Background: an optimization exercise with open tools, aiming at small area and a short achievable clock period. Do not read the settings as production practice. At most, simulation tests tie the RTL to the original design; equivalence was not proved. Some runs may be left out. An edit can pass the tests and still lose a function that they never use. The RTL of run 2 was laid out without a check of its function.

<file path="design/flow/config.mk">
export PLATFORM = sky130hd
export DESIGN_NAME = cu_top
export DESIGN_NICKNAME = cu_top
export VERILOG_FILES = /design/flow/design.v
export SDC_FILE = /design/flow/constraint.sdc
export NUM_CORES = 4
export LEC_CHECK = 0
export CAP_MARGIN = 20
export CORE_MARGIN = 2
export CORE_UTILIZATION = 35
export PLACE_DENSITY = 0.55
export SLEW_MARGIN = 20
</file>
<file path="design/flow/constraint.sdc">
create_clock -name core_clock -period 28.0 [get_ports {clk}]
set_input_delay 5.6000 -clock core_clock [delete_from_list [all_inputs] [get_ports {clk}]]
set_output_delay 5.6000 -clock core_clock [all_outputs]
set_load 0.01 [all_outputs]
</file>
<file path="design/flow/design.v">
module cu_top 	#(parameter RF_DATASIZE=16, ADDRESS_WIDTH=4, SIGNAL_WIDTH=3)
		(
			input wire clk, reset, stall,
			input wire  ps_cu_trunc, ps_cu_float, 
			input wire ps_mul_en,ps_mul_otreg,
			input wire[3:0] ps_mul_dtsts,
			input wire[1:0] ps_mul_cls, ps_mul_sc,
			output wire mul_ps_mv, mul_ps_mn, mul_ps_mu, mul_ps_mi,
			input wire[(SIGNAL_WIDTH-1):0]ps_xb_w_cuEn,
			input wire ps_xb_w_bcEn,
			input wire[(ADDRESS_WIDTH-1):0] ps_xb_raddx, ps_xb_raddy, ps_xb_wadd,
			input wire [RF_DATASIZE-1:0] bc_dt,
			output wire [RF_DATASIZE-1:0] xb_dtx,	
			input wire ps_shf_en,
			input wire [1:0] ps_shf_cls,
			output wire shf_ps_sv, shf_ps_sz,
			input wire ps_alu_en,
			input wire [1:0]ps_alu_hc, ps_alu_sc2,
			input wire [2:0]ps_alu_sc1,
			input wire ps_alu_sat, ps_alu_ci, 
			output wire alu_ps_az, alu_ps_an, alu_ps_ac, alu_ps_av, alu_ps_au, alu_ps_as, alu_ps_ai,
			output wire alu_ps_compd
		);
	wire [RF_DATASIZE-1:0] xb_dty;
	wire xb_rf_w_En;
	wire [RF_DATASIZE-1:0] xb_rf_dt, alu_xb_dt, shf_xb_dt, mul_xb_dt, rf_xb_dtx, rf_xb_dty;
	crossbar #(.DATA_WIDTH(RF_DATASIZE), .ADDRESS_WIDTH(ADDRESS_WIDTH), .SIGNAL_WIDTH(SIGNAL_WIDTH)) xb_obj
		(	clk, stall,
			ps_xb_w_cuEn, ps_xb_w_bcEn,
			ps_xb_wadd, ps_xb_raddx, ps_xb_raddy,
			bc_dt, alu_xb_dt, shf_xb_dt, mul_xb_dt, rf_xb_dtx, rf_xb_dty,
			xb_dtx, xb_dty, 
			xb_rf_w_En, 
			xb_rf_dt
		);
	regfile #(.DATA_WIDTH(RF_DATASIZE), .ADDRESS_WIDTH(ADDRESS_WIDTH), .SIGNAL_WIDTH(SIGNAL_WIDTH)) rf_obj
			( 
				clk, xb_rf_w_En, 
				ps_xb_wadd,  ps_xb_raddx,  ps_xb_raddy,
				xb_rf_dt,
				rf_xb_dtx, rf_xb_dty
			);		
	multiplier #(.RF_DATASIZE(RF_DATASIZE)) mul_obj 
			(
				xb_dtx, xb_dty, mul_xb_dt,
				ps_mul_en, ps_cu_float, ps_mul_otreg, ps_cu_trunc,
				ps_mul_dtsts,
				ps_mul_cls, ps_mul_sc,
				clk, reset,
				mul_ps_mv, mul_ps_mn, mul_ps_mu, mul_ps_mi
			);	
	shifter #(.DATASIZE(RF_DATASIZE)) shf_obj
			(
				clk, reset,
				ps_shf_en, ps_shf_cls, 
				xb_dtx, xb_dty, 
				shf_xb_dt, shf_ps_sv, shf_ps_sz
			);
	alu #(.RF_DATASIZE(RF_DATASIZE)) alu_obj
			(
				clk, reset,
				xb_dtx, xb_dty, 
				alu_xb_dt,
				ps_alu_en, ps_cu_float, ps_alu_sat, ps_alu_ci, ps_cu_trunc,
				ps_alu_hc, ps_alu_sc2,
				ps_alu_sc1,
				alu_ps_az, alu_ps_an, alu_ps_ac, alu_ps_av, alu_ps_au, alu_ps_as, alu_ps_ai,
				alu_ps_compd
			);
endmodule
module regfile #(parameter DATA_WIDTH=16, ADDRESS_WIDTH=4, SIGNAL_WIDTH=3)
			( 
			input wire clk_rf,  xb_rf_w_En, 
			input wire [(ADDRESS_WIDTH-1):0]ps_xb_wadd,  ps_xb_raddx,  ps_xb_raddy,
			input wire[(DATA_WIDTH-1):0] xb_rf_dt,  
			output reg[(DATA_WIDTH-1):0] rf_xb_dtx,  rf_xb_dty
			);
reg[(DATA_WIDTH-1):0]regfile[(2**ADDRESS_WIDTH-1):0];
always@(posedge clk_rf)
begin
	if(xb_rf_w_En)
	begin
		case(ps_xb_wadd)
	4'h0:regfile[0]<=xb_rf_dt;
	4'h1:regfile[1]<=xb_rf_dt;
	4'h2:regfile[2]<=xb_rf_dt;
	4'h3:regfile[3]<=xb_rf_dt;
	4'h4:regfile[4]<=xb_rf_dt;
	4'h5:regfile[5]<=xb_rf_dt;
	4'h6:regfile[6]<=xb_rf_dt;
	4'h7:regfile[7]<=xb_rf_dt;
	4'h8:regfile[8]<=xb_rf_dt;
	4'h9:regfile[9]<=xb_rf_dt;
	4'ha:regfile[10]<=xb_rf_dt;
	4'hb:regfile[11]<=xb_rf_dt;
	4'hc:regfile[12]<=xb_rf_dt;
	4'hd:regfile[13]<=xb_rf_dt;
	4'he:regfile[14]<=xb_rf_dt;
	4'hf:regfile[15]<=xb_rf_dt;
		endcase
	end
end
always@(*)
begin
	rf_xb_dtx<=regfile[ps_xb_raddx];
	rf_xb_dty<=regfile[ps_xb_raddy];
end
endmodule 
module crossbar #(parameter DATA_WIDTH=16, ADDRESS_WIDTH=4, SIGNAL_WIDTH=3)
		(input  wire clk_dcd, ps_xb_stall,
		input wire[(SIGNAL_WIDTH-1):0] ps_xb_w_cuEn,
		input wire ps_xb_w_bcEn,
		input wire[(ADDRESS_WIDTH-1):0] ps_xb_wadd,  ps_xb_raddx,  ps_xb_raddy,
		input wire [(DATA_WIDTH-1):0] bc_dt, alu_xb_dt, shf_xb_dt, mul_xb_dt, rf_xb_dtx, rf_xb_dty,
		output reg [(DATA_WIDTH-1):0] xb_dtx, xb_dty, 
		output reg xb_rf_w_En, 
		output reg [(DATA_WIDTH-1):0]xb_rf_dt
		);
	wire x,y;
	reg[(ADDRESS_WIDTH-1):0] ps_xb_wadd_p;
	reg ps_xb_stall_p;
always @(posedge clk_dcd) begin
	ps_xb_stall_p<=ps_xb_stall;
	ps_xb_wadd_p<=ps_xb_wadd;
end
	wire cuEn=ps_xb_w_cuEn[0]|ps_xb_w_cuEn[1]|ps_xb_w_cuEn[2];
	assign x=((ps_xb_raddx==ps_xb_wadd)&ps_xb_stall_p&ps_xb_stall)|((ps_xb_raddx==ps_xb_wadd_p)&(~ps_xb_stall_p)&ps_xb_stall);
	assign y=((ps_xb_raddy==ps_xb_wadd)&ps_xb_stall_p&ps_xb_stall)|((ps_xb_raddy==ps_xb_wadd_p)&(~ps_xb_stall_p)&ps_xb_stall);
always@(*)
begin
	if(cuEn|ps_xb_w_bcEn)
	 xb_rf_w_En<=1;
		else
			xb_rf_w_En<=0;
end
always@(*)
begin
  case ({ps_xb_w_cuEn[2],ps_xb_w_cuEn[1],ps_xb_w_cuEn[0],ps_xb_w_bcEn})
  {1'b0,1'b0,1'b0,1'b1}:xb_rf_dt=bc_dt;
  {1'b0,1'b0,1'b1,1'b0}:xb_rf_dt=alu_xb_dt;
  {1'b0,1'b1,1'b0,1'b0}:xb_rf_dt=mul_xb_dt;
  {1'b1,1'b0,1'b0,1'b0}:xb_rf_dt=shf_xb_dt;
  default: xb_rf_dt=alu_xb_dt;
  endcase
end
always@(*)
begin
	begin
		case(x)
			0:xb_dtx<=rf_xb_dtx;
			1:begin
				case(xb_rf_w_En)
					0:xb_dtx<=rf_xb_dtx;
					1:xb_dtx<=xb_rf_dt;
					default:xb_dtx<=0;
				endcase
			end
			default:xb_dtx<=0;
		endcase
	end
	begin
		case(y)
			0:xb_dty<=rf_xb_dty;
			1:begin
				case(xb_rf_w_En)
					0:xb_dty<=rf_xb_dty;
					1:xb_dty<=xb_rf_dt;
					default:xb_dty<=0;
				endcase
			end
			default:xb_dty<=0;
		endcase
	end
end
endmodule 
module alu   
            #(parameter RF_DATASIZE = 16)  
            (
                input wire clk, reset,
                input wire [RF_DATASIZE-1:0] xb_dtx, xb_dty,
                output reg  [RF_DATASIZE-1:0] alu_xb_dt,
                input wire ps_alu_en, ps_alu_float, ps_alu_sat, ps_alu_ci, ps_alu_trunc,
                input wire [1:0] ps_alu_hc, ps_alu_sc2,
                input wire [2:0] ps_alu_sc1,
                output reg alu_ps_az, alu_ps_an, alu_ps_ac, alu_ps_av, alu_ps_au, alu_ps_as, alu_ps_ai,
                output wire alu_ps_compd
            );
    reg alu_en, alu_float, alu_sat, alu_trunc;
    reg [1:0]alu_hc, alu_sc2;
    reg [2:0]alu_sc1;
    wire satEn;
    always@(posedge clk or negedge reset)
    begin
        if(~reset)
        begin
                alu_en  <= 1'b0;
                alu_sat <= 1'b0;
        end
        else
        begin
            alu_en  <= ps_alu_en;
            alu_sat <= satEn; 
        end
    end
    assign satEn = alu_en ? ps_alu_sat : alu_sat;
    always@(posedge clk or negedge reset)
    begin
        if(~reset)
        begin
            alu_float <= 1'b0;
            alu_trunc <= 1'b0;
            alu_hc    <= 2'b00;
            alu_sc1   <= 3'b000;
            alu_sc2   <= 2'b00;
        end
        else 
            if(ps_alu_en)
                    begin
                        alu_float <= ps_alu_float;
                        alu_trunc <= ps_alu_trunc;
                        alu_hc    <= ps_alu_hc;
                        alu_sc1   <= ps_alu_sc1;
                        alu_sc2   <= ps_alu_sc2;
                    end 
    end
    reg [RF_DATASIZE-1:0] x, y;
    always@(posedge clk or negedge reset)
    begin
        if(~reset)
        begin
            x  <= 16'h0001;
            y  <= 16'h0000;
        end
        else
        begin
            x <= ps_alu_en ? xb_dtx : x;
            y <= ps_alu_en ? (~ps_alu_sc2[1] ? xb_dty : 16'h0000) : y; 
        end
    end
    wire invld_x, invld_y;       
    wire infs;                   
    assign invld_x = (&x[RF_DATASIZE-2:RF_DATASIZE-6]) & (|x[RF_DATASIZE-7:0]) & alu_float;
    assign invld_y = (&y[RF_DATASIZE-2:RF_DATASIZE-6]) & (|y[RF_DATASIZE-7:0]) & alu_float;
    assign infs = (&x[RF_DATASIZE-2:RF_DATASIZE-6]) & ~(|x[RF_DATASIZE-7:0]) & (&y[RF_DATASIZE-2:RF_DATASIZE-6]) & ~(|y[RF_DATASIZE-7:0]) & alu_float;
    reg sx, sy, s;
    reg [4:0] ex, ey;
    reg [15:0] e;
    reg [10:0] mx, my;
    reg [9:0] m;
    reg [4:0] diff;
    reg [4:0] tru_diff;
    reg [RF_DATASIZE-1:0] Fz;
    reg  [RF_DATASIZE-1:0] a, b;
    reg  c;
    wire signed [RF_DATASIZE-1:0] sum, cout;
    reg  [RF_DATASIZE-1:0] norm_ip;
    reg  [RF_DATASIZE-1:0] temp_x, temp_y;
    reg signed [25:0] temp_dt_2, temp_dt_3;
    reg signed [15:0] temp_dt_1, temp_dt; 
    always@(*)
    begin
        sx = 0; sy = 0; mx = 0; my = 0; tru_diff = 0;
        temp_x = 0; temp_y = 0; temp_dt_1 = 0; temp_dt_2 = 0; temp_dt_3 = 0;
        if(alu_hc == 2'b00)      
        begin
            if(alu_float & ~alu_sc1[0])      
            begin
                temp_dt = 0;
                sx = x[RF_DATASIZE-1];
                sy = y[RF_DATASIZE-1];
                ex = x[RF_DATASIZE-2:RF_DATASIZE-6];
                ey = y[RF_DATASIZE-2:RF_DATASIZE-6];
                diff = ex + ~ey + 1;
                tru_diff = (diff^{5{diff[4]}}) + diff[4];
                mx = {1'b1,x[RF_DATASIZE - 7:0]} >> (tru_diff & {5{diff[4]}});
                my = {1'b1,y[RF_DATASIZE - 7:0]} >> (tru_diff & {5{~diff[4]}});
                temp_x = (ex == 5'b0_0000) ? {x[15],15'b000_0000_0000_0000} : (({{5{1'b0}},mx} ^ {16{sx}}) + sx);
                temp_y = (ey == 5'b0_0000) ? {y[15],15'b000_0000_0000_0000} : (({{5{1'b0}},my} ^ {16{sy}}) + sy);
                norm_ip = sum;
            end
            else if(alu_float)
            begin
                ey = 0;
                case(alu_sc1[2:1])
                    2'b00:           
                    begin
                        sx = 0;
                        diff = 0;
                        norm_ip = 0;
                        tru_diff = 0;
                        temp_dt = 0;
                        ex = x[RF_DATASIZE-2:RF_DATASIZE-6];
                        temp_x = {{11{1'b0}},ex};
                        temp_y = alu_sc2[1] ? 16'b1111_1111_1111_0001 : y;
                    end
                    2'b01:           
                    begin
                        diff = 0;
                        norm_ip = 0;
                        sx = x[RF_DATASIZE-1];
                        ex = x[RF_DATASIZE-2:RF_DATASIZE-6];
                        temp_x = {{11{1'b0}},ex};
                        temp_y = y;
                        temp_dt_3 = {15'b000_0000_0000_0000,((|ex) ? 1'b1 : 1'b0),x[RF_DATASIZE - 7:0]};
                        if(sum < 15)
                        begin
                            temp_dt_2 = temp_dt_3 & 0;
                        end
                        else
                        begin
                            temp_dt_2 = temp_dt_3 << sum;
                        end
                        temp_dt_1 = temp_dt_2[25:10];
                        temp_dt = alu_ps_au ? 16'h0000 : (temp_dt_1 ^ {16{sx}}) + sx;
                    end
                    2'b10:           
                    begin
                        diff = 0;
                        norm_ip = 0;
                        sx = x[RF_DATASIZE-1];
                        ex = x[RF_DATASIZE-2:RF_DATASIZE-6];
                        temp_x = {{11{1'b0}},ex};
                        temp_y = y;
                        temp_dt_3 = {15'b000_0000_0000_0000,((|ex) ? 1'b1 : 1'b0),x[RF_DATASIZE - 7:0]};
                        if(sum < 15)
                        begin
                            temp_dt_2 = temp_dt_3 & 0;
                        end
                        else
                        begin
                            temp_dt_2 = temp_dt_3 << sum;
                        end
                        if(~alu_trunc)
                        begin
                            if(~temp_dt_2[9] & (~alu_trunc))	
                                temp_dt_1 = temp_dt_2[25:10];
                            else
                            begin
                                if(temp_dt_2[8:0] == 9'b0_0000_0000)
                                    temp_dt_1 = (temp_dt_2[25:10] + temp_dt_2[10]);
                                else
                                    temp_dt_1 = (temp_dt_2[25:10] + 1);
                            end
                        end
                        else
                            temp_dt_1 = temp_dt_2[25:10];
                        temp_dt = alu_ps_au ? (sx ? (alu_trunc ? 16'hffff : 16'h0000) : 16'h0000) : ((temp_dt_1 ^ {16{sx}}) + sx);
                    end
                    2'b11:           
                    begin
                        sx = 0;
                        ex = 0;
                        diff = 0;
                        temp_x = 1;
                        temp_y = 0;
                        tru_diff = 0;
                        temp_dt = 0;
                        norm_ip = x;
                    end
                    default:
                    begin
                        sx = 0;
                        ex = 0;
                        temp_x = 1;
                        temp_y = 0;
                    end
                endcase
            end
            else             
            begin
                ex = 0;
                ey = 0;
                diff = 0;
                norm_ip = 0;
                tru_diff = 0;
                temp_dt = 0;
                temp_x = x;
                temp_y = y;
            end
            c = (~alu_float) & alu_sc1[0] & ps_alu_ci;
            a = (alu_sc2[1] & alu_sc1[1] & ~alu_sc1[0]) ? (~temp_x): temp_x;
            b = alu_sc2[1] ? (((^alu_sc1[2:1]) & (~alu_float)) ? (16'hffff + (ps_alu_ci & alu_sc1[0])) : ((temp_y & {16{alu_sc2[0]}}) + ({15'b000_0000_0000_0000, (~alu_sc1[0])}) + c)) : (alu_sc2[0] ? (~temp_y + 1 - alu_sc1[0] + c) : (temp_y + c));
        end
        else
        begin
            ex = 0;
            ey = 0;
            diff = 0;
            norm_ip = 0;
            a = 1;
            b = 0;
            c = 0;
            tru_diff = 0;
            temp_dt = 0;
        end
    end
    reg [RF_DATASIZE-1:0] num_x, num_y;
    reg temp_max;    
    reg max;         
    reg [RF_DATASIZE-1:0] norm_x, norm_y;
    always@(*)
    begin
        num_x = 0; norm_x = 0; norm_y = 0;
        if(alu_hc == 2'b10)          
        begin
            norm_x = ((x[14:10] == 5'b0_0000) & alu_float) ? {x[15],15'b000_0000_0000_0000} : x;
            norm_y = ((y[14:10] == 5'b0_0000) & alu_float) ? {y[15],15'b000_0000_0000_0000} : y;
            num_x = alu_float ? norm_x[14:0] : ((x ^ {16{x[15]}}) + x[15]);
            num_y = alu_float ? norm_y[14:0] : ((y ^ {16{y[15]}}) + y[15]);
            if(num_x[15] ^ num_y[15])
                temp_max = num_y[15];
            else if(num_x[14] ^ num_y[14])
                temp_max = num_y[14];
            else if(num_x[13] ^ num_y[13])
                temp_max = num_y[13];
            else if(num_x[12] ^ num_y[12])
                temp_max = num_y[12];
            else if(num_x[11] ^ num_y[11])
                temp_max = num_y[11];
            else if(num_x[10] ^ num_y[10])
                temp_max = num_y[10];
            else if(num_x[9] ^ num_y[9])
                temp_max = num_y[9];
            else if(num_x[8] ^ num_y[8])
                temp_max = num_y[8];
            else if(num_x[7] ^ num_y[7])
                temp_max = num_y[7];
            else if(num_x[6] ^ num_y[6])
                temp_max = num_y[6];
            else if(num_x[5] ^ num_y[5])
                temp_max = num_y[5];
            else if(num_x[4] ^ num_y[4])
                temp_max = num_y[4];
            else if(num_x[3] ^ num_y[3])
                temp_max = num_y[3];
            else if(num_x[2] ^ num_y[2])
                temp_max = num_y[2];
            else if(num_x[1] ^ num_y[1])
                temp_max = num_y[1];
            else if(num_x[0] ^ num_y[0])
                temp_max = num_y[0];
            else
                temp_max = 1'b0;
            if(x[15] ^ y[15])
                max = x[15];
            else
                max = temp_max ^ x[15];
        end
        else
        begin
            num_y = 0;
            temp_max = 0;
            max = 0;
        end
    end
    always@(*)
    begin
        case(alu_hc)
            2'b00:       
            begin
                if(alu_float & ~alu_sc1[0])
                begin
                    if(~alu_sc2[0])          
                        alu_ps_ai = (invld_x | invld_y) | (infs & (x[15] ^ y[15]));
                    else if(alu_sc2[0] & alu_sc1[1])
                        alu_ps_ai = (invld_x | invld_y);
                    else
                        alu_ps_ai = (invld_x | invld_y) | (infs & ~(x[15] ^ y[15]));
                    alu_ps_av = (alu_sc1[1] & alu_sc2[0]) ? 1'b0 : (e[5] ^ (&e[4:0])) & (~alu_ps_ai);       
                    alu_ps_au = (alu_sc1[1] & alu_sc2[0]) ? 1'b0 : e[15] | ~(|e[14:0]) & (~alu_ps_ai);      
                    alu_xb_dt = (invld_x | invld_y) ? 16'hffff : ((~alu_sc2[1] & alu_sc1[2]) ? {1'b0,Fz[14:0]} : Fz);
                end
                else if(alu_float)
                begin
                    case(alu_sc1[2:1])
                        2'b00:       
                        begin
                            alu_ps_ai = invld_x;
                            alu_ps_av = (alu_sc2[1] ? ((&ex | ~(|ex)) & ~invld_x) : (~y[15] & ((|sum[15:5]) | (&sum[4:0])))) & (~alu_ps_ai);       
                            alu_ps_au = (sum[15] | ~(|sum[14:0])) & ~(alu_sc2[1]) & (~alu_ps_ai);              
                            if(alu_sc2[1])
                            begin
                                if(invld_x)
                                    alu_xb_dt = 16'hffff;
                                else if(alu_ps_av)
                                    alu_xb_dt = satEn ? ({16{&ex}} & 16'h7fff | {16{~(|ex)}} & 16'h8000) : ({16{&ex}} & 16'h7c00 | {16{~(|ex)}} & 16'hfc00);
                                else
                                    alu_xb_dt = sum;
                            end
                            else
                            begin
                                alu_xb_dt = alu_ps_av ? (alu_trunc ? {x[15],15'b11110_11_1111_1111} : {x[15],15'b11111_00_0000_0000}) : (alu_ps_au ? {x[15],15'b000_0000_0000_0000} : {x[RF_DATASIZE-1], sum[4:0],x[9:0]});
                            end
                        end
                        2'b01:       
                        begin
                            alu_ps_av = (((sum > 29) | &ex) ? 1'b1 : 1'b0) & (~invld_x);
                            alu_ps_au = (|temp_dt_3[10:0]) & (sum < 15) & (~invld_x);
                            alu_ps_ai = invld_x | (~satEn & alu_ps_av);
                            if(invld_x)
                                alu_xb_dt = 16'hffff;
                            else if(satEn)
                                alu_xb_dt = alu_ps_av ? (sx ? 16'h8000 : 16'h7fff) : temp_dt;
                            else
                                alu_xb_dt = alu_ps_av ? 16'hffff : temp_dt;
                        end
                        2'b10:       
                        begin
                            alu_ps_av = (((sum > 29) | &ex) ? 1'b1 : 1'b0) & (~invld_x);
                            alu_ps_au = (|temp_dt_3[10:0]) & (sum < 15) & (~invld_x);
                            alu_ps_ai = invld_x | (~satEn & alu_ps_av);
                            if(invld_x)
                                alu_xb_dt = 16'hffff;
                            else if(satEn)
                                alu_xb_dt = alu_ps_av ? (sx ? 16'h8000 : 16'h7fff) : temp_dt;
                            else
                                alu_xb_dt = alu_ps_av ? 16'hffff : temp_dt;
                        end
                        2'b11:       
                        begin
                            alu_ps_ai = 1'b0;        
                            alu_ps_av = (~y[15] & ((|e[15:5]) | (&e[4:0]))) & (~alu_ps_ai);       
                            alu_ps_au = (e[15] | ~(|e[14:0])) & (~alu_ps_ai);                     
                            alu_xb_dt = ~(|x) ? 16'h0000 : Fz;
                        end  
                    endcase
                end
                else
                begin
                    alu_ps_au = 1'b0;        
                    alu_ps_av = ((alu_sc1 == 3'b010) ? 1'b0 : (cout[RF_DATASIZE-1] ^ cout[RF_DATASIZE-2]));        
                    alu_ps_ai = 1'b0;        
                    alu_xb_dt = (satEn & alu_ps_av) ? (sum[15] ? 16'h7fff : 16'h8000) : ((~alu_sc2[1] & alu_sc1[1] & ~alu_sc2[0]) ? (sum >>> 1) : sum);
                end
            end       
            2'b10:       
            begin
                alu_ps_av = 1'b0;        
                alu_ps_au = 1'b0;        
                alu_ps_ai = invld_x | invld_y;     
                case(alu_sc1[1:0])
                    2'b00:       
                        alu_xb_dt = alu_ps_ai ? 16'b1111_1111_1111_1111 : (max ? norm_x : norm_y);
                    2'b10:       
                        alu_xb_dt = alu_ps_ai ? 16'b1111_1111_1111_1111 : (max ? norm_y : norm_x);
                    2'b01:       
                        alu_xb_dt = alu_ps_ai ? 16'b1111_1111_1111_1111 : (temp_max ? x : (alu_float ? ((x[15]) ? {1'b1,num_y} : {1'b0,num_y}) : ((x[15]) ? ({1'b0,num_y} ^ {16{1'b1}} + 1'b1): {1'b0,num_y})));
                    2'b11:       
                        alu_xb_dt = alu_ps_ai ? 16'b1111_1111_1111_1111 : ((x == y) ? 0 : (max ? 16'hffff : 16'h0001));
                    default:
                        alu_xb_dt = 16'h1;
                endcase
            end
            2'b01:       
            begin
                alu_ps_av = 1'b0;        
                alu_ps_au = 1'b0;        
                alu_ps_ai = 1'b0;        
                case(alu_sc1)
                    3'b000:      
                        alu_xb_dt = x & y;
                    3'b001:      
                        alu_xb_dt = x | y;
                    3'b010:      
                        alu_xb_dt = x ^ y;
                    3'b100:      
                        alu_xb_dt = &x;
                    3'b101:      
                        alu_xb_dt = |x;
                    3'b111:      
                        alu_xb_dt = ~x;
                    default: 
                        alu_xb_dt = 16'h1;
                endcase
            end
            2'b11:       
            begin
                case(alu_sc1)
                    3'b000:      
                    begin
                        alu_ps_av = 1'b0;        
                        alu_ps_au = 1'b0;        
                        if((x[RF_DATASIZE-2:RF_DATASIZE-6] == 5'b0_0000))
                        begin
                            alu_xb_dt = {~x[RF_DATASIZE-1],15'b000_0000_0000_0000};
                            alu_ps_ai = 1'b0;        
                        end
                        else if(invld_x)
                        begin
                            alu_xb_dt = 16'b1111_1111_1111_1111;
                            alu_ps_ai = 1'b1;        
                        end
                        else
                        begin
                            alu_xb_dt = {~x[RF_DATASIZE-1], x[RF_DATASIZE-2:0]};
                            alu_ps_ai = 1'b0;        
                        end
                    end
                    3'b001:      
                    begin
                        alu_ps_av = 1'b0;        
                        alu_ps_au = 1'b0;        
                        if((x[RF_DATASIZE-2:RF_DATASIZE-6] == 5'b0_0000) & alu_float)
                        begin
                            alu_xb_dt = {x[RF_DATASIZE-1],15'b000_0000_0000_0000};
                            alu_ps_ai = 1'b0;        
                        end
                        else if(invld_x)
                        begin
                            alu_xb_dt = 16'b1111_1111_1111_1111;
                            alu_ps_ai = 1'b1;        
                        end
                        else
                        begin
                            alu_xb_dt = x;
                            alu_ps_ai = 1'b0;        
                        end
                    end
                    3'b010:      
                    begin
                        alu_ps_av = 1'b0;        
                        alu_ps_au = 1'b0;        
                        if(x[RF_DATASIZE-2:RF_DATASIZE-6] == 5'b00000)
                        begin
                            alu_xb_dt = {x[RF_DATASIZE-1],15'b000_0000_0000_0000};
                            alu_ps_ai = 1'b0;        
                        end
                        else
                            if(x[RF_DATASIZE-2:RF_DATASIZE-6] == 5'b11111)
                            begin
                                alu_xb_dt = 16'b1111_1111_1111_1111;
                                alu_ps_ai = 1'b1;        
                            end
                            else
                            begin
                                alu_xb_dt = {1'b1, x[RF_DATASIZE-7:0], 5'b0_0000};
                                alu_ps_ai = 1'b1;        
                            end
                    end
                    3'b011:      
                    begin
                        alu_ps_au = 1'b0;        
                        alu_ps_ai = invld_x;     
                        alu_ps_av = (alu_float ? 1'b0 : ((x == 16'b1000_0000_0000_0000) ? 1'b1 : 1'b0)) & (~alu_ps_ai);        
                        alu_xb_dt = alu_float ? {1'b0, x[RF_DATASIZE-2:0]} : ((satEn & alu_ps_av) ? 16'h7fff : (({16{x[RF_DATASIZE-1]}} ^ x) + x[RF_DATASIZE-1]));
                    end
                    3'b100:      
                    begin
                        alu_ps_av = 1'b0;        
                        alu_ps_au = 1'b0;        
                        alu_ps_ai = invld_x | invld_y;
                        if(x[RF_DATASIZE-2:RF_DATASIZE-6] == 5'b0_0000)
                            alu_xb_dt = {y[RF_DATASIZE-1],15'b000_0000_0000_0000};
                        else
                            if(invld_x | invld_y)
                                alu_xb_dt = 16'b1111_1111_1111_1111;
                            else
                                alu_xb_dt = {y[RF_DATASIZE-1], x[RF_DATASIZE-2:0]};
                    end
                    default:
                    begin
                        alu_ps_av = 0;
                        alu_ps_au = 0;
                        alu_ps_ai = 0;
                        alu_xb_dt = 16'h1;
                    end
                endcase
            end
            default:
            begin
                alu_xb_dt = 16'h1;
            end
        endcase
    end
    reg [RF_DATASIZE-1:0] tru_norm_ip;
    reg [4:0] zeroes;
    reg [7:0] zval8;
    reg [3:0] zval4;
    reg signed [4:0] shft_amnt;
    reg signed [15:0] exp_diff;
    reg [15:0] norm_out;
    always@(*)
    begin
        zval8 = 0; zval4 = 0;
        tru_norm_ip = (norm_ip ^ {16{norm_ip[RF_DATASIZE-1]}}) + norm_ip[RF_DATASIZE-1];
        if(tru_norm_ip == 16'h0000) 	
            zeroes = 5'b10000;		 
        else
        begin
            zeroes[4] = 1'b0;
            zeroes[3] = (tru_norm_ip[15:8] == 8'h00);	
            zval8     = (zeroes[3] ? tru_norm_ip[7:0] : tru_norm_ip[15:8]);
            zeroes[2] = (zval8[7:4] == 4'h0);
            zval4     = (zeroes[2] ? zval8[3:0] : zval8[7:4]);
            zeroes[1] = (zval4[3:2] == 2'b00);
            zeroes[0] = zeroes[1] ? ~zval4[1] : ~zval4[3];
        end
        shft_amnt = 5'b0_0101 - zeroes;      
        exp_diff  = shft_amnt - {16{({alu_en,alu_float,alu_hc,alu_sc2,alu_sc1[1:0]} == 8'b11_00_00_10)}};      
        norm_out = tru_norm_ip << zeroes;
    end
    reg [9:0] rnd_out;
    always@(*)
    begin
		if(~alu_trunc)
		begin
			if(~norm_out[4])	
				rnd_out = norm_out[14:5];
			else
			begin
				if(norm_out[3:0] == 4'b0000)
					rnd_out = (norm_out[14:5] + norm_out[5]);
				else
					rnd_out = (norm_out[14:5] + 1);
			end
		end
		else
			rnd_out = norm_out[14:5];
	end
    always@(*)
    begin
        s = norm_ip[RF_DATASIZE-1];
        e = alu_sc1[0] ? (30 - zeroes + ({16{alu_sc2[1]}} & y)) : (((ex & {5{~diff[4]}}) | (ey & {5{diff[4]}})) + exp_diff);
        m = rnd_out;
        Fz = alu_ps_av ? (alu_trunc ? {s,15'b11110_11_1111_1111} : {s,15'b11111_00_0000_0000}) : (alu_ps_au ? {s,15'b000_0000_0000_0000} : {s, e[4:0], m});
    end
    always@(*)
    begin 
        alu_ps_az = ((alu_float & ~(alu_sc1[0] & ~alu_sc2[0] & (^alu_sc1[2:1]))) ? (alu_xb_dt[14:0] == 15'h0): (alu_xb_dt == 16'h0000)) & (~alu_ps_ai);          
        alu_ps_an = (({alu_hc,alu_sc1} == 5'b11_010) ? 1'b0 : alu_xb_dt[RF_DATASIZE-1]) & (~alu_ps_ai);
        alu_ps_ac = (cout[RF_DATASIZE-1] & ~(|alu_hc) & (~alu_float) & ~({alu_hc,alu_sc2,alu_sc1} == 7'b00_01_011)) & (~alu_ps_ai);
        alu_ps_as = (({alu_hc,alu_sc1[1]} == 3'b11_1) ? x[15] : 1'b0) & (~alu_ps_ai);
    end
        assign alu_ps_compd = alu_en & ({alu_hc,alu_sc1,alu_sc2} == 7'b10_011_01);
    genvar i;
    generate
        full_adder f (a[0], b[0], 1'b0, sum[0], cout[0]);
        for(i=1; i<RF_DATASIZE; i=i+1)
        begin
            full_adder f (a[i], b[i], cout[i-1], sum[i], cout[i]);
        end
    endgenerate
endmodule
module full_adder
    (
        input wire a,b,c,
        output wire sum,cout
    );
    assign sum  = a^b^c;
    assign cout = (a&b) | (b&c) | (a&c);
endmodule
module multiplier
			#(parameter RF_DATASIZE=16)
			(
				input wire[15:0] xb_dtx, xb_dty,
				output wire[15:0] mul_xb_dt,
				input wire ps_mul_en, ps_mul_float, ps_mul_otreg, ps_mul_trunc,
				input wire[3:0] ps_mul_dtsts,
				input wire[1:0] ps_mul_cls, ps_mul_sc,
				input wire clk, reset,
				output wire mul_ps_mv, mul_ps_mn, mul_ps_mu, mul_ps_mi
			);
		reg mul_en, mul_float, mul_otreg, mul_trunc;
		reg mul_rndPrdt, mul_IbF, mul_rxUbS, mul_ryUbS;
		reg[1:0] mul_cls, mul_sc;
		always@(posedge clk or negedge reset)
		begin
			if(~reset)
				mul_en <= 1'b0;
			else
				mul_en <= ps_mul_en;
		end
		always@(posedge clk or negedge reset)
		begin
		    if(~reset)
		    begin
				mul_float <= 1'b0;
		        mul_otreg <= 1'b0;
				mul_trunc <= 1'b0;
				mul_ryUbS <= 1'b0;
				mul_rxUbS <= 1'b0;
				mul_IbF <= 1'b0;
				mul_rndPrdt <= 1'b0;
				mul_cls <= 2'b00;
				mul_sc <= 2'b00;
			end
			else if(ps_mul_en)
			begin
				mul_float <= ps_mul_float;
				mul_otreg <= ps_mul_otreg;
				mul_trunc <= ps_mul_trunc;
				mul_ryUbS <= ps_mul_dtsts[3];
				mul_rxUbS <= ps_mul_dtsts[2];
				mul_IbF <= ps_mul_dtsts[1];
				mul_rndPrdt <= ps_mul_dtsts[0];
				mul_cls <= ps_mul_cls;
				mul_sc <= ps_mul_sc;
			end
		end
		reg[15:0] Rx16_latched, Ry16_latched;
		reg sx, sy;
		reg [4:0] ex, ey;
		reg [10:0] mx, my;
		wire mul_mi = &xb_dtx[14:10] | &xb_dty[14:10];
		wire den_zero = ~(|xb_dtx[14:10] & |xb_dty[14:10]);
		wire fl_ld = ps_mul_float & ~mul_mi & ~den_zero;
		always@(posedge clk or negedge reset)
		begin
			if(~reset)
			begin
				Ry16_latched <= 16'h0;
				sy <= 1'b0;
				ey <= 5'b0;
				my <= 11'b0;
			end
			else if( ps_mul_en & ps_mul_cls!=2'b00 &(~ps_mul_float))
				Ry16_latched <= xb_dty;
			else if (fl_ld)
			begin
				sy <= xb_dty[15];
				ey <= xb_dty[14:10];
				my <= {1'b1, xb_dty[9:0]};
			end
		end
		always@(posedge clk or negedge reset)
		begin
		    if(~reset)
		    begin
		        Rx16_latched <= 16'h0;
				sx <= 1'b0;
				ex <= 5'b0;
				mx <= 11'b0;
			end
			else if( ps_mul_en & ~(ps_mul_cls==2'b00 & (~ps_mul_otreg|(&ps_mul_sc))) & (~ps_mul_float))
				Rx16_latched <= xb_dtx;
			else if (fl_ld)
			begin
				sx <= xb_dtx[15];
				ex <= xb_dtx[14:10];
				mx <= {1'b1, xb_dtx[9:0]};
			end
		end
		wire xs = mul_rxUbS & Rx16_latched[15];
		wire ys = mul_ryUbS & Ry16_latched[15];
		wire signed [16:0] X17 = mul_float ? {6'b0, mx} : {xs, Rx16_latched};
		wire signed [16:0] Y17 = mul_float ? {6'b0, my} : {ys, Ry16_latched};
		wire signed [31:0] P = X17 * Y17;
		wire SS = mul_rxUbS & mul_ryUbS;
		wire UU = ~mul_rxUbS & ~mul_ryUbS;
		reg [31:0] prod32;
		always @* begin
			if (mul_float) begin
				if (SS)
					prod32 = mul_IbF ? {11'b0, P[21:2], 1'b0} : {12'b0, P[21:2]};
				else if (UU)
					prod32 = P[21] ? {10'b0, P[21:0]} : {9'b0, P[21:0], 1'b0};
				else
					prod32 = {11'b0, P[21:1]};
			end
			else
				prod32 = (SS & mul_IbF) ? {P[30:0], 1'b0} : P;
		end
		wire sg = ~mul_float & (xs ^ ys);
		wire [39:0] pext = {{8{sg}}, prod32};
		reg [39:0] mr40_data;
		reg [39:0] sat_out;
		always @* begin
			case ({mul_rxUbS, mul_IbF})
				2'b00: sat_out = (mr40_data[39:16] == 24'h0) ? mr40_data : 40'h00_0000_FFFF;
				2'b01: sat_out = (mr40_data[39:32] == 8'h0) ? mr40_data : 40'h00_FFFF_FFFF;
				2'b10: sat_out = (&mr40_data[39:15] | ~|mr40_data[39:15]) ? mr40_data :
				                 (mr40_data[39] ? 40'hFF_FFFF_8000 : 40'h00_0000_7FFF);
				2'b11: sat_out = (&mr40_data[39:31] | ~|mr40_data[39:31]) ? mr40_data :
				                 (mr40_data[39] ? 40'hFF_8000_0000 : 40'h00_7FFF_FFFF);
			endcase
		end
		wire [39:0] acc = mr40_data + (pext ^ {40{mul_cls[0]}}) + mul_cls[0];
		reg [39:0] mul40_out_data;
		reg [15:0] mr_slice;
		always @* begin
			mr_slice = 16'h0;
			case (mul_cls)
				2'b00:
					case (mul_sc)
						2'b00: begin
							mul40_out_data = {mr40_data[39:16], Rx16_latched};
							mr_slice = mr40_data[15:0];
						end
						2'b01: begin
							mul40_out_data = {{8{Rx16_latched[15]}}, Rx16_latched, mr40_data[15:0]};
							mr_slice = mr40_data[31:16];
						end
						2'b10: begin
							mul40_out_data = {Rx16_latched[7:0], mr40_data[31:0]};
							mr_slice = {{8{mr40_data[39]}}, mr40_data[39:32]};
						end
						default:
							mul40_out_data = sat_out;
					endcase
				2'b01:
					mul40_out_data = mul_float ? {3'b0, prod32, 5'b0} : pext;
				default:
					mul40_out_data = acc;
			endcase
		end
		wire rnd = mul_rndPrdt | (~mul_trunc & mul_float);
		wire inc = mul40_out_data[15] & (mul40_out_data[16] | (|mul40_out_data[14:0]));
		wire [23:0] hi = mul40_out_data[39:16];
		wire [39:0] rnd40_out = rnd ? {hi + {23'b0, inc}, 16'b0} : mul_trunc ? {hi, 16'b0} : mul40_out_data;
		always@(posedge clk or negedge reset)
		begin
			if(~reset)
				mr40_data<=40'h0;
			else if (mul_otreg & mul_en)
				mr40_data<=rnd40_out;
		end
		reg mul_mi_l, den_zero_l;
		always@(posedge clk or negedge reset)
		begin
			if(~reset)
			begin
				mul_mi_l <= 1'b0;
				den_zero_l <= 1'b0;
			end
			else if(ps_mul_en)
			begin
				mul_mi_l <= mul_mi;
				den_zero_l <= den_zero;
			end
		end
		wire s = sx ^ sy;
		wire [5:0] e = {1'b0, ex} + {1'b0, ey} + 6'd49 + {5'b0, P[21]};
		wire [15:0] mul_out = mul_float ? (mul_mi_l ? 16'hffff : den_zero_l ? 16'h0000 : {s, e[4:0], rnd40_out[25:16]}) :
		                      mul_IbF ? rnd40_out[31:16] : rnd40_out[15:0];
		wire mr_xfer = (mul_cls==2'b00) & (mul_sc!=2'b11);
		assign mul_xb_dt = mr_xfer ? mr_slice : mul_out;
		reg mul_mv;
		always @* begin
			case ({mul_rxUbS|mul_ryUbS, mul_IbF})
				2'b00: mul_mv = mul_float ? ((&e[4:0]) | (e[5] & ~e[4])) : (|rnd40_out[39:16]);
				2'b01: mul_mv = |rnd40_out[39:32];
				2'b10: mul_mv = ~(&rnd40_out[39:15] | ~|mul40_out_data[39:15]);
				2'b11: mul_mv = ~(&rnd40_out[39:31] | ~|mul40_out_data[39:31]);
			endcase
		end
		wire mul_mn = mul_float ? s : (mul_rxUbS|mul_ryUbS) & rnd40_out[39];
		wire mul_mu = mul_float & ((~|e) | (e[5] & e[4]));
		assign mul_ps_mv = ~mul_mi & mul_mv & ~mr_xfer;
		assign mul_ps_mn = ~mul_mi & mul_mn & ~mr_xfer;
		assign mul_ps_mu = ~mul_mi & mul_mu;
		assign mul_ps_mi = mul_mi & ps_mul_en;
endmodule
module shifter #(parameter DATASIZE = 16)(clk_exe, reset, ps_shf_en, ps_shf_cls, xb_dtx, xb_dty, shf_xb_dt, shf_ps_sv, shf_ps_sz);
input wire reset, clk_exe;
input wire ps_shf_en;
input wire [1:0]ps_shf_cls;
input wire [15:0]xb_dtx;
input wire [15:0]xb_dty;
output reg [15:0]shf_xb_dt;
output reg shf_ps_sv, shf_ps_sz;
reg [15:0]ip1, ip2;
reg [1:0]shf_cls;
wire [3:0] k = ip2[3:0];
wire [15:0] r1 = k[0] ? {ip1[14:0], ip1[15]}    : ip1;
wire [15:0] r2 = k[1] ? {r1[13:0], r1[15:14]}   : r1;
wire [15:0] r3 = k[2] ? {r2[11:0], r2[15:12]}   : r2;
wire [15:0] rot = k[3] ? {r3[7:0], r3[15:8]}    : r3;
reg [15:0] ge;	 
integer j;
always @* begin
	for (j = 0; j < 16; j = j + 1)
		ge[j] = (j >= k);
end
wire neg = ip2[15];
wire big_l = |ip2[14:4];
wire big_r = ~(&ip2[14:4]) | (k == 4'd0);
wire sgn = ip1[15];
wire [15:0] shl = big_l ? 16'h0000 : (rot & ge);
wire [15:0] sar = big_r ? {16{sgn}} : ((rot & ~ge) | ({16{sgn}} & ge));
wire [15:0] ashf = neg ? sar : shl;
wire [15:0] lz_in = ip1 ^ {16{shf_cls[0]}};
reg [4:0] lzc;
integer t;
always @* begin
	lzc = 5'd16;
	for (t = 0; t < 16; t = t + 1)
		if (lz_in[t]) lzc = 5'd15 - t;
end
always @* begin
	case (shf_cls)
		2'b00: begin
			shf_xb_dt = ashf;
			shf_ps_sv = ~neg & (sgn ^ ashf[15]);
			shf_ps_sz = ~|ashf;
		end
		2'b01: begin
			shf_xb_dt = rot;
			shf_ps_sv = 1'b0;
			shf_ps_sz = ~|ip1;
		end
		default: begin
			shf_xb_dt = {11'd0, lzc};
			shf_ps_sv = lzc[4];
			shf_ps_sz = lz_in[15];
		end
	endcase
end
always@(posedge clk_exe or negedge reset)
begin
	if(~reset)
	begin
		shf_cls<=2'b0;
		ip1<=16'h1;
		ip2<=16'h1;
	end
	else
	begin
		if(ps_shf_en)
		begin
			shf_cls<=ps_shf_cls;
			ip1<=xb_dtx;
			if(!ps_shf_cls[1])	ip2<=xb_dty;
		end
	end
end
endmodule
</file>
<file path="design/flow/run.sh">
#!/bin/bash
# synth_recipe.tcl (not shown) runs the flow's synth.tcl, then flattens the netlist and writes it again
# the make line also repeats each setting of config.mk as NAME=value (left out here)
make -C /OpenROAD-flow-scripts/flow DESIGN_CONFIG=/design/flow/config.mk WORK_HOME=/design/flow/orfs CLKGATE_MAP_FILE= SYNTH_SCRIPT=/design/flow/synth_recipe.tcl finish
</file>
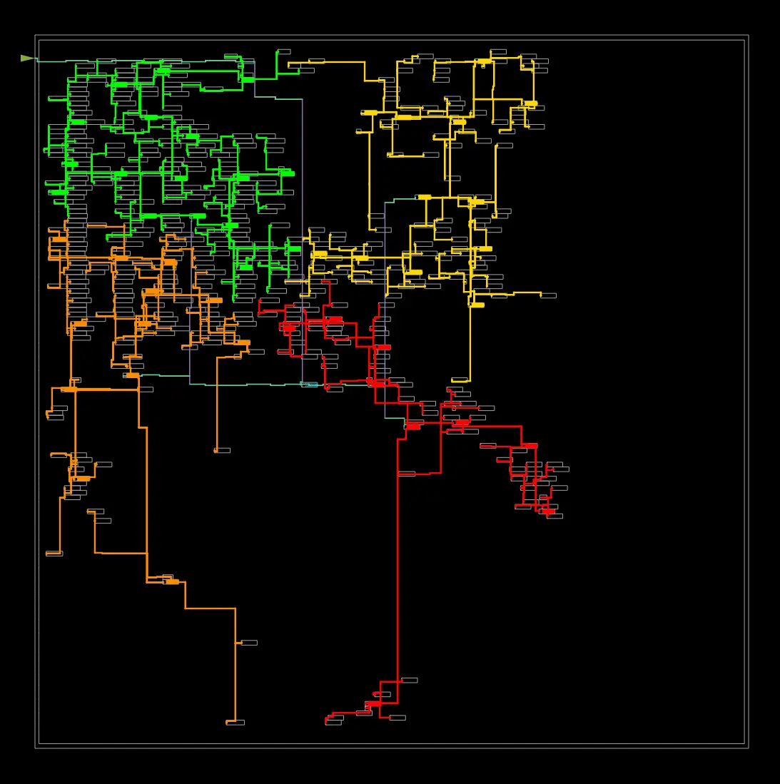
Run 1: clock tree after CTS
Seq Cell Count: 458
CTS root buf: clkbuf_16
htree depth: 2
Num CTS Buffers: 51

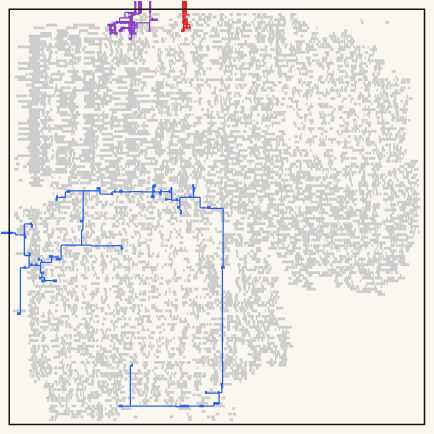
Run 1: wires at chosen ports, followed through buffers
Drawn at 1 px/um.
ps_xb_w_cuEn: in red, direction input, edge top, end cells 6, buffers 3, wire 96.7 um. ps_xb_wadd: in purple, direction input, edge top, end cells 24, buffers 4, wire 300 um. ps_alu_en: in blue, direction input, edge left, end cells 58, buffers 2, wire 975 um.

==> impl_results.md, run 1 <==
* Adder-Cell Fraction of Synth Area at 15.9%
* Final #Nets at 8,004
* Worst Hold End: mul_obj.my[10]
* Commonest non-fill, non-tap cells in the layout: 711 x nand2_1, 553 x nor2_1, 484 x buf_4
* Register name with the most flops: rf_obj.regfile
* Overall Global Routing Usage at about a third
* CP Depth at about 70
* First-pass GRT wire length at just over 400,000 um
* WS Path Type: input pin to primary output
* Final WL at between 200,000 and 300,000 um
* Top delay family on crit path: adder cells
* Crit. Startpoint: ps_alu_ci
* Pins over their slew limit at 0
* Post-synthesis mux area share at ~5.4%
* Final setup viols at 0
* Resized cells post-CTS at 67
* CP arrival at 21.82 ns
* Max Freq at 36.5 MHz
* Clock-cell share of area at under 10%
* CLK BUF at 59
* Pin count of the biggest net entering global routing at 82
* Period utilization at about 98%
* Routed wl met3 at 29,000 um
* Compound-Gate Fraction of Synth Area at 25.8%
* Number of max-cap violations at 0
* Filler cells at 17,000
* Die extent in y at approximately 410 um
* Final RePlAce weighted congestion at about 1.0
* CTS clk-pin slew, worst paths at around 0.070 ns
* Antenna Cells at 7
* FP Rows at 150
* Simple-gate portion of the synthesized area at between 20% and 30%
* Seq area share at a little under a fifth
* Skew-Pair Late Insertion Delay at 0.69 ns
* Post-DP HPWL at around 210,000 um
* Layer with the highest usage: met2
* Vias at 62,000
* Die width at between 400 and 500 um
* CP bufs+invs at 18
* Share of the synthesized area in the top cell type at 13.1%
* Mean Syn Cell Area at 8.12 um^2
* Clock Sinks at around 460
* Register area at ~13,000 um^2
* Outcome: complete, no violations
* Rel. slew slack at approximately 14%
* Syn Std Cell Area at between 50,000 and 60,000 um^2
* Max reg flops at approximately 260
* TritonCTS clock tree: yes
* Xor/xnor share of the synthesized area at under 10%
* Number of flops mapped to enable cells by yosys at 256
* Worst Hold Launch: mul_obj.my[10]
* Max FO, Critical Path at 6
* Post-CTS setup buffer count at 7
* Critical R2R Launch: alu_obj.y[11]
* Req. time, crit path at 22.40 ns
* Clock tree buffer depth at 3
* Synth area leader: edfxtp_1
* Non-clk bufs at ~580
* Die ar. at about 170,000 um^2
* Count of final hold-check violations at 0
* DRT antenna net count at 0
* Area Growth Syn to Fin at 13.4%
* Asr flop ratio synth at 43.0%
* Grt met2 use at between 40% and 50%
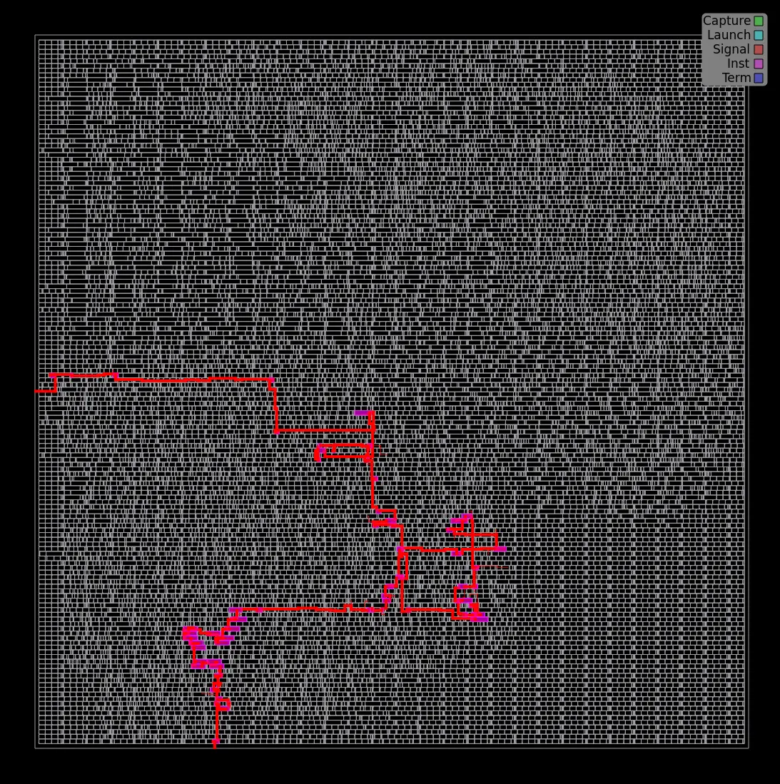
Run 1: the worst timing path
Finished Layout Cells: 9,641
Setup TNS: 0 ns
setup ws final: 0.580 ns

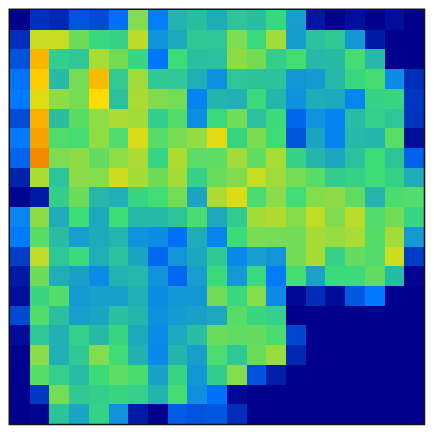
Run 1: placement density heat map
Drawn at 1 px/um. The die is cut into 21 by 21 equal tiles; dark blue is low, red is high, 0 to 100% covered.
1.4% of the tiles are over 75% full. The emptiest ninth of the die: lower right. The mean over all tiles is 37%. 14% of the tiles are nearly empty. The fullest tile reaches 84%.
core area: 167,000 um^2
Final Util: 39.9%
initial core utilization: 35.2%

[run 1: synth_stat cells, types with 46 or more instances]
cell type	number
o21ai_0	432
inv_1	471
mux2i_1	148
xor2_1	73
ha_1	249
a21oi_1	481
xnor2_1	229
nor4_1	74
nor3_1	166
a221oi_1	71
a22oi_1	214
or3_1	68
nor2b_1	56
nand2b_1	73
o21a_1	46
and3_1	70
a31oi_1	86
o211ai_1	109
and2_1	139
nand2_1	713
edfxtp_1	256
nand4_1	119
fa_1	308
a21o_1	61
buf_1	52
dfrtp_1	194
clkbuf_1	400
mux2_2	92
nand3_1	196
a211oi_1	79
nor2_1	567
o22ai_1	107
==> run 1 -> run 2 <==
--- a/design/flow/design.v
+++ b/design/flow/design.v
@@ -751,9 +751,9 @@
 endmodule
 module multiplier
 			#(parameter RF_DATASIZE=16)
-			(
-				input wire[15:0] xb_dtx, xb_dty,
-				output wire[15:0] mul_xb_dt,
+			(	
+				input wire[RF_DATASIZE-1:0] xb_dtx, xb_dty, 
+				output wire[RF_DATASIZE-1:0] mul_xb_dt,
 				input wire ps_mul_en, ps_mul_float, ps_mul_otreg, ps_mul_trunc,
 				input wire[3:0] ps_mul_dtsts,
 				input wire[1:0] ps_mul_cls, ps_mul_sc,
@@ -761,15 +761,17 @@
 				output wire mul_ps_mv, mul_ps_mn, mul_ps_mu, mul_ps_mi
 			);
 		reg mul_en, mul_float, mul_otreg, mul_trunc;
-		reg mul_rndPrdt, mul_IbF, mul_rxUbS, mul_ryUbS;
+		reg mul_rndPrdt, mul_IbF, mul_rxUbS, mul_ryUbS;		 
 		reg[1:0] mul_cls, mul_sc;
 		always@(posedge clk or negedge reset)
-		begin
+		begin 
 			if(~reset)
+			begin
 				mul_en <= 1'b0;
+			end
 			else
 				mul_en <= ps_mul_en;
-		end
+		end	
 		always@(posedge clk or negedge reset)
 		begin
 		    if(~reset)
@@ -797,13 +799,16 @@
 				mul_sc <= ps_mul_sc;
 			end
 		end
-		reg[15:0] Rx16_latched, Ry16_latched;
+		wire mul_mrUbS;
+		assign mul_mrUbS=mul_rxUbS;	 
+		reg[RF_DATASIZE-1:0] Rx16_latched, Ry16_latched;
 		reg sx, sy;
 		reg [4:0] ex, ey;
 		reg [10:0] mx, my;
-		wire mul_mi = &xb_dtx[14:10] | &xb_dty[14:10];
-		wire den_zero = ~(|xb_dtx[14:10] & |xb_dty[14:10]);
-		wire fl_ld = ps_mul_float & ~mul_mi & ~den_zero;
+		wire mul_mi;
+		wire den_zero;
+		assign mul_mi = &xb_dtx[14:10] | &xb_dty[14:10];
+		assign den_zero = ~(|xb_dtx[14:10] & |xb_dty[14:10]);
 		always@(posedge clk or negedge reset)
 		begin
 			if(~reset)
@@ -813,9 +818,10 @@
 				ey <= 5'b0;
 				my <= 11'b0;
 			end
-			else if( ps_mul_en & ps_mul_cls!=2'b00 &(~ps_mul_float))
-				Ry16_latched <= xb_dty;
-			else if (fl_ld)
+			else
+				if( ps_mul_en & ps_mul_cls!=2'b00 &(~ps_mul_float))
+					Ry16_latched <= xb_dty;
+			else if (ps_mul_float & ~mul_mi & ~den_zero)
 			begin
 				sy <= xb_dty[15];
 				ey <= xb_dty[14:10];
@@ -833,88 +839,100 @@
 			end
 			else if( ps_mul_en & ~(ps_mul_cls==2'b00 & (~ps_mul_otreg|(&ps_mul_sc))) & (~ps_mul_float))
 				Rx16_latched <= xb_dtx;
-			else if (fl_ld)
+			else if (ps_mul_float & ~mul_mi & ~den_zero)
 			begin
 				sx <= xb_dtx[15];
 				ex <= xb_dtx[14:10];
 				mx <= {1'b1, xb_dtx[9:0]};
 			end
 		end
-		wire xs = mul_rxUbS & Rx16_latched[15];
-		wire ys = mul_ryUbS & Ry16_latched[15];
-		wire signed [16:0] X17 = mul_float ? {6'b0, mx} : {xs, Rx16_latched};
-		wire signed [16:0] Y17 = mul_float ? {6'b0, my} : {ys, Ry16_latched};
-		wire signed [31:0] P = X17 * Y17;
-		wire SS = mul_rxUbS & mul_ryUbS;
-		wire UU = ~mul_rxUbS & ~mul_ryUbS;
-		reg [31:0] prod32;
-		always @* begin
-			if (mul_float) begin
-				if (SS)
-					prod32 = mul_IbF ? {11'b0, P[21:2], 1'b0} : {12'b0, P[21:2]};
-				else if (UU)
-					prod32 = P[21] ? {10'b0, P[21:0]} : {9'b0, P[21:0], 1'b0};
-				else
-					prod32 = {11'b0, P[21:1]};
-			end
-			else
-				prod32 = (SS & mul_IbF) ? {P[30:0], 1'b0} : P;
-		end
-		wire sg = ~mul_float & (xs ^ ys);
-		wire [39:0] pext = {{8{sg}}, prod32};
-		reg [39:0] mr40_data;
-		reg [39:0] sat_out;
-		always @* begin
-			case ({mul_rxUbS, mul_IbF})
-				2'b00: sat_out = (mr40_data[39:16] == 24'h0) ? mr40_data : 40'h00_0000_FFFF;
-				2'b01: sat_out = (mr40_data[39:32] == 8'h0) ? mr40_data : 40'h00_FFFF_FFFF;
-				2'b10: sat_out = (&mr40_data[39:15] | ~|mr40_data[39:15]) ? mr40_data :
-				                 (mr40_data[39] ? 40'hFF_FFFF_8000 : 40'h00_0000_7FFF);
-				2'b11: sat_out = (&mr40_data[39:31] | ~|mr40_data[39:31]) ? mr40_data :
-				                 (mr40_data[39] ? 40'hFF_8000_0000 : 40'h00_7FFF_FFFF);
+		wire[RF_DATASIZE:0] U_Rx, S_Rx, U_Ry, S_Ry;	 
+		assign U_Rx={1'b0,Rx16_latched};
+		assign S_Rx={Rx16_latched,1'b0};		 
+		assign U_Ry={1'b0,Ry16_latched};
+		assign S_Ry={Ry16_latched,1'b0};
+		wire signed[RF_DATASIZE:0] S_x,S_y;		 
+		assign S_x = mul_float ? {6'b0,mx} : mul_rxUbS ? S_Rx : U_Rx;
+		assign S_y = mul_float ? {6'b0,my} : mul_ryUbS ? S_Ry : U_Ry;
+		wire signed[2*RF_DATASIZE+1:0] S_p;		 
+		assign S_p = S_x * S_y;
+		wire s;
+		wire [5:0]e;
+		assign s = sx^sy;
+		assign e = ex + ey - 15 + (1 & S_p[21]);
+		wire s1,s0;	 
+		assign s1 = ~mul_rxUbS | ~mul_ryUbS;
+		assign s0 = (mul_rxUbS & (~mul_ryUbS |  mul_IbF)) | (~mul_rxUbS & mul_ryUbS);
+		reg[2*RF_DATASIZE-1:0] mul32_product_data;	 
+		reg[(RF_DATASIZE*5/2)-1:0] mul40_out_data;	 
+		always@(*)
+		begin
+			case( {s1,s0} )
+				2'b00:	mul32_product_data=S_p[2*RF_DATASIZE+1:2];		 
+				2'b01:	mul32_product_data=S_p[2*RF_DATASIZE+1:2]<<1;		 
+				2'b10:	mul32_product_data= mul_float ? ( S_p[21] ? S_p[2*RF_DATASIZE-1:0] : (S_p[2*RF_DATASIZE-1:0] << 1)) : S_p[2*RF_DATASIZE-1:0];		 
+				2'b11:	mul32_product_data=S_p[2*RF_DATASIZE:1];		 
 			endcase
 		end
-		wire [39:0] acc = mr40_data + (pext ^ {40{mul_cls[0]}}) + mul_cls[0];
-		reg [39:0] mul40_out_data;
-		reg [15:0] mr_slice;
-		always @* begin
-			mr_slice = 16'h0;
-			case (mul_cls)
-				2'b00:
-					case (mul_sc)
-						2'b00: begin
-							mul40_out_data = {mr40_data[39:16], Rx16_latched};
-							mr_slice = mr40_data[15:0];
-						end
-						2'b01: begin
-							mul40_out_data = {{8{Rx16_latched[15]}}, Rx16_latched, mr40_data[15:0]};
-							mr_slice = mr40_data[31:16];
-						end
-						2'b10: begin
-							mul40_out_data = {Rx16_latched[7:0], mr40_data[31:0]};
-							mr_slice = {{8{mr40_data[39]}}, mr40_data[39:32]};
-						end
-						default:
-							mul40_out_data = sat_out;
+		reg [(RF_DATASIZE*5/2)-1:0] mr40_data;
+		wire [(RF_DATASIZE*5/2)-1:0] mr_in_data;
+		reg [RF_DATASIZE-1:0] mr_slice;	 
+		wire[(RF_DATASIZE*5/2)-1:0] sat_out;
+		wire satEn;
+		assign satEn = (mul_cls==2'b00) & (mul_sc==2'b11);
+		mul_sat sat1(satEn, mr40_data, mul_mrUbS, mul_IbF, sat_out);	
+		defparam sat1.SIZE=RF_DATASIZE;
+		wire[RF_DATASIZE*5/2-1:0] rnd40_out;
+		mul_rnd rnd1(mul40_out_data, mul_rndPrdt, mul_trunc , mul_float, rnd40_out);
+		defparam rnd1.SIZE=RF_DATASIZE;
+		always@(*)
+		begin
+			casex(mul_cls)
+				2'b00:	 
+					case(mul_sc)			 
+						2'b00:			 
+							begin	
+								mul40_out_data = { mr40_data[RF_DATASIZE*5/2-1:RF_DATASIZE], Rx16_latched };
+								mr_slice = mr40_data[RF_DATASIZE-1:0];	
+							end
+						2'b01:			 
+							begin
+								mul40_out_data = { {RF_DATASIZE/2{Rx16_latched[RF_DATASIZE-1]}}, Rx16_latched, mr40_data[RF_DATASIZE-1:0] };
+								mr_slice = mr40_data[RF_DATASIZE*2-1:RF_DATASIZE];
+							end
+						2'b10:					
+							begin		 
+								mul40_out_data = { Rx16_latched[RF_DATASIZE/2-1:0], mr40_data[RF_DATASIZE*2-1:0] };
+								mr_slice = {{RF_DATASIZE/2{mr40_data[RF_DATASIZE*5/2-1]}}, mr40_data[RF_DATASIZE*5/2-1 : RF_DATASIZE*2]};
+							end				
+						2'b11:	
+						    begin
+						          mul40_out_data = sat_out;	 
+					              mr_slice = {RF_DATASIZE{1'h0}};
+					        end
 					endcase
-				2'b01:
-					mul40_out_data = mul_float ? {3'b0, prod32, 5'b0} : pext;
-				default:
-					mul40_out_data = acc;
+				2'b01:	 
+				    begin
+                        mul40_out_data = mul_float ? {3'b0, mul32_product_data, 5'b0} : { { RF_DATASIZE/2 { S_x[RF_DATASIZE]^S_y[RF_DATASIZE] } }, mul32_product_data };
+						mr_slice = {RF_DATASIZE{1'h0}};
+                    end
+				2'b1X:	 
+					begin
+                        mul40_out_data = mr40_data + mul_cls[0] + ( { { RF_DATASIZE/2 { S_x[RF_DATASIZE]^S_y[RF_DATASIZE] } }, mul32_product_data } ^ { RF_DATASIZE*5/2 {mul_cls[0]} } ) ;	 
+                        mr_slice = {RF_DATASIZE{1'h0}};
+                    end
 			endcase
 		end
-		wire rnd = mul_rndPrdt | (~mul_trunc & mul_float);
-		wire inc = mul40_out_data[15] & (mul40_out_data[16] | (|mul40_out_data[14:0]));
-		wire [23:0] hi = mul40_out_data[39:16];
-		wire [39:0] rnd40_out = rnd ? {hi + {23'b0, inc}, 16'b0} : mul_trunc ? {hi, 16'b0} : mul40_out_data;
+		assign mr_in_data = (mul_otreg & mul_en) ? rnd40_out : mr40_data;
 		always@(posedge clk or negedge reset)
 		begin
 			if(~reset)
-				mr40_data<=40'h0;
-			else if (mul_otreg & mul_en)
-				mr40_data<=rnd40_out;
+				mr40_data<=40'h0;		 
+			else
+				mr40_data<=mr_in_data;
 		end
-		reg mul_mi_l, den_zero_l;
+		wire [RF_DATASIZE-1:0] mul_out;
+		reg mul_mi_l, den_zero_l;	 
 		always@(posedge clk or negedge reset)
 		begin
 			if(~reset)
@@ -928,80 +946,198 @@
 				den_zero_l <= den_zero;
 			end
 		end
-		wire s = sx ^ sy;
-		wire [5:0] e = {1'b0, ex} + {1'b0, ey} + 6'd49 + {5'b0, P[21]};
-		wire [15:0] mul_out = mul_float ? (mul_mi_l ? 16'hffff : den_zero_l ? 16'h0000 : {s, e[4:0], rnd40_out[25:16]}) :
-		                      mul_IbF ? rnd40_out[31:16] : rnd40_out[15:0];
-		wire mr_xfer = (mul_cls==2'b00) & (mul_sc!=2'b11);
-		assign mul_xb_dt = mr_xfer ? mr_slice : mul_out;
+		assign mul_out = mul_float ? (mul_mi_l ? 16'hffff : den_zero_l ? 16'h0000 : {s,e[4:0],rnd40_out[25:16]}) : mul_IbF ? rnd40_out[(2*RF_DATASIZE-1):RF_DATASIZE] : rnd40_out[RF_DATASIZE-1:0];
+		assign mul_xb_dt = (mul_cls==2'b00 & mul_sc!=2'b11) ? mr_slice : mul_out;
+		wire mul_mn;
 		reg mul_mv;
-		always @* begin
-			case ({mul_rxUbS|mul_ryUbS, mul_IbF})
-				2'b00: mul_mv = mul_float ? ((&e[4:0]) | (e[5] & ~e[4])) : (|rnd40_out[39:16]);
-				2'b01: mul_mv = |rnd40_out[39:32];
-				2'b10: mul_mv = ~(&rnd40_out[39:15] | ~|mul40_out_data[39:15]);
-				2'b11: mul_mv = ~(&rnd40_out[39:31] | ~|mul40_out_data[39:31]);
+		wire mul_mu;
+		always@(*)
+		begin
+			case( {mul_rxUbS|mul_ryUbS , mul_IbF} )		
+					2'b00:	 
+						mul_mv = mul_float ? (&e[4:0]) | (e[5] & ~e[4]) : ~(rnd40_out[(RF_DATASIZE*5/2)-1:RF_DATASIZE]=={24{1'h0}}); 
+					2'b01:	 
+						mul_mv = ~(rnd40_out[(RF_DATASIZE*5/2)-1:RF_DATASIZE*2]==8'h00);
+					2'b10:	 
+						mul_mv = ~(rnd40_out[(RF_DATASIZE*5/2)-1:RF_DATASIZE-1]=={25{1'h1}} | mul40_out_data[(RF_DATASIZE*5/2)-1:RF_DATASIZE-1]=={25{1'h0}});	
+					2'b11:	 
+						mul_mv = ~(rnd40_out[(RF_DATASIZE*5/2)-1:RF_DATASIZE*2-1]=={9{1'h1}} | mul40_out_data[(RF_DATASIZE*5/2)-1:RF_DATASIZE*2-1]=={9{1'h0}});
 			endcase
 		end
-		wire mul_mn = mul_float ? s : (mul_rxUbS|mul_ryUbS) & rnd40_out[39];
-		wire mul_mu = mul_float & ((~|e) | (e[5] & e[4]));
-		assign mul_ps_mv = ~mul_mi & mul_mv & ~mr_xfer;
-		assign mul_ps_mn = ~mul_mi & mul_mn & ~mr_xfer;
-		assign mul_ps_mu = ~mul_mi & mul_mu;
+		assign mul_mn = mul_float ? s : (mul_rxUbS|mul_ryUbS) & rnd40_out[(RF_DATASIZE*5/2)-1];
+		assign mul_mu = mul_float ? (~|e) | (e[5] & e[4]) : 1'b0;
+		assign mul_ps_mv = mul_mi ? 1'b0 : mul_mv & ~(mul_cls==2'b00 & mul_sc!=2'b11);
+		assign mul_ps_mn = mul_mi ? 1'b0 : mul_mn & ~(mul_cls==2'b00 & mul_sc!=2'b11);
+		assign mul_ps_mu = mul_mi ? 1'b0 : mul_mu;
 		assign mul_ps_mi = mul_mi & ps_mul_en;
 endmodule
+module mul_rnd	
+		#(parameter SIZE=16)
+		(
+			input wire[SIZE*5/2-1:0] data_in,		 
+			input wire ps_mul_rndPrdt, mul_trunc,mul_float,
+			output reg[SIZE*5/2-1:0] out		 
+		);
+	always@(*)
+	begin
+		if(ps_mul_rndPrdt | (~mul_trunc&mul_float))		 
+		begin
+			if(~data_in[SIZE-1])	
+				out = { data_in[SIZE*5/2-1:SIZE], {SIZE{1'b0}} };
+			else
+			begin
+				if(data_in[SIZE-2:0]=={(SIZE-1){1'b0}})
+					out = { (data_in[SIZE*5/2-1:SIZE]+data_in[SIZE]), {SIZE{1'b0}} };
+				else
+					out = { (data_in[SIZE*5/2-1:SIZE]+1), {SIZE{1'b0}} };
+			end
+		end
+		else if (mul_trunc)
+		begin
+			out = { data_in[SIZE*5/2-1:SIZE], {SIZE{1'b0}} };
+		end
+		else
+			out=data_in;
+	end
+endmodule
+module mul_sat	
+		#(parameter SIZE=16)
+		(
+		input wire mul_satEn,	
+		input wire[(SIZE*5/2)-1:0] data_in, 	 
+		input wire UbS, IbF, 		
+		output reg[(SIZE*5/2)-1:0] out		 
+		);
+	always@(*)
+	begin
+		if(mul_satEn)	 
+		begin
+			case( {UbS,IbF} )		 
+				2'b00:	 
+					out = (data_in[(SIZE*5/2)-1:SIZE]=={ (SIZE*5/2 - SIZE){1'h0} }) ? data_in : 40'h00_0000_FFFF;		 
+				2'b01:	 
+					out = (data_in[(SIZE*5/2)-1:SIZE*2]=={(SIZE/2){1'h0}}) ? data_in : 40'h00_FFFF_FFFF;		 
+				2'b10:	 
+					if(data_in[(SIZE*5/2)-1:SIZE-1]=={ (SIZE*5/2 - SIZE + 1){1'h1}} | data_in[(SIZE*5/2)-1:SIZE-1]=={ (SIZE*5/2 - SIZE + 1){1'h0}})				 
+						out=data_in;
+					else
+						out = data_in[(SIZE*5/2)-1] ? 40'hFF_FFFF_8000 : 40'h00_0000_7FFF;
+				2'b11:	 
+					if(data_in[(SIZE*5/2)-1:SIZE*2-1]=={ (SIZE*5/2 - 2*SIZE +1){1'h1}} | data_in[(SIZE*5/2)-1:SIZE*2-1]=={ (SIZE*5/2 - 2*SIZE + 1){1'h0}})			 
+						out=data_in;
+					else
+						out = data_in[(SIZE*5/2)-1] ? 40'hFF_8000_0000 : 40'h00_7FFF_FFFF;			 
+			endcase
+		end
+		else
+			out=data_in;
+	end
+endmodule 
 module shifter #(parameter DATASIZE = 16)(clk_exe, reset, ps_shf_en, ps_shf_cls, xb_dtx, xb_dty, shf_xb_dt, shf_ps_sv, shf_ps_sz);
 input wire reset, clk_exe;
 input wire ps_shf_en;
 input wire [1:0]ps_shf_cls;
-input wire [15:0]xb_dtx;
-input wire [15:0]xb_dty;
-output reg [15:0]shf_xb_dt;
+input wire [DATASIZE-1:0]xb_dtx;
+input wire [DATASIZE-1:0]xb_dty;
+output reg [DATASIZE-1:0]shf_xb_dt;
 output reg shf_ps_sv, shf_ps_sz;
-reg [15:0]ip1, ip2;
+reg [DATASIZE-1:0]ip1, ip2; 
 reg [1:0]shf_cls;
-wire [3:0] k = ip2[3:0];
-wire [15:0] r1 = k[0] ? {ip1[14:0], ip1[15]}    : ip1;
-wire [15:0] r2 = k[1] ? {r1[13:0], r1[15:14]}   : r1;
-wire [15:0] r3 = k[2] ? {r2[11:0], r2[15:12]}   : r2;
-wire [15:0] rot = k[3] ? {r3[7:0], r3[15:8]}    : r3;
-reg [15:0] ge;	 
-integer j;
-always @* begin
-	for (j = 0; j < 16; j = j + 1)
-		ge[j] = (j >= k);
-end
-wire neg = ip2[15];
-wire big_l = |ip2[14:4];
-wire big_r = ~(&ip2[14:4]) | (k == 4'd0);
-wire sgn = ip1[15];
-wire [15:0] shl = big_l ? 16'h0000 : (rot & ge);
-wire [15:0] sar = big_r ? {16{sgn}} : ((rot & ~ge) | ({16{sgn}} & ge));
-wire [15:0] ashf = neg ? sar : shl;
-wire [15:0] lz_in = ip1 ^ {16{shf_cls[0]}};
-reg [4:0] lzc;
-integer t;
-always @* begin
-	lzc = 5'd16;
-	for (t = 0; t < 16; t = t + 1)
-		if (lz_in[t]) lzc = 5'd15 - t;
-end
-always @* begin
-	case (shf_cls)
-		2'b00: begin
-			shf_xb_dt = ashf;
-			shf_ps_sv = ~neg & (sgn ^ ashf[15]);
-			shf_ps_sz = ~|ashf;
-		end
-		2'b01: begin
-			shf_xb_dt = rot;
-			shf_ps_sv = 1'b0;
-			shf_ps_sz = ~|ip1;
-		end
-		default: begin
-			shf_xb_dt = {11'd0, lzc};
-			shf_ps_sv = lzc[4];
-			shf_ps_sz = lz_in[15];
+reg shf_en;
+wire [DATASIZE-1:0]ip2_2c;
+wire [DATASIZE-1:0]rot;
+wire [DATASIZE-1:0]rot_inv;
+assign ip2_2c = (ip2^{DATASIZE{ip2[DATASIZE-1]}})+ip2[DATASIZE-1];
+assign rot = ip2_2c%16'd16;
+assign rot_inv = 16'd16-rot;
+reg [7:0]zval8, oval8;
+reg [4:0]zval4, oval4;
+reg [4:0]leftz, lefto;
+reg [DATASIZE-1:0]rot1, rot2;
+always@*
+begin
+	zval8=0; zval4=0; oval8=0; oval4=0; leftz=0; lefto=0; rot1=0; rot2=0;
+	case(shf_cls)
+		2'b00:	begin
+			if(ip2[DATASIZE-1])				 
+			begin
+				shf_xb_dt=$signed(ip1)>>>ip2_2c;
+				shf_ps_sv=1'b0;	 
+			end
+			else	
+			begin		
+				shf_xb_dt=ip1<<<ip2;
+			if(ip1[DATASIZE-1]!=shf_xb_dt[DATASIZE-1])
+				shf_ps_sv=1'b1;
+			else 
+				shf_ps_sv=1'b0;
+			end
+			if(shf_xb_dt==16'h0000)
+				shf_ps_sz=1'b1;
+			else 
+				shf_ps_sz=1'b0;
+			end
+		2'b01:	begin
+			if(ip2[DATASIZE-1])			 
+			begin
+				rot1=rot;
+				rot2=rot_inv;
+			end
+			else
+			begin
+				rot1=rot_inv;
+				rot2=rot;
+			end
+			shf_xb_dt = (ip1>>rot1) | (ip1<<rot2);
+			if(shf_xb_dt==16'h0000)
+				shf_ps_sz=1'b1;
+			else 
+				shf_ps_sz=1'b0;
+			shf_ps_sv=1'b0;
+			end	
+	2'b10:	begin
+				if(ip1 == 16'h0000) 	leftz=5'b10000;		 
+				else
+				begin
+					leftz[4]=1'b0;
+					leftz[3] = (ip1[15:8] == 8'h00);	
+					zval8      = (leftz[3] ? ip1[7:0] : ip1[15:8]);
+					leftz[2] = (zval8[7:4] == 4'h0);
+					zval4      = (leftz[2] ? zval8[3:0] : zval8[7:4]);
+					leftz[1] = (zval4[3:2] ==2'b00);
+					leftz[0] = leftz[1] ? ~zval4[1] : ~zval4[3];
+				end
+				shf_xb_dt=leftz;	
+				if(ip1[DATASIZE-1])
+					shf_ps_sz=1'b1;
+				else 
+					shf_ps_sz=1'b0;
+				if(shf_xb_dt==16'h0010)
+					shf_ps_sv=1'b1;
+				else 
+					shf_ps_sv=1'b0;
+		end
+	2'b11:	begin
+				if(ip1 == 16'hffff) 	lefto=5'b10000;		 
+				else
+				begin
+					lefto[4]=1'b0;
+					lefto[3] = (ip1[15:8] == 8'hff);
+					oval8    = (lefto[3] ? ip1[7:0] : ip1[15:8]);
+					lefto[2] = (oval8[7:4] == 4'hf);
+					oval4   = (lefto[2] ? oval8[3:0] : oval8[7:4]);
+					lefto[1] = (oval4[3:2] == 2'b11);
+					lefto[0] = lefto[1] ? oval4[1] : oval4[3];
+				end
+				shf_xb_dt=lefto;
+				if(!ip1[DATASIZE-1])
+					shf_ps_sz=1'b1;
+				else 
+					shf_ps_sz=1'b0;
+				if(shf_xb_dt==16'h0010)
+					shf_ps_sv=1'b1;
+				else 
+					shf_ps_sv=1'b0;
 		end
 	endcase
 end
@@ -1009,13 +1145,15 @@
 begin
 	if(~reset)
 	begin
+		shf_en<=1'b0;
 		shf_cls<=2'b0;
 		ip1<=16'h1;
 		ip2<=16'h1;
 	end
 	else
 	begin
-		if(ps_shf_en)
+		shf_en<=ps_shf_en;
+		if(ps_shf_en) 
 		begin
 			shf_cls<=ps_shf_cls;
 			ip1<=xb_dtx;
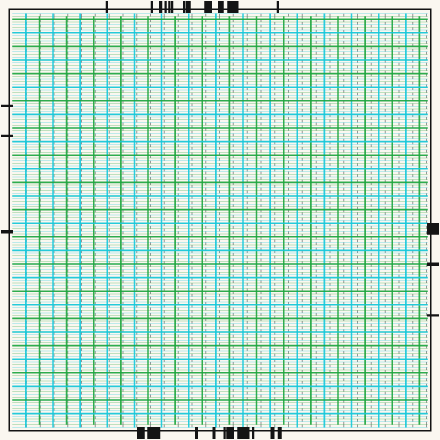
Run 2: power grid
Drawn at 1 px/um. Pins as bars on the die edge. Tap cells in gray.
VSS: in cyan. VDD: in green.
The core has 152 rows. 30 straps on met5. 30 straps on met4. 2,310 tap cells.
die extent in y: 420 um
core area: 172,000 um^2

==> run 2 against run 1 <==
Compared with the run above:
- critical endpoint is now mul_ps_mv
- flip-flop and latch count stayed put
- die area is 3.0% higher
- design area increased by 3.2%
- synthesized cell count increased by 5.2%
- sequential share of layout area is 0.60 points lower
- utilization up 0.12 points
- first-iteration DRC count down 1.2%
- still clean
- setup slack improved by 0.069 ns
- routed wire length up 3.1%
- register-to-register slack gained 0.16 ns
==> impl_results.md, run 2 <==
* Compound-Gate Fraction of Synth Area at between 20% and 30%
* CTS root buf: clkbuf_16
* Filler cells at roughly 18,000
* Initial antenna violation count at 9
* CTS clk-pin slew, worst paths at 0.08 ns
* Layer with the highest usage: met2
* Share of the synthesized area in the top cell type at between 10% and 20%
* WS Path Type: input pin to primary output
* Grt met2 use at about 50%
* Outcome: complete, no violations
* Rel. slew slack at a little under a fifth
* Critical R2R Launch: alu_obj.x[12]
* Register area at 12,700 um^2
* Resized cells post-CTS at 57
* Register name with the most flops: rf_obj.regfile
* Routed wl met3 at 26,600 um
* Adder-Cell Fraction of Synth Area at between 15 and 20%
* Htree depth at 2
* Seq Cell Count at 458
* Number of max-cap violations at 0
* Setup TNS at 0 ns
* Pin count of the biggest net entering global routing at 90
* CP bufs+invs at 13
* Max reg flops at between 200 and 300
* Setup ws final at 0.648 ns
* Req. time, crit path at 22.40 ns
* Period utilization at between 90% and 100%
* CLK BUF at 60
* Commonest non-fill, non-tap cells in the layout: 758 x nand2_1, 716 x nor2_1, 522 x a21oi_1
* Asr flop ratio synth at between 40% and 50%
* Final RePlAce weighted congestion at 1.02
* Remaining routing DRC violations at 0
* Simple-gate portion of the synthesized area at a little under a fifth
* Antenna Cells at 5
* FP Rows at ~150
* DRT antenna net count at 0
* Max FO, Critical Path at 7
* Overall Global Routing Usage at 32.3%
* Xor/xnor share of the synthesized area at around 5%
* Count of final hold-check violations at 0
* Final setup viols at 0
* Top delay family on crit path: adder cells
* Pins over their slew limit at 0
* First-pass GRT wire length at 425,000 um
* CTS Hold Bufs at 0
* Final #Nets at roughly 8,400
* Die ar. at 176,000 um^2
* Syn Std Cell Area at around 60,000 um^2
* Post-CTS setup buffer count at 5
* Post-DP HPWL at ~220,000 um
* Finished Layout Cells at approximately 10,000
* Num CTS Buffers at 52
* Worst Hold End: mul_obj.my[10]
* Worst Hold Launch: mul_obj.my[10]
* Clock tree buffer depth at 3
* Top-count cell post-synth: nand2_1
* Non-clk bufs at a little under 600
* Clock Sinks at between 400 and 500
* Seq area share at a little under a fifth
* Synth area leader: edfxtp_1
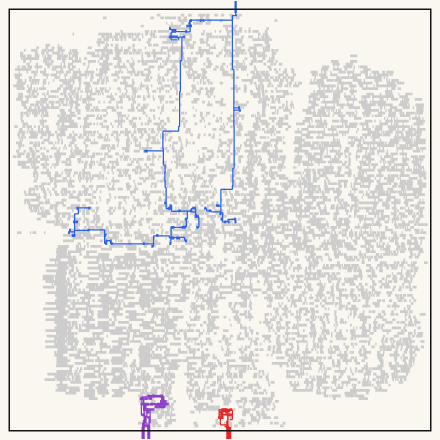
Run 2: wires at chosen ports, followed through buffers
Drawn at 1 px/um.
ps_xb_wadd: in purple, direction input, edge bottom, end cells 23, buffers 4, wire 284 um. ps_alu_en: in blue, direction input, edge top, end cells 64, buffers 2, wire 946 um. ps_xb_w_cuEn: in red, direction input, edge bottom, end cells 6, buffers 3, wire 146 um.

run 2: cell count changes after synthesis, sizes merged, moves of 34 or more:
cell	before	now
mux2i	148	237
o211ai	111	71
inv	472	518
o21ai	454	509
nand2	714	759
clkbuf	401	435
a21oi	482	542
and2	140	53
nor2	568	736
run 2: worst max-delay path by stage:
stage	startpoint	endpoint	slack (ns)	cells after the start
2_1_floorplan	ps_alu_ci	xb_dtx[8]	0.07	69
3_5_place_dp	ps_alu_ci	mul_ps_mv	-1.26	66
3_3_place_gp	ps_alu_ci	mul_ps_mv	-1.16	69
5_1_grt	ps_alu_ci	xb_dtx[6]	0.002	69
6_report	ps_alu_ci	mul_ps_mv	0.65	67
4_1_cts	ps_alu_ci	xb_dtx[8]	-0.12	73
## Run 3: large edit since run 2, in outline
design/flow/design.v: 1164 -> 803 lines; modules unchanged: 3
  alu: edited, 568 -> 298 lines
  alu_fadd: new, 38 lines
  multiplier: edited, 222 -> 218 lines
  shifter: edited, 129 -> 74 lines
  removed: full_adder, mul_rnd, mul_sat
==> module shifter as of run 3 <==
module shifter #(parameter DATASIZE = 16)(clk_exe, reset, ps_shf_en, ps_shf_cls, xb_dtx, xb_dty, shf_xb_dt, shf_ps_sv, shf_ps_sz);
input wire reset, clk_exe;
input wire ps_shf_en;
input wire [1:0]ps_shf_cls;
input wire [15:0]xb_dtx;
input wire [15:0]xb_dty;
output reg [15:0]shf_xb_dt;
output reg shf_ps_sv, shf_ps_sz;
reg [15:0]ip1, ip2;
reg [1:0]shf_cls;
wire [3:0] k = ip2[3:0];
wire [15:0] r1 = k[0] ? {ip1[14:0], ip1[15]}    : ip1;
wire [15:0] r2 = k[1] ? {r1[13:0], r1[15:14]}   : r1;
wire [15:0] r3 = k[2] ? {r2[11:0], r2[15:12]}   : r2;
wire [15:0] rot = k[3] ? {r3[7:0], r3[15:8]}    : r3;
reg [15:0] ge;	 
integer j;
always @* begin
	for (j = 0; j < 16; j = j + 1)
		ge[j] = (j >= k);
end
wire neg = ip2[15];
wire big_l = |ip2[14:4];
wire big_r = ~(&ip2[14:4]) | (k == 4'd0);
wire sgn = ip1[15];
wire [15:0] shl = big_l ? 16'h0000 : (rot & ge);
wire [15:0] sar = big_r ? {16{sgn}} : ((rot & ~ge) | ({16{sgn}} & ge));
wire [15:0] ashf = neg ? sar : shl;
wire [15:0] lz_in = ip1 ^ {16{shf_cls[0]}};
reg [4:0] lzc;
integer t;
always @* begin
	lzc = 5'd16;
	for (t = 0; t < 16; t = t + 1)
		if (lz_in[t]) lzc = 5'd15 - t;
end
always @* begin
	case (shf_cls)
		2'b00: begin
			shf_xb_dt = ashf;
			shf_ps_sv = ~neg & (sgn ^ ashf[15]);
			shf_ps_sz = ~|ashf;
		end
		2'b01: begin
			shf_xb_dt = rot;
			shf_ps_sv = 1'b0;
			shf_ps_sz = ~|ip1;
		end
		default: begin
			shf_xb_dt = {11'd0, lzc};
			shf_ps_sv = lzc[4];
			shf_ps_sz = lz_in[15];
		end
	endcase
end
always@(posedge clk_exe or negedge reset)
begin
	if(~reset)
	begin
		shf_cls<=2'b0;
		ip1<=16'h1;
		ip2<=16'h1;
	end
	else
	begin
		if(ps_shf_en)
		begin
			shf_cls<=ps_shf_cls;
			ip1<=xb_dtx;
			if(!ps_shf_cls[1])	ip2<=xb_dty;
		end
	end
end
endmodule
==> module alu_fadd as of run 3 <==
module alu_fadd (
    input wire [15:0] x, y,
    input wire [2:0] sc1,
    input wire [1:0] sc2,
    output wire ns,
    output wire [15:0] tn
);
    wire sx = x[15];
    wire sy = y[15];
    wire [4:0] ex = x[14:10];
    wire [4:0] ey = y[14:10];
    wire xz = (ex == 5'd0);
    wire yz = (ey == 5'd0);
    wire [4:0] diff = ex - ey;
    wire [4:0] dyx = ey - ex;
    wire d4 = diff[4];
    wire [10:0] mantx = {1'b1, x[9:0]};
    wire [10:0] manty = {1'b1, y[9:0]};
    wire [10:0] mxs = d4 ? (mantx >> dyx) : mantx;
    wire [10:0] mys = d4 ? manty : (manty >> diff);
    wire [15:0] TXr = xz ? {sx, 15'b0} : ({5'b0, mxs} ^ {16{sx}});
    wire [15:0] TYr = yz ? {sy, 15'b0} : ({5'b0, mys} ^ {16{sy}});
    wire ix = ~xz & sx;
    wire iy = ~yz & sy;
    wire neg_x = sc2[1] & sc1[1];
    wire [15:0] XA = neg_x ? ~TXr : TXr;
    wire cx = neg_x ? ~ix : ix;
    wire [15:0] YB = (sc2 == 2'b01) ? ~TYr : (sc2 == 2'b10) ? 16'h0000 : TYr;
    wire cy = (sc2 == 2'b01) ? ~iy : (sc2 == 2'b10) ? 1'b0 : iy;
    wire ce = sc2[1] & ~neg_x;
    wire [1:0] K = {1'b0, cx} + {1'b0, cy} + {1'b0, ce};
    wire [15:0] K2 = 16'd2 - {14'b0, K};
    wire [15:0] fsum = XA + YB + {14'b0, K};
    wire [15:0] nfsum = ~XA + ~YB + K2;
    wire [15:0] absx = (x ^ {16{sx}}) + sx;
    assign ns = sc1[0] ? sx : fsum[15];
    assign tn = sc1[0] ? absx : (fsum[15] ? nfsum : fsum);
endmodule
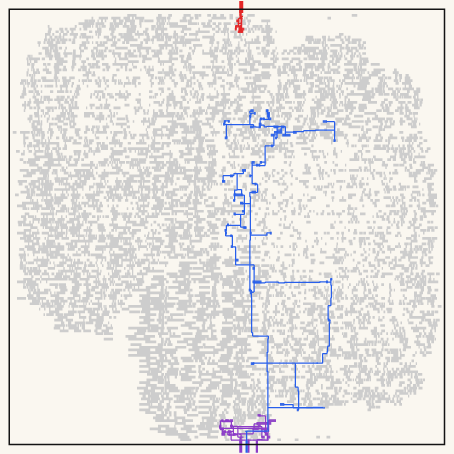
Run 3: wires at chosen ports, followed through buffers
Drawn at 1 px/um.
ps_xb_w_cuEn: in red, direction input, edge top, end cells 6, buffers 3, wire 92.1 um. ps_alu_en: in blue, direction input, edge bottom, end cells 66, buffers 2, wire 1,310 um. ps_xb_wadd: in purple, direction input, edge bottom, end cells 23, buffers 4, wire 387 um.

==> run 3 against run 2 <==
Compared with the run above:
- still clean on timing, DRC and antenna
- fmax grew 50%
- design area rose by 3.2%
- flip-flop and latch count rose by 49
- critical path type is now flip-flop to flip-flop
- critical endpoint is now mul_obj.P[30]
==> impl_results.md, run 3 <==
* Non-clk bufs at 337
* Final WL at around 330,000 um
* Non-clock inverters at roughly 620
* Max Freq at 54.7 MHz
* Synth Register Bits at between 500 and 600
* Yosys warns at 6
* Htree depth at 2
* Reg-to-reg setup timing slack at approximately 9.7 ns
* Metal1 wirelength at about 120,000 um
* Vias at just under 70,000
* Setup ws final at between 9 and 10 ns
* Seq/Total Area, Yosys at a little over a fifth
* Remaining routing DRC violations at 0
* Crit end category: flip-flop
* Worst Hold End: mul_obj.my[10]
* Register name with the most flops: rf_obj.regfile
* Adder-Cell Fraction of Synth Area at between 15 and 20%
* Clock tree buffer depth at 3
* Remaining global-route overflow at 0
* Initial core utilization at 35.3%
* CP max stage delay at between 0.7 and 0.8 ns
* Metal2 WL at between 100,000 and 150,000 um
* Met3 Usage GRT at approximately 7.4%
* Clock-cell share of area at 2.93%
* Die extent in y at 434 um
* Max reg flops at ~260
* Pin count of the biggest net entering global routing at 162
* Rel. slew slack at between 10% and 20%
* TritonCTS clock tree: yes
* Syn Std Cell Area at around 65,000 um^2
* Core area at about 180,000 um^2
* Vias in the first global route at roughly 66,000
* Resized cells post-CTS at 0
* Met1 Track Usage GR at a little over two fifths
* Seq area share at between 10% and 20%
* Antenna Cells at 16
* Final setup viols at 0
* Overall Global Routing Usage at ~34%
* Asr flop ratio synth at 48.5%
* Via density at between 6 and 7
* Top-count cell post-synth: nand2_1
* Layer with the highest usage: met2
* Mean Syn Cell Area at between 7 and 8 um^2
* Cell variety after synth at 130
* Cells after Synth at approximately 8,000
* R2R depth at a little over 60
* Skew-Pair Late Insertion Delay at around 0.74 ns
* Comb_multi_in at 6,525
* Post-Place Worst Slack at just under 10 ns
* CP max-delay cell: clkinv_1
* Largest regs: rf_obj.regfile x256, mul_obj.mr40_data x40, mul_obj.P x32
* Die ar. at 188,000 um^2
* Largest family of logic cells by synthesized area: compound AO/OA/AOI/OAI gates
* Die width at 434 um
* Total I/O pin count at 90
* Commonest non-fill, non-tap cells in the layout: 860 x nand2_1, 716 x nor2_1, 587 x inv_1
* DRT antenna net count at 0
* Outcome: complete, no violations
* Layout cells sized above 1 at 8.14%
* Period utilization at ~65%
* Seq Cell Count at roughly 500
* Setup TNS at 0 ns
* Synth area leader: edfxtp_1
* Number of max-cap violations at 0
* Final worst path period need at between 15 and 20 ns
* Synth top cells by count: 861 x nand2_1, 729 x nor2_1, 587 x inv_1
* CP endpoint: mul_obj.P[30]
* Routed wl met3 at about 33,000 um
* Worst-Margin Slew at 1.33 ns
* Area Growth Syn to Fin at 9.79%
* Max layer used: met5
* Register area at ~14,000 um^2
* Leading cell type in the layout, fill and taps excluded: nand2_1
* Filler cells at roughly 19,000
* Worst Hold Class: flip-flop to flip-flop
* Initial antenna violation count at 21
* Most frequent cell on the critical path: o21ai_0
* CP arrival at around 19 ns
* Final Instance Area at about 71,000 um^2
* Req. time, crit path at ~29 ns
* Xor/xnor share of the synthesized area at 5.04%
* Well Taps at 2,464
* Post-synthesis mux area share at under 10%
* DRT Pass-1 Iters at 7
* Multi-input combinational area share at around two thirds
* Compound-Gate Fraction of Synth Area at 26.2%
* First-pass GRT wire length at about 480,000 um
* Pins over their slew limit at 0
* Count of final hold-check violations at 0
* Grt met2 use at between 50% and 60%
* Num CTS Buffers at 60
* Crit. Startpoint: alu_obj.y[11]
* CTS root buf: clkbuf_16
* Final #Nets at 8,731
* 1st-iter DRT viols at ~9,000
* Number of flops mapped to enable cells by yosys at 256
* Post-DP HPWL at between 200,000 and 300,000 um
* Crit path launch type: flip-flop
* Placed Area at 68,800 um^2
* # port buffers at 89
* CTS Hold Bufs at 0
* Main synth FF type: edfxtp_1
* Clock Sinks at about 500
* RSZ-0062 raised after global routing: false
* Final RePlAce weighted congestion at 1.08
* Post-Route Skew at about 0.054 ns
* Worst Hold Launch: mul_obj.my[10]
* Simple-gate portion of the synthesized area at slightly above 20%
* Critical R2R Launch: alu_obj.y[11]
* CLK BUF at 73
* Max FO, Critical Path at 36
* FP Rows at between 150 and 200
* Share of the synthesized area in the top cell type at 11.9%
* Ranking of synthesized cells by area: edfxtp_1 12%, fa_1 9.5%, dfrtp_1 9.4%
* WS Path Type: flip-flop to flip-flop
* CTS clk-pin slew, worst paths at approximately 0.060 ns
* Post-CTS setup buffer count at 0
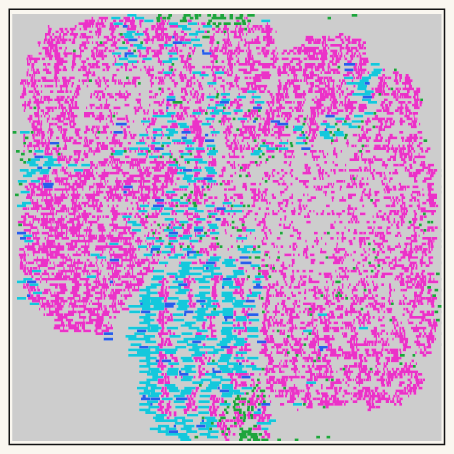
Run 3: placement by cell class
Drawn at 1 px/um. Fill, decap, tap and diode cells in gray.
flops: in cyan, cells 507, share of their area 21%. clock drivers and dummy loads: in blue, cells 112, share of their area 3.1%. combinational and other logic: in magenta, cells 7,143, share of their area 72%. other buffers and delay cells: in green, cells 337, share of their area 4.1%.

## run 3: changes by cell type after synthesis, moves of 49 or more
cell / previous run / this run
mux2i_1: 237 / 161
nand2_1: 759 / 861
clkbuf_1: 435 / 370
nand3_1: 186 / 253
ha_1: 255 / 316
inv_1: 512 / 587
dfrtp_1: 194 / 243
## run 3: stage by stage
stage / util [%] / instances
floorplan: - / 8137
global placement: 37.5 / 10400
detailed placement: 37.5 / 10400
CTS: 38.7 / 10600
global route: 38.7 / 10600
finish: 38.7 / 10600
## run 3: worst max-delay path, delay by kind of cell, from the launching register on
family / cells / cell delay (ns)
buffers and inverters: 6 / 1.35
XOR/XNOR: 3 / 0.91
AND/OR/NAND/NOR: 14 / 3.19
flip-flops: 1 / 0.33
AO/OA/AOI/OAI: 27 / 7.72
adder cells (fa/ha/maj): 10 / 4.35
multiplexers: 1 / 0.24
==> run 3 -> run 4 <==
--- a/design/flow/design.v
+++ b/design/flow/design.v
@@ -240,22 +240,22 @@
             y <= y_n;
         end
     end
-    wire ns_n;
-    wire [15:0] tn_n;
-    alu_fadd fa (.x(x_n), .y(y_n), .sc1(sc1_n), .sc2(sc2_n), .ns(ns_n), .tn(tn_n));
-    reg ns;
-    reg [15:0] tn;
+    wire nsf_n;
+    wire [15:0] tnf_n;
+    alu_fadd fa (.x(x_n), .y(y_n), .sc1(sc1_n), .sc2(sc2_n), .ns(nsf_n), .tn(tnf_n));
+    reg nsf;
+    reg [15:0] tnf;
     always@(posedge clk or negedge reset)
     begin
         if(~reset)
         begin
-            ns <= 1'b0;
-            tn <= 16'h0000;
+            nsf <= 1'b0;
+            tnf <= 16'h0000;
         end
         else
         begin
-            ns <= ns_n;
-            tn <= tn_n;
+            nsf <= nsf_n;
+            tnf <= tnf_n;
         end
     end
     wire F = alu_float;
@@ -277,6 +277,8 @@
     wire [4:0] diff = ex - ey;
     wire d4 = diff[4];
     wire [15:0] absx = (x ^ {16{sx}}) + sx;
+    wire ns = sc1[0] ? sx : nsf;
+    wire [15:0] tn = sc1[0] ? absx : tnf;
     reg [4:0] zeroes;
     integer k;
     always @* begin
@@ -392,12 +394,12 @@
     end
     wire abs_ov = ~F & (x == 16'h8000);
     wire [15:0] abs_x = F ? {1'b0, x[14:0]} : absx;
-    wire [22:0] rv [0:3];
+    wire [22:0] rv [0:0];
     genvar g;
     generate
-        for (g = 0; g < 4; g = g + 1) begin : ov
-            wire sat = (g >= 2);
-            wire ci = (g % 2 == 1);
+        for (g = 0; g < 1; g = g + 1) begin : ov
+            wire sat = 1'b0;
+            wire ci = 1'b0;
             wire [22:0] r;
         wire c = ~F & sc1[0] & ci;
         wire [15:0] sum = c ? s1[15:0] : s0[15:0];
@@ -465,7 +467,41 @@
             assign rv[g] = r;
         end
     endgenerate
-    wire [22:0] rsel = rv[{satEn, ps_alu_ci}];
+    reg [15:0] dt_s;
+    reg av_s, au_s, ai_s;
+    always @* begin
+        if (hc == 2'b11) begin
+            dt_s = abs_ov ? 16'h7fff : abs_x; av_s = abs_ov; au_s = 1'b0; ai_s = invld_x;
+        end
+        else if (sc1[2:1] == 2'b00) begin
+            dt_s = sc2[1] ? (invld_x ? 16'hffff : av_SL ? sl_sat : sum_e) : dt_SCB;
+            av_s = av_SL; au_s = au_SL; ai_s = invld_x;
+        end
+        else begin
+            dt_s = invld_x ? 16'hffff : (av_TF ? (sx ? 16'h8000 : 16'h7fff) : temp_dt);
+            av_s = av_TF; au_s = au_TF; ai_s = invld_x;
+        end
+    end
+    wire az_s = ((F & ~(sc1[0] & ~sc2[0] & (^sc1[2:1]))) ? (dt_s[14:0] == 15'h0) : (dt_s == 16'h0)) & ~ai_s;
+    wire an_s = dt_s[15] & ~ai_s;
+    wire as_s = ((hc == 2'b11) & sc1[1]) & sx & ~ai_s;
+    wire [22:0] r_s = {dt_s, az_s, an_s, 1'b0, av_s, au_s, as_s, ai_s};
+    wire sat_op = ((hc == 2'b00) & F & sc1[0] & ((sc1[2:1] == 2'b00) ? sc2[1] : (sc1[2:1] != 2'b11))) |
+                  ((hc == 2'b11) & (sc1 == 3'b011) & ~F);
+    wire av_c0 = ~av_off_C & (c15_0 ^ c14_0);
+    wire av_c1 = ~av_off_C & (c15_1 ^ c14_1);
+    wire ac_mask = ~((sc2 == 2'b01) & (sc1 == 3'b011));
+    wire [15:0] n_c0 = shr ? {1'b0, s0[15:1]} : s0[15:0];
+    wire [15:0] n_c1 = shr ? {1'b0, s1[15:1]} : s1[15:0];
+    wire [22:0] r_fx0 = {n_c0, n_c0 == 16'h0, n_c0[15], c15_0 & ac_mask, av_c0, 3'b000};
+    wire [22:0] r_fx1 = {n_c1, n_c1 == 16'h0, n_c1[15], c15_1 & ac_mask, av_c1, 3'b000};
+    wire [22:0] r_fs0 = {(s0[15] ? 16'h7fff : 16'h8000), 1'b0, ~s0[15], c15_0 & ac_mask, av_c0, 3'b000};
+    wire [22:0] r_fs1 = {(s1[15] ? 16'h7fff : 16'h8000), 1'b0, ~s1[15], c15_1 & ac_mask, av_c1, 3'b000};
+    wire [22:0] r_f0 = (satEn & av_c0) ? r_fs0 : r_fx0;
+    wire [22:0] r_f1 = (satEn & av_c1) ? r_fs1 : r_fx1;
+    wire is_fix = (hc == 2'b00) & ~F;
+    wire [22:0] rsel = is_fix ? ((ps_alu_ci & sc1[0]) ? r_f1 : r_f0) :
+                       ((satEn & sat_op) ? r_s : rv[0]);
     always @* begin
         {alu_xb_dt, alu_ps_az, alu_ps_an, alu_ps_ac, alu_ps_av, alu_ps_au, alu_ps_as, alu_ps_ai} = rsel;
     end
@@ -505,9 +541,8 @@
     wire [15:0] K2 = 16'd2 - {14'b0, K};
     wire [15:0] fsum = XA + YB + {14'b0, K};
     wire [15:0] nfsum = ~XA + ~YB + K2;
-    wire [15:0] absx = (x ^ {16{sx}}) + sx;
-    assign ns = sc1[0] ? sx : fsum[15];
-    assign tn = sc1[0] ? absx : (fsum[15] ? nfsum : fsum);
+    assign ns = fsum[15];
+    assign tn = fsum[15] ? nfsum : fsum;
 endmodule
 module multiplier
 			#(parameter RF_DATASIZE=16)
--- a/design/flow/config.mk
+++ b/design/flow/config.mk
@@ -7,6 +7,6 @@
 export LEC_CHECK = 0
 export CAP_MARGIN = 20
 export CORE_MARGIN = 2
-export CORE_UTILIZATION = 35
-export PLACE_DENSITY = 0.55
+export CORE_UTILIZATION = 55
+export PLACE_DENSITY = 0.7
 export SLEW_MARGIN = 20
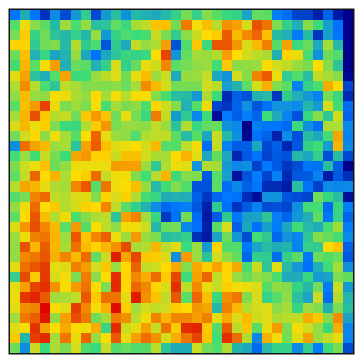
Run 4: placement density heat map
Drawn at 1 px/um. The die is cut into 34 by 34 equal tiles; dark blue is low, red is high, 0 to 100% covered.
0.90% of the tiles are nearly empty. The mean over all tiles is 56%. 24% of the tiles are over 75% full.

==> run 4 against run 3 <==
Compared with the run above:
- setup slack got worse by 1.2 ns
- sequential share of layout area increased by 0.76 points
- global-route usage increased by 18 points
- still clean
- design area decreased by 3.7%
- die area decreased by 37%
==> impl_results.md, run 4 <==
* Outcome: complete, no violations
* Filler cells at between 10,000 and 15,000
* Mean Syn Cell Area at ~8.1 um^2
* Most frequent cell on the critical path: ha_1
* WS Path Type: flip-flop to flip-flop
* Core area at 114,000 um^2
* Overall Global Routing Usage at about 52%
* Initial core utilization at between 50 and 60%
* Leading cell type in the layout, fill and taps excluded: nand2_1
* Max FO, Critical Path at 43
* Register name with the most flops: rf_obj.regfile
* Cell variety after synth at between 100 and 150
* Remaining global-route overflow at 0
* TritonCTS clock tree: yes
* Via density at between 7 and 8
* Rel. slew slack at around 8.9%
* Final Instance Area at about 68,000 um^2
* Crit path launch type: flip-flop
* Routed wl met3 at between 40,000 and 50,000 um
* Seq/Total Area, Yosys at ~22%
* Met3 Usage GRT at around 20%
* Met1 Track Usage GR at around three fifths
* Post-synthesis mux area share at 4.96%
* Worst Hold End: mul_obj.my[10]
* Resized cells post-CTS at 0
* Period utilization at between 60 and 70%
* Cells after Synth at around 8,000
* Yosys warns at 6
* Ranking of synthesized cells by area: edfxtp_1 12%, fa_1 9.7%, dfrtp_1 9.6%
* Post-Route Skew at ~0.045 ns
* Max Freq at 51.2 MHz
* CP arrival at roughly 20 ns
* R2R depth at 65
* Initial antenna violation count at 23
* Reg-to-reg setup timing slack at ~8.5 ns
* Setup TNS at 0 ns
* Placed Area at approximately 66,000 um^2
* Final WL at 313,000 um
* Largest regs: rf_obj.regfile x256, mul_obj.mr40_data x40, mul_obj.P x32
* CTS Hold Bufs at 0
* Final #Nets at roughly 8,400
* Post-CTS setup buffer count at 0
* Share of the synthesized area in the top cell type at about an eighth
* Simple-gate portion of the synthesized area at between 10% and 20%
* CP max stage delay at about 0.84 ns
* Layout cells sized above 1 at between 8 and 9%
* Post-Place Cells at 9,197
* Worst Hold Class: flip-flop to flip-flop
* Max layer used: met5
* Post-DP HPWL at between 200,000 and 250,000 um
* Vias in the first global route at approximately 65,000
* Die width at between 300 and 400 um
* Final RePlAce weighted congestion at 1.16
* CTS clk-pin slew, worst paths at around 0.07 ns
* Metal2 WL at between 100,000 and 150,000 um
* Commonest non-fill, non-tap cells in the layout: 748 x nand2_1, 745 x nor2_1, 607 x inv_1
* Metal1 wirelength at between 100,000 and 150,000 um
* Clock tree buffer depth at 3
* 1st-iter DRT viols at 10,900
* Area Growth Syn to Fin at 8.15%
* Total I/O pin count at 90
* DRT Pass-1 Iters at 8
* Largest family of logic cells by synthesized area: compound AO/OA/AOI/OAI gates
* # port buffers at between 80 and 90
* Htree depth at 2
* Setup ws final at 8.48 ns
* FP Rows at 124
* Num CTS Buffers at 59
* Compound-Gate Fraction of Synth Area at between 20% and 30%
* Main synth FF type: edfxtp_1
* Die extent in y at approximately 340 um
* Synth area leader: edfxtp_1
* CP max-delay cell: a21oi_1
* Critical R2R Launch: alu_obj.x[0]
* Layer with the highest usage: met2
* DRT antenna net count at 0
* Crit end category: flip-flop
* Worst Hold Launch: mul_obj.my[10]
* Count of final hold-check violations at 0
* CTS root buf: clkbuf_16
* Final setup viols at 0
* Syn Std Cell Area at between 60,000 and 70,000 um^2
* RSZ-0062 raised after global routing: false
* Max reg flops at roughly 260
* Top-count cell post-synth: nor2_1
* Pin count of the biggest net entering global routing at 74
* Asr flop ratio synth at approximately half
* Remaining routing DRC violations at 0
* Skew-Pair Late Insertion Delay at about 0.73 ns
* Post-Place Worst Slack at between 9 and 10 ns
* Number of max-cap violations at 0
* Synth top cells by count: 758 x nor2_1, 749 x nand2_1, 607 x inv_1
* Die ar. at between 100,000 and 150,000 um^2
* Number of flops mapped to enable cells by yosys at around 260
* Req. time, crit path at ~29 ns
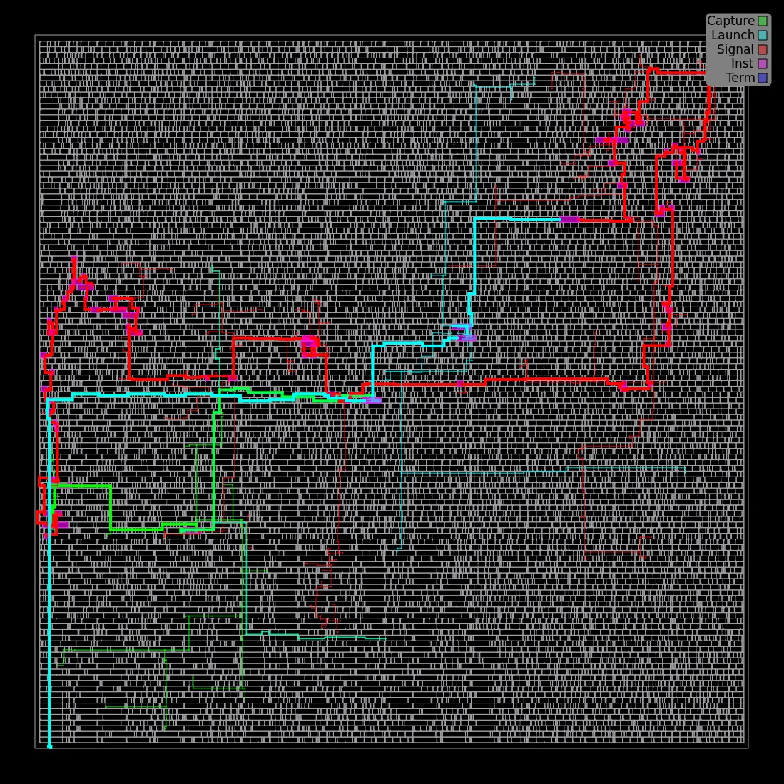
Run 4: the worst timing path
final worst path period need: 19.52 ns
Final Util: 59.9%
Finished Layout Cells: 9,330

[run 4: cell type report]
| class | count | share of cell area (%) |
|---|---|---|
| diodes | 19 | 0.0696 |
| clock buffers | 69 | 2.37 |
| clock inverters | 43 | 0.725 |
| inverters | 632 | 3.47 |
| multi-input cells | 6227 | 66.3 |
| flip-flops and latches | 507 | 20.4 |
| well taps | 1512 | 2.77 |
| repair buffers | 321 | 3.89 |
[run 4: worst max-delay path: cells and delay by family (launching register included)]
kind	cells	cell delay [ns]
buffers and inverters	6	1.29
adders and majority gates	12	4.39
xor gates and xnor gates	3	0.67
DFF	1	0.81
muxes	3	1.47
AOI/OAI and AO/OA	26	6.68
and+or+nand+nor	15	4.04
[run 4: worst max-delay path by stage]
stage,start,to,depth (start not counted)
after floorplan,alu_obj.x[15],mul_obj.P[31],74
after CTS,alu_obj.x[0],mul_obj.P[30],65
final,alu_obj.x[0],mul_obj.P[30],65
after global routing,alu_obj.x[15],mul_obj.P[30],66
after global placement,ps_xb_w_cuEn[0],mul_obj.P[30],46
after detailed placement,alu_obj.x[0],mul_obj.P[30],65
==> run 5: too many edits to list; what changed since run 4 <==
design/flow/design.v: 838 -> 1785 lines; modules unchanged: 4
  alu: edited, 334 -> 346 lines
  alu_fadd: edited, 37 -> 46 lines
  multiplier: edited, 218 -> 224 lines
  mul17: new, 911 lines
  cu_add: new, 9 lines
==> module alu_fadd as of run 5 <==
module alu_fadd (
    input wire [15:0] x, y,
    input wire [2:0] sc1,
    input wire [1:0] sc2,
    output wire ns,
    output wire [15:0] tn
);
    wire sx = x[15];
    wire sy = y[15];
    wire [4:0] ex = x[14:10];
    wire [4:0] ey = y[14:10];
    wire xz = (ex == 5'd0);
    wire yz = (ey == 5'd0);
    wire [4:0] diff = ex - ey;
    wire [4:0] dyx = ey - ex;
    wire d4 = diff[4];
    wire [10:0] mantx = {1'b1, x[9:0]};
    wire [10:0] manty = {1'b1, y[9:0]};
    wire [10:0] mxs = d4 ? (mantx >> dyx) : mantx;
    wire [10:0] mys = d4 ? manty : (manty >> diff);
    wire [15:0] TXr = xz ? {sx, 15'b0} : ({5'b0, mxs} ^ {16{sx}});
    wire [15:0] TYr = yz ? {sy, 15'b0} : ({5'b0, mys} ^ {16{sy}});
    wire ix = ~xz & sx;
    wire iy = ~yz & sy;
    wire neg_x = sc2[1] & sc1[1];
    wire [15:0] XA = neg_x ? ~TXr : TXr;
    wire cx = neg_x ? ~ix : ix;
    wire [15:0] YB = (sc2 == 2'b01) ? ~TYr : (sc2 == 2'b10) ? 16'h0000 : TYr;
    wire cy = (sc2 == 2'b01) ? ~iy : (sc2 == 2'b10) ? 1'b0 : iy;
    wire ce = sc2[1] & ~neg_x;
    wire [1:0] K = {1'b0, cx} + {1'b0, cy} + {1'b0, ce};
    wire [15:0] K2 = 16'd2 - {14'b0, K};
    wire [15:0] Kv = {14'b0, K};
    wire [15:0] fs_s = XA ^ YB ^ Kv;
    wire [15:0] fs_c = (XA & YB) | (XA & Kv) | (YB & Kv);
    wire [15:0] fsum;
    wire fsum_co;
    cu_add #(.W(16)) add_f (.a(fs_s), .b({fs_c[14:0], 1'b0}), .ci(1'b0), .s(fsum), .co(fsum_co));
    wire [15:0] nf_s = ~XA ^ ~YB ^ K2;
    wire [15:0] nf_c = (~XA & ~YB) | (~XA & K2) | (~YB & K2);
    wire [15:0] nfsum;
    wire nfsum_co;
    cu_add #(.W(16)) add_nf (.a(nf_s), .b({nf_c[14:0], 1'b0}), .ci(1'b0), .s(nfsum), .co(nfsum_co));
    assign ns = fsum[15];
    assign tn = fsum[15] ? nfsum : fsum;
endmodule
==> module cu_add as of run 5 <==
module cu_add #(parameter W = 16)
		(
			input wire [W-1:0] a, b,
			input wire ci,
			output wire [W-1:0] s,
			output wire co
		);
	assign {co, s} = a + b + {{W{1'b0}}, ci};
endmodule
--- a/design/flow/config.mk
+++ b/design/flow/config.mk
@@ -8,5 +8,5 @@
 export CAP_MARGIN = 20
 export CORE_MARGIN = 2
-export CORE_UTILIZATION = 55
-export PLACE_DENSITY = 0.7
+export CORE_UTILIZATION = 35
+export PLACE_DENSITY = 0.55
 export SLEW_MARGIN = 20
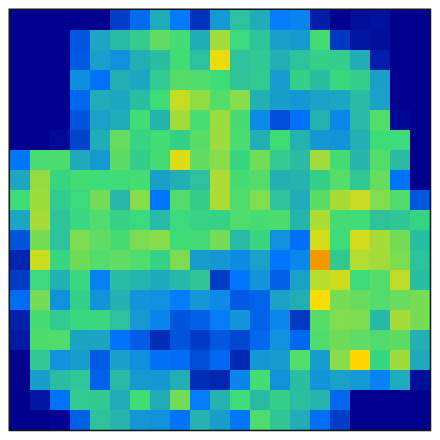
Run 5: placement density heat map
Drawn at 1 px/um. The die is cut into 21 by 21 equal tiles; dark blue is low, red is high, 0 to 100% covered.
The emptiest ninth of the die: upper left. 12% of the tiles are nearly empty. The fullest tile reaches 83%. 0.50% of the tiles are over 75% full. The mean over all tiles is 36%.

==> run 5 against run 4 <==
Compared with the run above:
- still clean
- largest cell class unchanged
- via count down 3.3%
- final cell count grew 8.1%
- critical path type unchanged
==> impl_results.md, run 5 <==
* Top-count cell post-synth: nor2_1
* Placed Area at roughly 64,000 um^2
* # port buffers at around 90
* Clock-cell share of area at between 3 and 4%
* Signal buffers share of area at ~4.5%
* Max reg flops at ~260
* Final worst path period need at approximately 17 ns
* Antenna Cells at 5
* 1st-iter DRT viols at ~10,000
* Post-Route Skew at 0.0744 ns
* Vias in the first global route at just over 60,000
* RSZ-0062 raised after global routing: false
* Final #Nets at ~8,000
* Register name with the most flops: rf_obj.regfile
* Top delay family on crit path: compound AO/OA/AOI/OAI gates
* Leading cell kind: multi-input gates
* Seq/Total Area, Yosys at 23.1%
* Main synth FF type: edfxtp_1
* Comb_multi_in at approximately 6,400
* Die width at ~420 um
* CP max-delay cell: a211oi_1
* Max Freq at between 50 and 60 MHz
* Met1 Track Usage GR at between 40% and 50%
* Seq area share at between 20% and 30%
* Die extent in y at ~420 um
* Skew-Pair Late Insertion Delay at about 0.73 ns
* Commonest non-fill, non-tap cells in the layout: 723 x nand2_1, 714 x nor2_1, 680 x a21oi_1
* Setup ws final at about 11 ns
* Cell variety after synth at approximately 110
* Number of flops mapped to enable cells by yosys at approximately 260
* Pin count of the biggest net entering global routing at between 60 and 70
* Ranking of synthesized cells by area: edfxtp_1 13%, dfrtp_1 10%, ha_1 5.8%
* Outcome: complete, no violations
* Final Instance Area at 66,500 um^2
* Final Util at 38.7%
* Final RePlAce weighted congestion at approximately 1.0
* Max FO, Critical Path at 67
* Post-Place Worst Slack at between 10 and 15 ns
* Largest regs: rf_obj.regfile x256, mul_obj.mr40_data x40, mul_obj.P x32
* Multi-input combinational area share at between 60% and 70%
* Area of the multi-input gates at 43,100 um^2
* Crit end category: flip-flop
* Synth Register Bits at approximately 510
* Cells after Synth at slightly below 8,000
* Overall Global Routing Usage at between 30% and 40%
* Htree depth at 2
* Core area at about 170,000 um^2
* Number of max-cap violations at 0
* Met3 Usage GRT at about 6.5%
* CTS Hold Bufs at 0
* Worst-Margin Slew at roughly 1.2 ns
* TritonCTS clock tree: yes
* CP max stage delay at between 0.9 and 1 ns
* Post-DP HPWL at around 230,000 um
* CP arrival at 18.00 ns
* FP Rows at about 150
* Rel. slew slack at around a fifth
* Share of the synthesized area in the top cell type at between 10% and 20%
* Mean Syn Cell Area at between 7 and 8 um^2
* Resized cells post-CTS at 0
* Area Growth Syn to Fin at 9.97%
* Register area at ~14,000 um^2
* Yosys warns at 6
* First-pass GRT wire length at 437,000 um
* Syn Std Cell Area at between 60,000 and 70,000 um^2
* Layout cells sized above 1 at 8.65%
* Final WL at between 300,000 and 400,000 um
* Via density at around 6.6
* Final setup viols at 0
* Well Taps at ~2,300
* Asr flop ratio synth at between 40% and 50%
* DRT antenna net count at 0
* Period utilization at 62.3%
* Post-Place Cells at around 10,000
* Most frequent cell on the critical path: a21oi_1
* Total I/O pin count at 90
* Grt met2 use at between 40% and 50%
* Count of final hold-check violations at 0
* Synth area leader: edfxtp_1
* CTS root buf: clkbuf_16
* CP bufs+invs at 6
* Pins over their slew limit at 0
* Hold_ws at ~0.47 ns
* Remaining global-route overflow at 0
* Layer with the highest usage: met2
* Non-clk bufs at between 300 and 400
* Setup TNS at 0 ns
* Synth top cells by count: 728 x nor2_1, 724 x nand2_1, 683 x a21oi_1
* Die ar. at roughly 180,000 um^2
* WS Path Type: flip-flop to flip-flop
* Leading cell type in the layout, fill and taps excluded: nand2_1
* Vias at around 66,000
* CLK BUF at 74
* Finished Layout Cells at 10,100
* Initial core utilization at 35.2%
* DRT Pass-1 Iters at 7
* Crit path launch type: flip-flop
* CTS clk-pin slew, worst paths at 0.06 ns
* Clock tree buffer depth at 3
* Non-clock inverters at 415
* Worst Hold Class: flip-flop to flip-flop
* Post-CTS setup buffer count at 0
* Filler cells at 17,700
* Remaining routing DRC violations at 0
* Initial antenna violation count at 17
* Drt wl/cell at 30.2 um
* Req. time, crit path at 28.54 ns
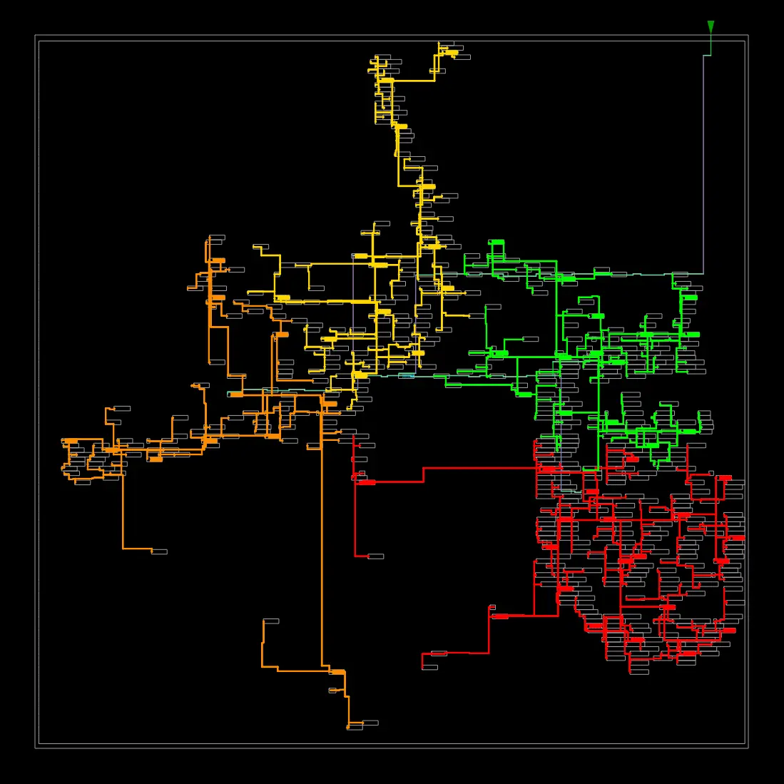
Run 5: clock tree after CTS
Num CTS Buffers: 60
Seq Cell Count: 508
Clock Sinks: 508

[run 5: cells by family after synthesis]
family                   count (synthesis)  synth area share (%)
AO/OA/AOI/OAI                         2854                  30.9
XOR/XNOR                               419                  6.09
adder cells (fa/ha/maj)                407                  9.98
buffers and inverters                  992                  6.25
flip-flops                             508                  23.1
multiplexers                           247                  4.75
other                                    2                0.0124
AND/OR/NAND/NOR                       2433                  18.9
[run 5: final timing paths]
| path | start | end | slack, ns | depth (start not counted) |
|---|---|---|---|---|
| setup / recovery | mul_obj.mul_rxUbS | mul_obj.P[30] | 10.54 | 53 |
| hold / removal | mul_obj.my[10] | mul_obj.my[10] | 0.47 | 1 |
| setup reg to reg | mul_obj.mul_rxUbS | mul_obj.P[30] | 10.54 | 53 |
| hold reg to reg | mul_obj.my[10] | mul_obj.my[10] | 0.47 | 1 |
| max in group asynchronous | reset | alu_obj.alu_sc2[1] | 20.53 | 4 |
| min in group asynchronous | reset | mul_obj.mr40_data[33] | 4.83 | 1 |
[run 5: metal layers]
metal / share of wire [%] / up-vias
met4: 5.2 / 16
met2: 42 / 4316
met1: 42 / 32200
met5: 0.032 / -
li1: - / 29000
met3: 11 / 734
==> run 5 -> run 6 <==
--- a/design/flow/config.mk
+++ b/design/flow/config.mk
@@ -5,8 +5,8 @@
 export SDC_FILE = /design/flow/constraint.sdc
 export NUM_CORES = 4
 export LEC_CHECK = 0
-export CAP_MARGIN = 20
+export CAP_MARGIN = 60
 export CORE_MARGIN = 2
 export CORE_UTILIZATION = 35
 export PLACE_DENSITY = 0.55
-export SLEW_MARGIN = 20
+export SLEW_MARGIN = 60
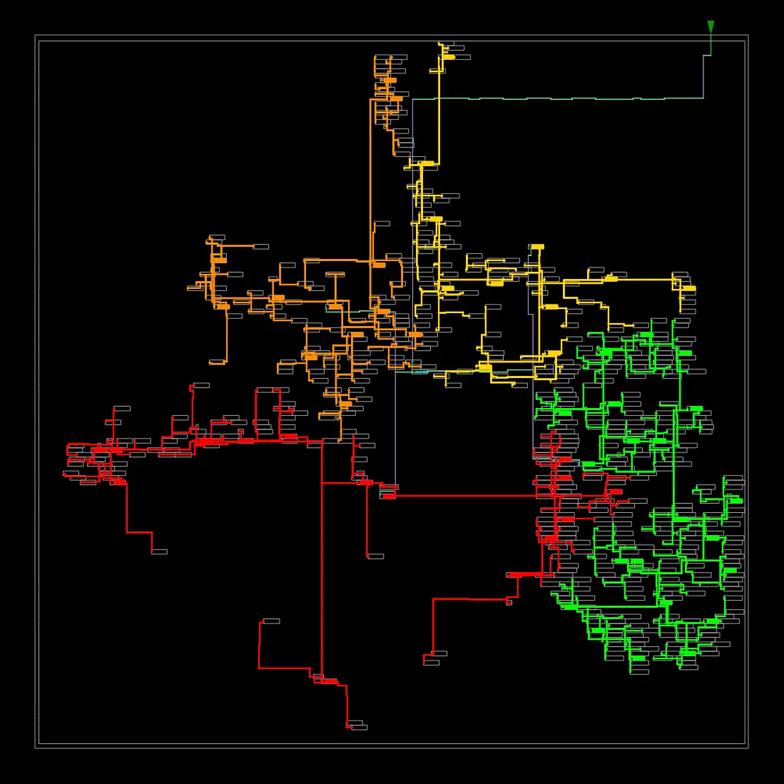
Run 6: clock tree after CTS

==> run 6 against run 5 <==
Compared with the run above:
- design area is 2.5% higher
- non-clock buffer count up 39
- synthesized cell count unchanged
- global-route usage barely moved
- die area did not move
- setup slack better by 0.75 ns
- fmax grew 4.5%
- area after synthesis did not move
- utilization rose by 0.97 points
- critical path depth down 38
- critical path type is now input pin to primary output
==> impl_results.md, run 6 <==
* Outcome: complete, no violations
* Crit end category: primary output
* CTS root buf: clkbuf_16
* Crit. Startpoint: ps_alu_sat
* Placed Area at about 66,000 um^2
* CP arrival at approximately 11 ns
* Vias in the first global route at between 60,000 and 70,000
* Share of the synthesized area in the top cell type at between 10% and 20%
* DRT Pass-1 Iters at 9
* Largest regs: rf_obj.regfile x256, mul_obj.mr40_data x40, mul_obj.P x32
* DRT antenna net count at 0
* RSZ-0062 raised after global routing: false
* Worst Hold Launch: mul_obj.Ry16_latched[8]
* Rel. slew slack at between 40% and 50%
* Die ar. at 176,000 um^2
* Cell Chain, Critical Path: clkdlybuf4s50_1 > mux2_2 > nand2_1 > or4_1 > and2_1 > a311oi_1 > o31ai_1 > o21ai_1 > clkinv_1 > a32oi_1 > nor4b_2 > nor2_1 > nand2_1 > nor3_2 > clkdlybuf4s50_1
* Well Taps at approximately 2,300
* Asr flop ratio synth at between 40 and 50%
* CP max-delay cell: clkdlybuf4s50_1
* Max layer used: met5
* Htree depth at 2
* Met1 Track Usage GR at 46.5%
* Multi-input combinational area share at 64.9%
* Finished Layout Cells at 10,100
* Cells after Synth at between 7,000 and 8,000
* Post-Route Skew at a little under 0.1 ns
* Layer with the highest usage: met2
* Leading cell kind: multi-input gates
* TritonCTS clock tree: yes
* Max reg flops at 256
* Die width at approximately 420 um
* Setup ws final at 11.30 ns
* Signal buffers share of area at under 10%
* Pin count of the biggest net entering global routing at 69
* Clock-cell share of area at around 3.1%
* Post-Place Worst Slack at 11.15 ns
* CLK BUF at 74
* Non-clock inverters at 415
* Period utilization at roughly three fifths
* Commonest non-fill, non-tap cells in the layout: 714 x nand2_1, 694 x nor2_1, 657 x a21oi_1
* Yosys warns at 6
* Clock Sinks at about 500
* # port buffers at between 80 and 90
* Reg-to-reg setup timing slack at 11.68 ns
* Number of max-cap violations at 0
* Reg-to-reg critical path endpoint: mul_obj.P[30]
* Max Freq at 59.9 MHz
* Area of the multi-input gates at between 40,000 and 50,000 um^2
* Vias at 66,700
* Final setup viols at 0
* R2R depth at 52
* Metal2 WL at about 130,000 um
* Max FO, Critical Path at 19
* Number of flops mapped to enable cells by yosys at between 200 and 300
* Pins over their slew limit at 0
* Drt wl/cell at about 30 um
* CP max stage delay at about 0.65 ns
* Register name with the most flops: rf_obj.regfile
* Resized cells post-CTS at 0
* CP bufs+invs at 3
* Area Growth Syn to Fin at 12.7%
* Filler cells at approximately 18,000
* Final RePlAce weighted congestion at ~1.0
* Total I/O pin count at 90
* Core area at 172,000 um^2
* Top delay family on crit path: simple AND/OR/NAND/NOR gates
* Synth top cells by count: 728 x nor2_1, 724 x nand2_1, 683 x a21oi_1
* Post-CTS setup buffer count at 0
* Non-clk bufs at 410
* Ranking of synthesized cells by area: edfxtp_1 13%, dfrtp_1 10%, ha_1 5.8%
* Leading cell type in the layout, fill and taps excluded: nand2_1
* Met3 Usage GRT at 6.47%
* Final worst path period need at roughly 17 ns
* Final WL at 305,000 um
* Count of final hold-check violations at 0
* Worst-Margin Slew at 0.766 ns
* Remaining global-route overflow at 0
* Hold_ws at between 0.4 and 0.5 ns
* Final Util at roughly two fifths
* Skew-Pair Late Insertion Delay at about 0.74 ns
* Final #Nets at between 8,000 and 9,000
* Mean Syn Cell Area at slightly below 8 um^2
* Initial antenna violation count at 13
* Main synth FF type: edfxtp_1
* Routed wl met3 at approximately 33,000 um
* WS Path Type: input pin to primary output
* Comb_multi_in at 6,367
* Post-DP HPWL at about 230,000 um
* Via density at between 6 and 7
* Remaining routing DRC violations at 0
* Syn Std Cell Area at between 60,000 and 70,000 um^2
* Seq Cell Count at 508
* Crit path launch type: input pin
* Grt met2 use at 49.9%
* Die extent in y at around 420 um
* Worst Hold Class: flip-flop to flip-flop
* First-pass GRT wire length at about 440,000 um
* Post-Place Cells at approximately 10,000
* Critical R2R Launch: alu_obj.alu_sc1[1]
* Top-count cell post-synth: nor2_1
* Req. time, crit path at 22.40 ns
* Initial core utilization at 35.2%
* Synth area leader: edfxtp_1
* Synth Register Bits at between 500 and 600
* Cell variety after synth at about 110
* Register area at ~14,000 um^2
* Metal1 wirelength at around 130,000 um
* Layout cells sized above 1 at approximately an eighth
* CP Depth at 15
* Num CTS Buffers at 60
* Overall Global Routing Usage at roughly a third
* 1st-iter DRT viols at 10,000
* Seq/Total Area, Yosys at between 20% and 30%
* Clock tree buffer depth at 3
* Antenna Cells at 4
* CTS Hold Bufs at 0
* CTS clk-pin slew, worst paths at around 0.060 ns
* CP endpoint: mul_ps_mv
* Setup TNS at 0 ns
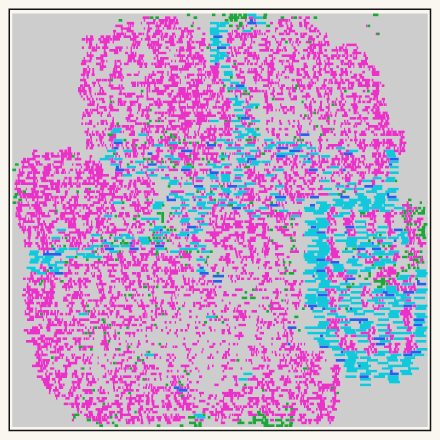
Run 6: placement by cell class
Drawn at 1 px/um. Fill, decap, tap and diode cells in gray.
Final Instance Area: 68,200 um^2
FP Rows: 152
Seq area share: 20.5%

## run 6: how the worst min path moves through the flow
| stage | to | slack, ns | depth (start not counted) |
|---|---|---|---|
| 5_1_grt | mul_obj.mx[10] | 0.49 | 1 |
| 4_1_cts | mul_obj.my[10] | 0.47 | 1 |
| 2_1_floorplan | mul_obj.mx[10] | 0.44 | 1 |
| 3_3_place_gp | mul_obj.my[10] | 0.45 | 1 |
| 3_5_place_dp | mul_obj.my[10] | 0.45 | 1 |
| 6_report | mul_obj.Ry16_latched[8] | 0.48 | 2 |
## run 6: logic make-up (layout without fill, tap and decap cells)
group,after synthesis,after routing,synth area share [%]
AO/OA/AOI/OAI,2854,2854,30.9
AND/OR/NAND/NOR,2433,2433,18.9
buffers and inverters,992,939,6.25
flip-flops,508,508,23.1
XOR/XNOR,419,419,6.09
adder cells (fa/ha/maj),407,407,9.98
multiplexers,247,247,4.75
other,2,11,0.0124
## run 6: worst min-delay path: stages (launching register included)
cell and delay, ns:
dfrtp_1 0.32, mux2i_1 0.07, inv_1 0.05

==> screenshots <==
Wires at chosen ports, followed through buffers.
image #1
Drawn at 1 px/um.
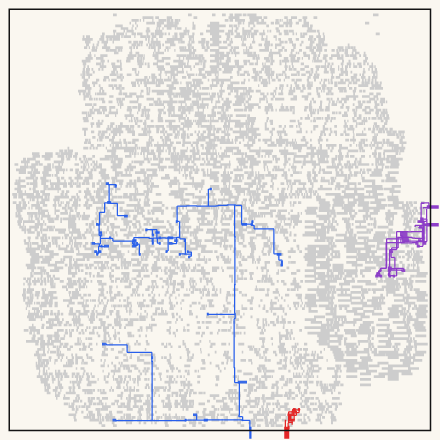
image #2
Drawn at 1.5 px/um.
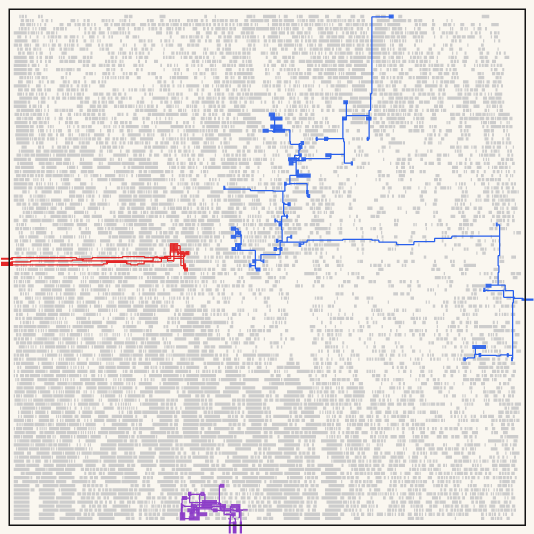
The one with the largest die is image #1.
- run 4 = image #2
- run 5 = image #1

Key to image #1:
ps_xb_wadd: in purple, direction input, edge right, end cells 23, buffers 4, wire 578 um. ps_alu_en: in blue, direction input, edge bottom, end cells 56, buffers 2, wire 1,120 um. ps_xb_w_cuEn: in red, direction input, edge bottom, end cells 6, buffers 3, wire 105 um.

static timing again, ports no longer ideal:
The flow's constraints put no driver on any port. The routed layouts listed below were extracted and timed again, unchanged, in two steps.
Step 1, drivers: a clkbuf_16 drives clk and a buf_2 each remaining input, both assumed.
Step 2 adds t to the input delays and takes it off the output delays; t is the mean of the earliest and latest rising clock arrival at the registers after step 1. Input paths then give back, and output paths get back, about the clock's delay inside the block.
Three values: ideal, step 1, step 2; two values: the first two.
| run | shift t [ns] | setup slack, ns | hold slack, ns | clock arrival spread, ns | worst register clock-pin slew, ns |
|---|---|---|---|---|---|
| run 1 | 0.744 | 0.580 / 0.558 / 0.558 | 0.482 / 0.482 / 0.482 | 0.065 / 0.065 | 0.08 / 0.08 |
| run 2 | 0.726 | 0.648 / 0.621 / 0.621 | 0.474 / 0.474 / 0.474 | 0.097 / 0.097 | 0.08 / 0.08 |
| run 3 | 0.798 | 9.723 / 9.723 / 9.637 | 0.473 / 0.473 / 0.473 | 0.054 / 0.054 | 0.08 / 0.08 |
| run 4 | 0.800 | 8.482 / 8.482 / 8.482 | 0.476 / 0.476 / 0.476 | 0.045 / 0.045 | 0.07 / 0.07 |
| run 5 | 0.781 | 10.545 / 10.545 / 10.178 | 0.470 / 0.470 / 0.470 | 0.075 / 0.076 | 0.07 / 0.07 |
| run 6 | 0.779 | 11.299 / 11.274 / 10.836 | 0.476 / 0.476 / 0.476 | 0.097 / 0.097 | 0.07 / 0.07 |
After both steps every run listed still meets setup and hold. The setup slack of run 6, which loses most, moves by -0.025 ns with the drivers and by -0.463 ns with both steps.
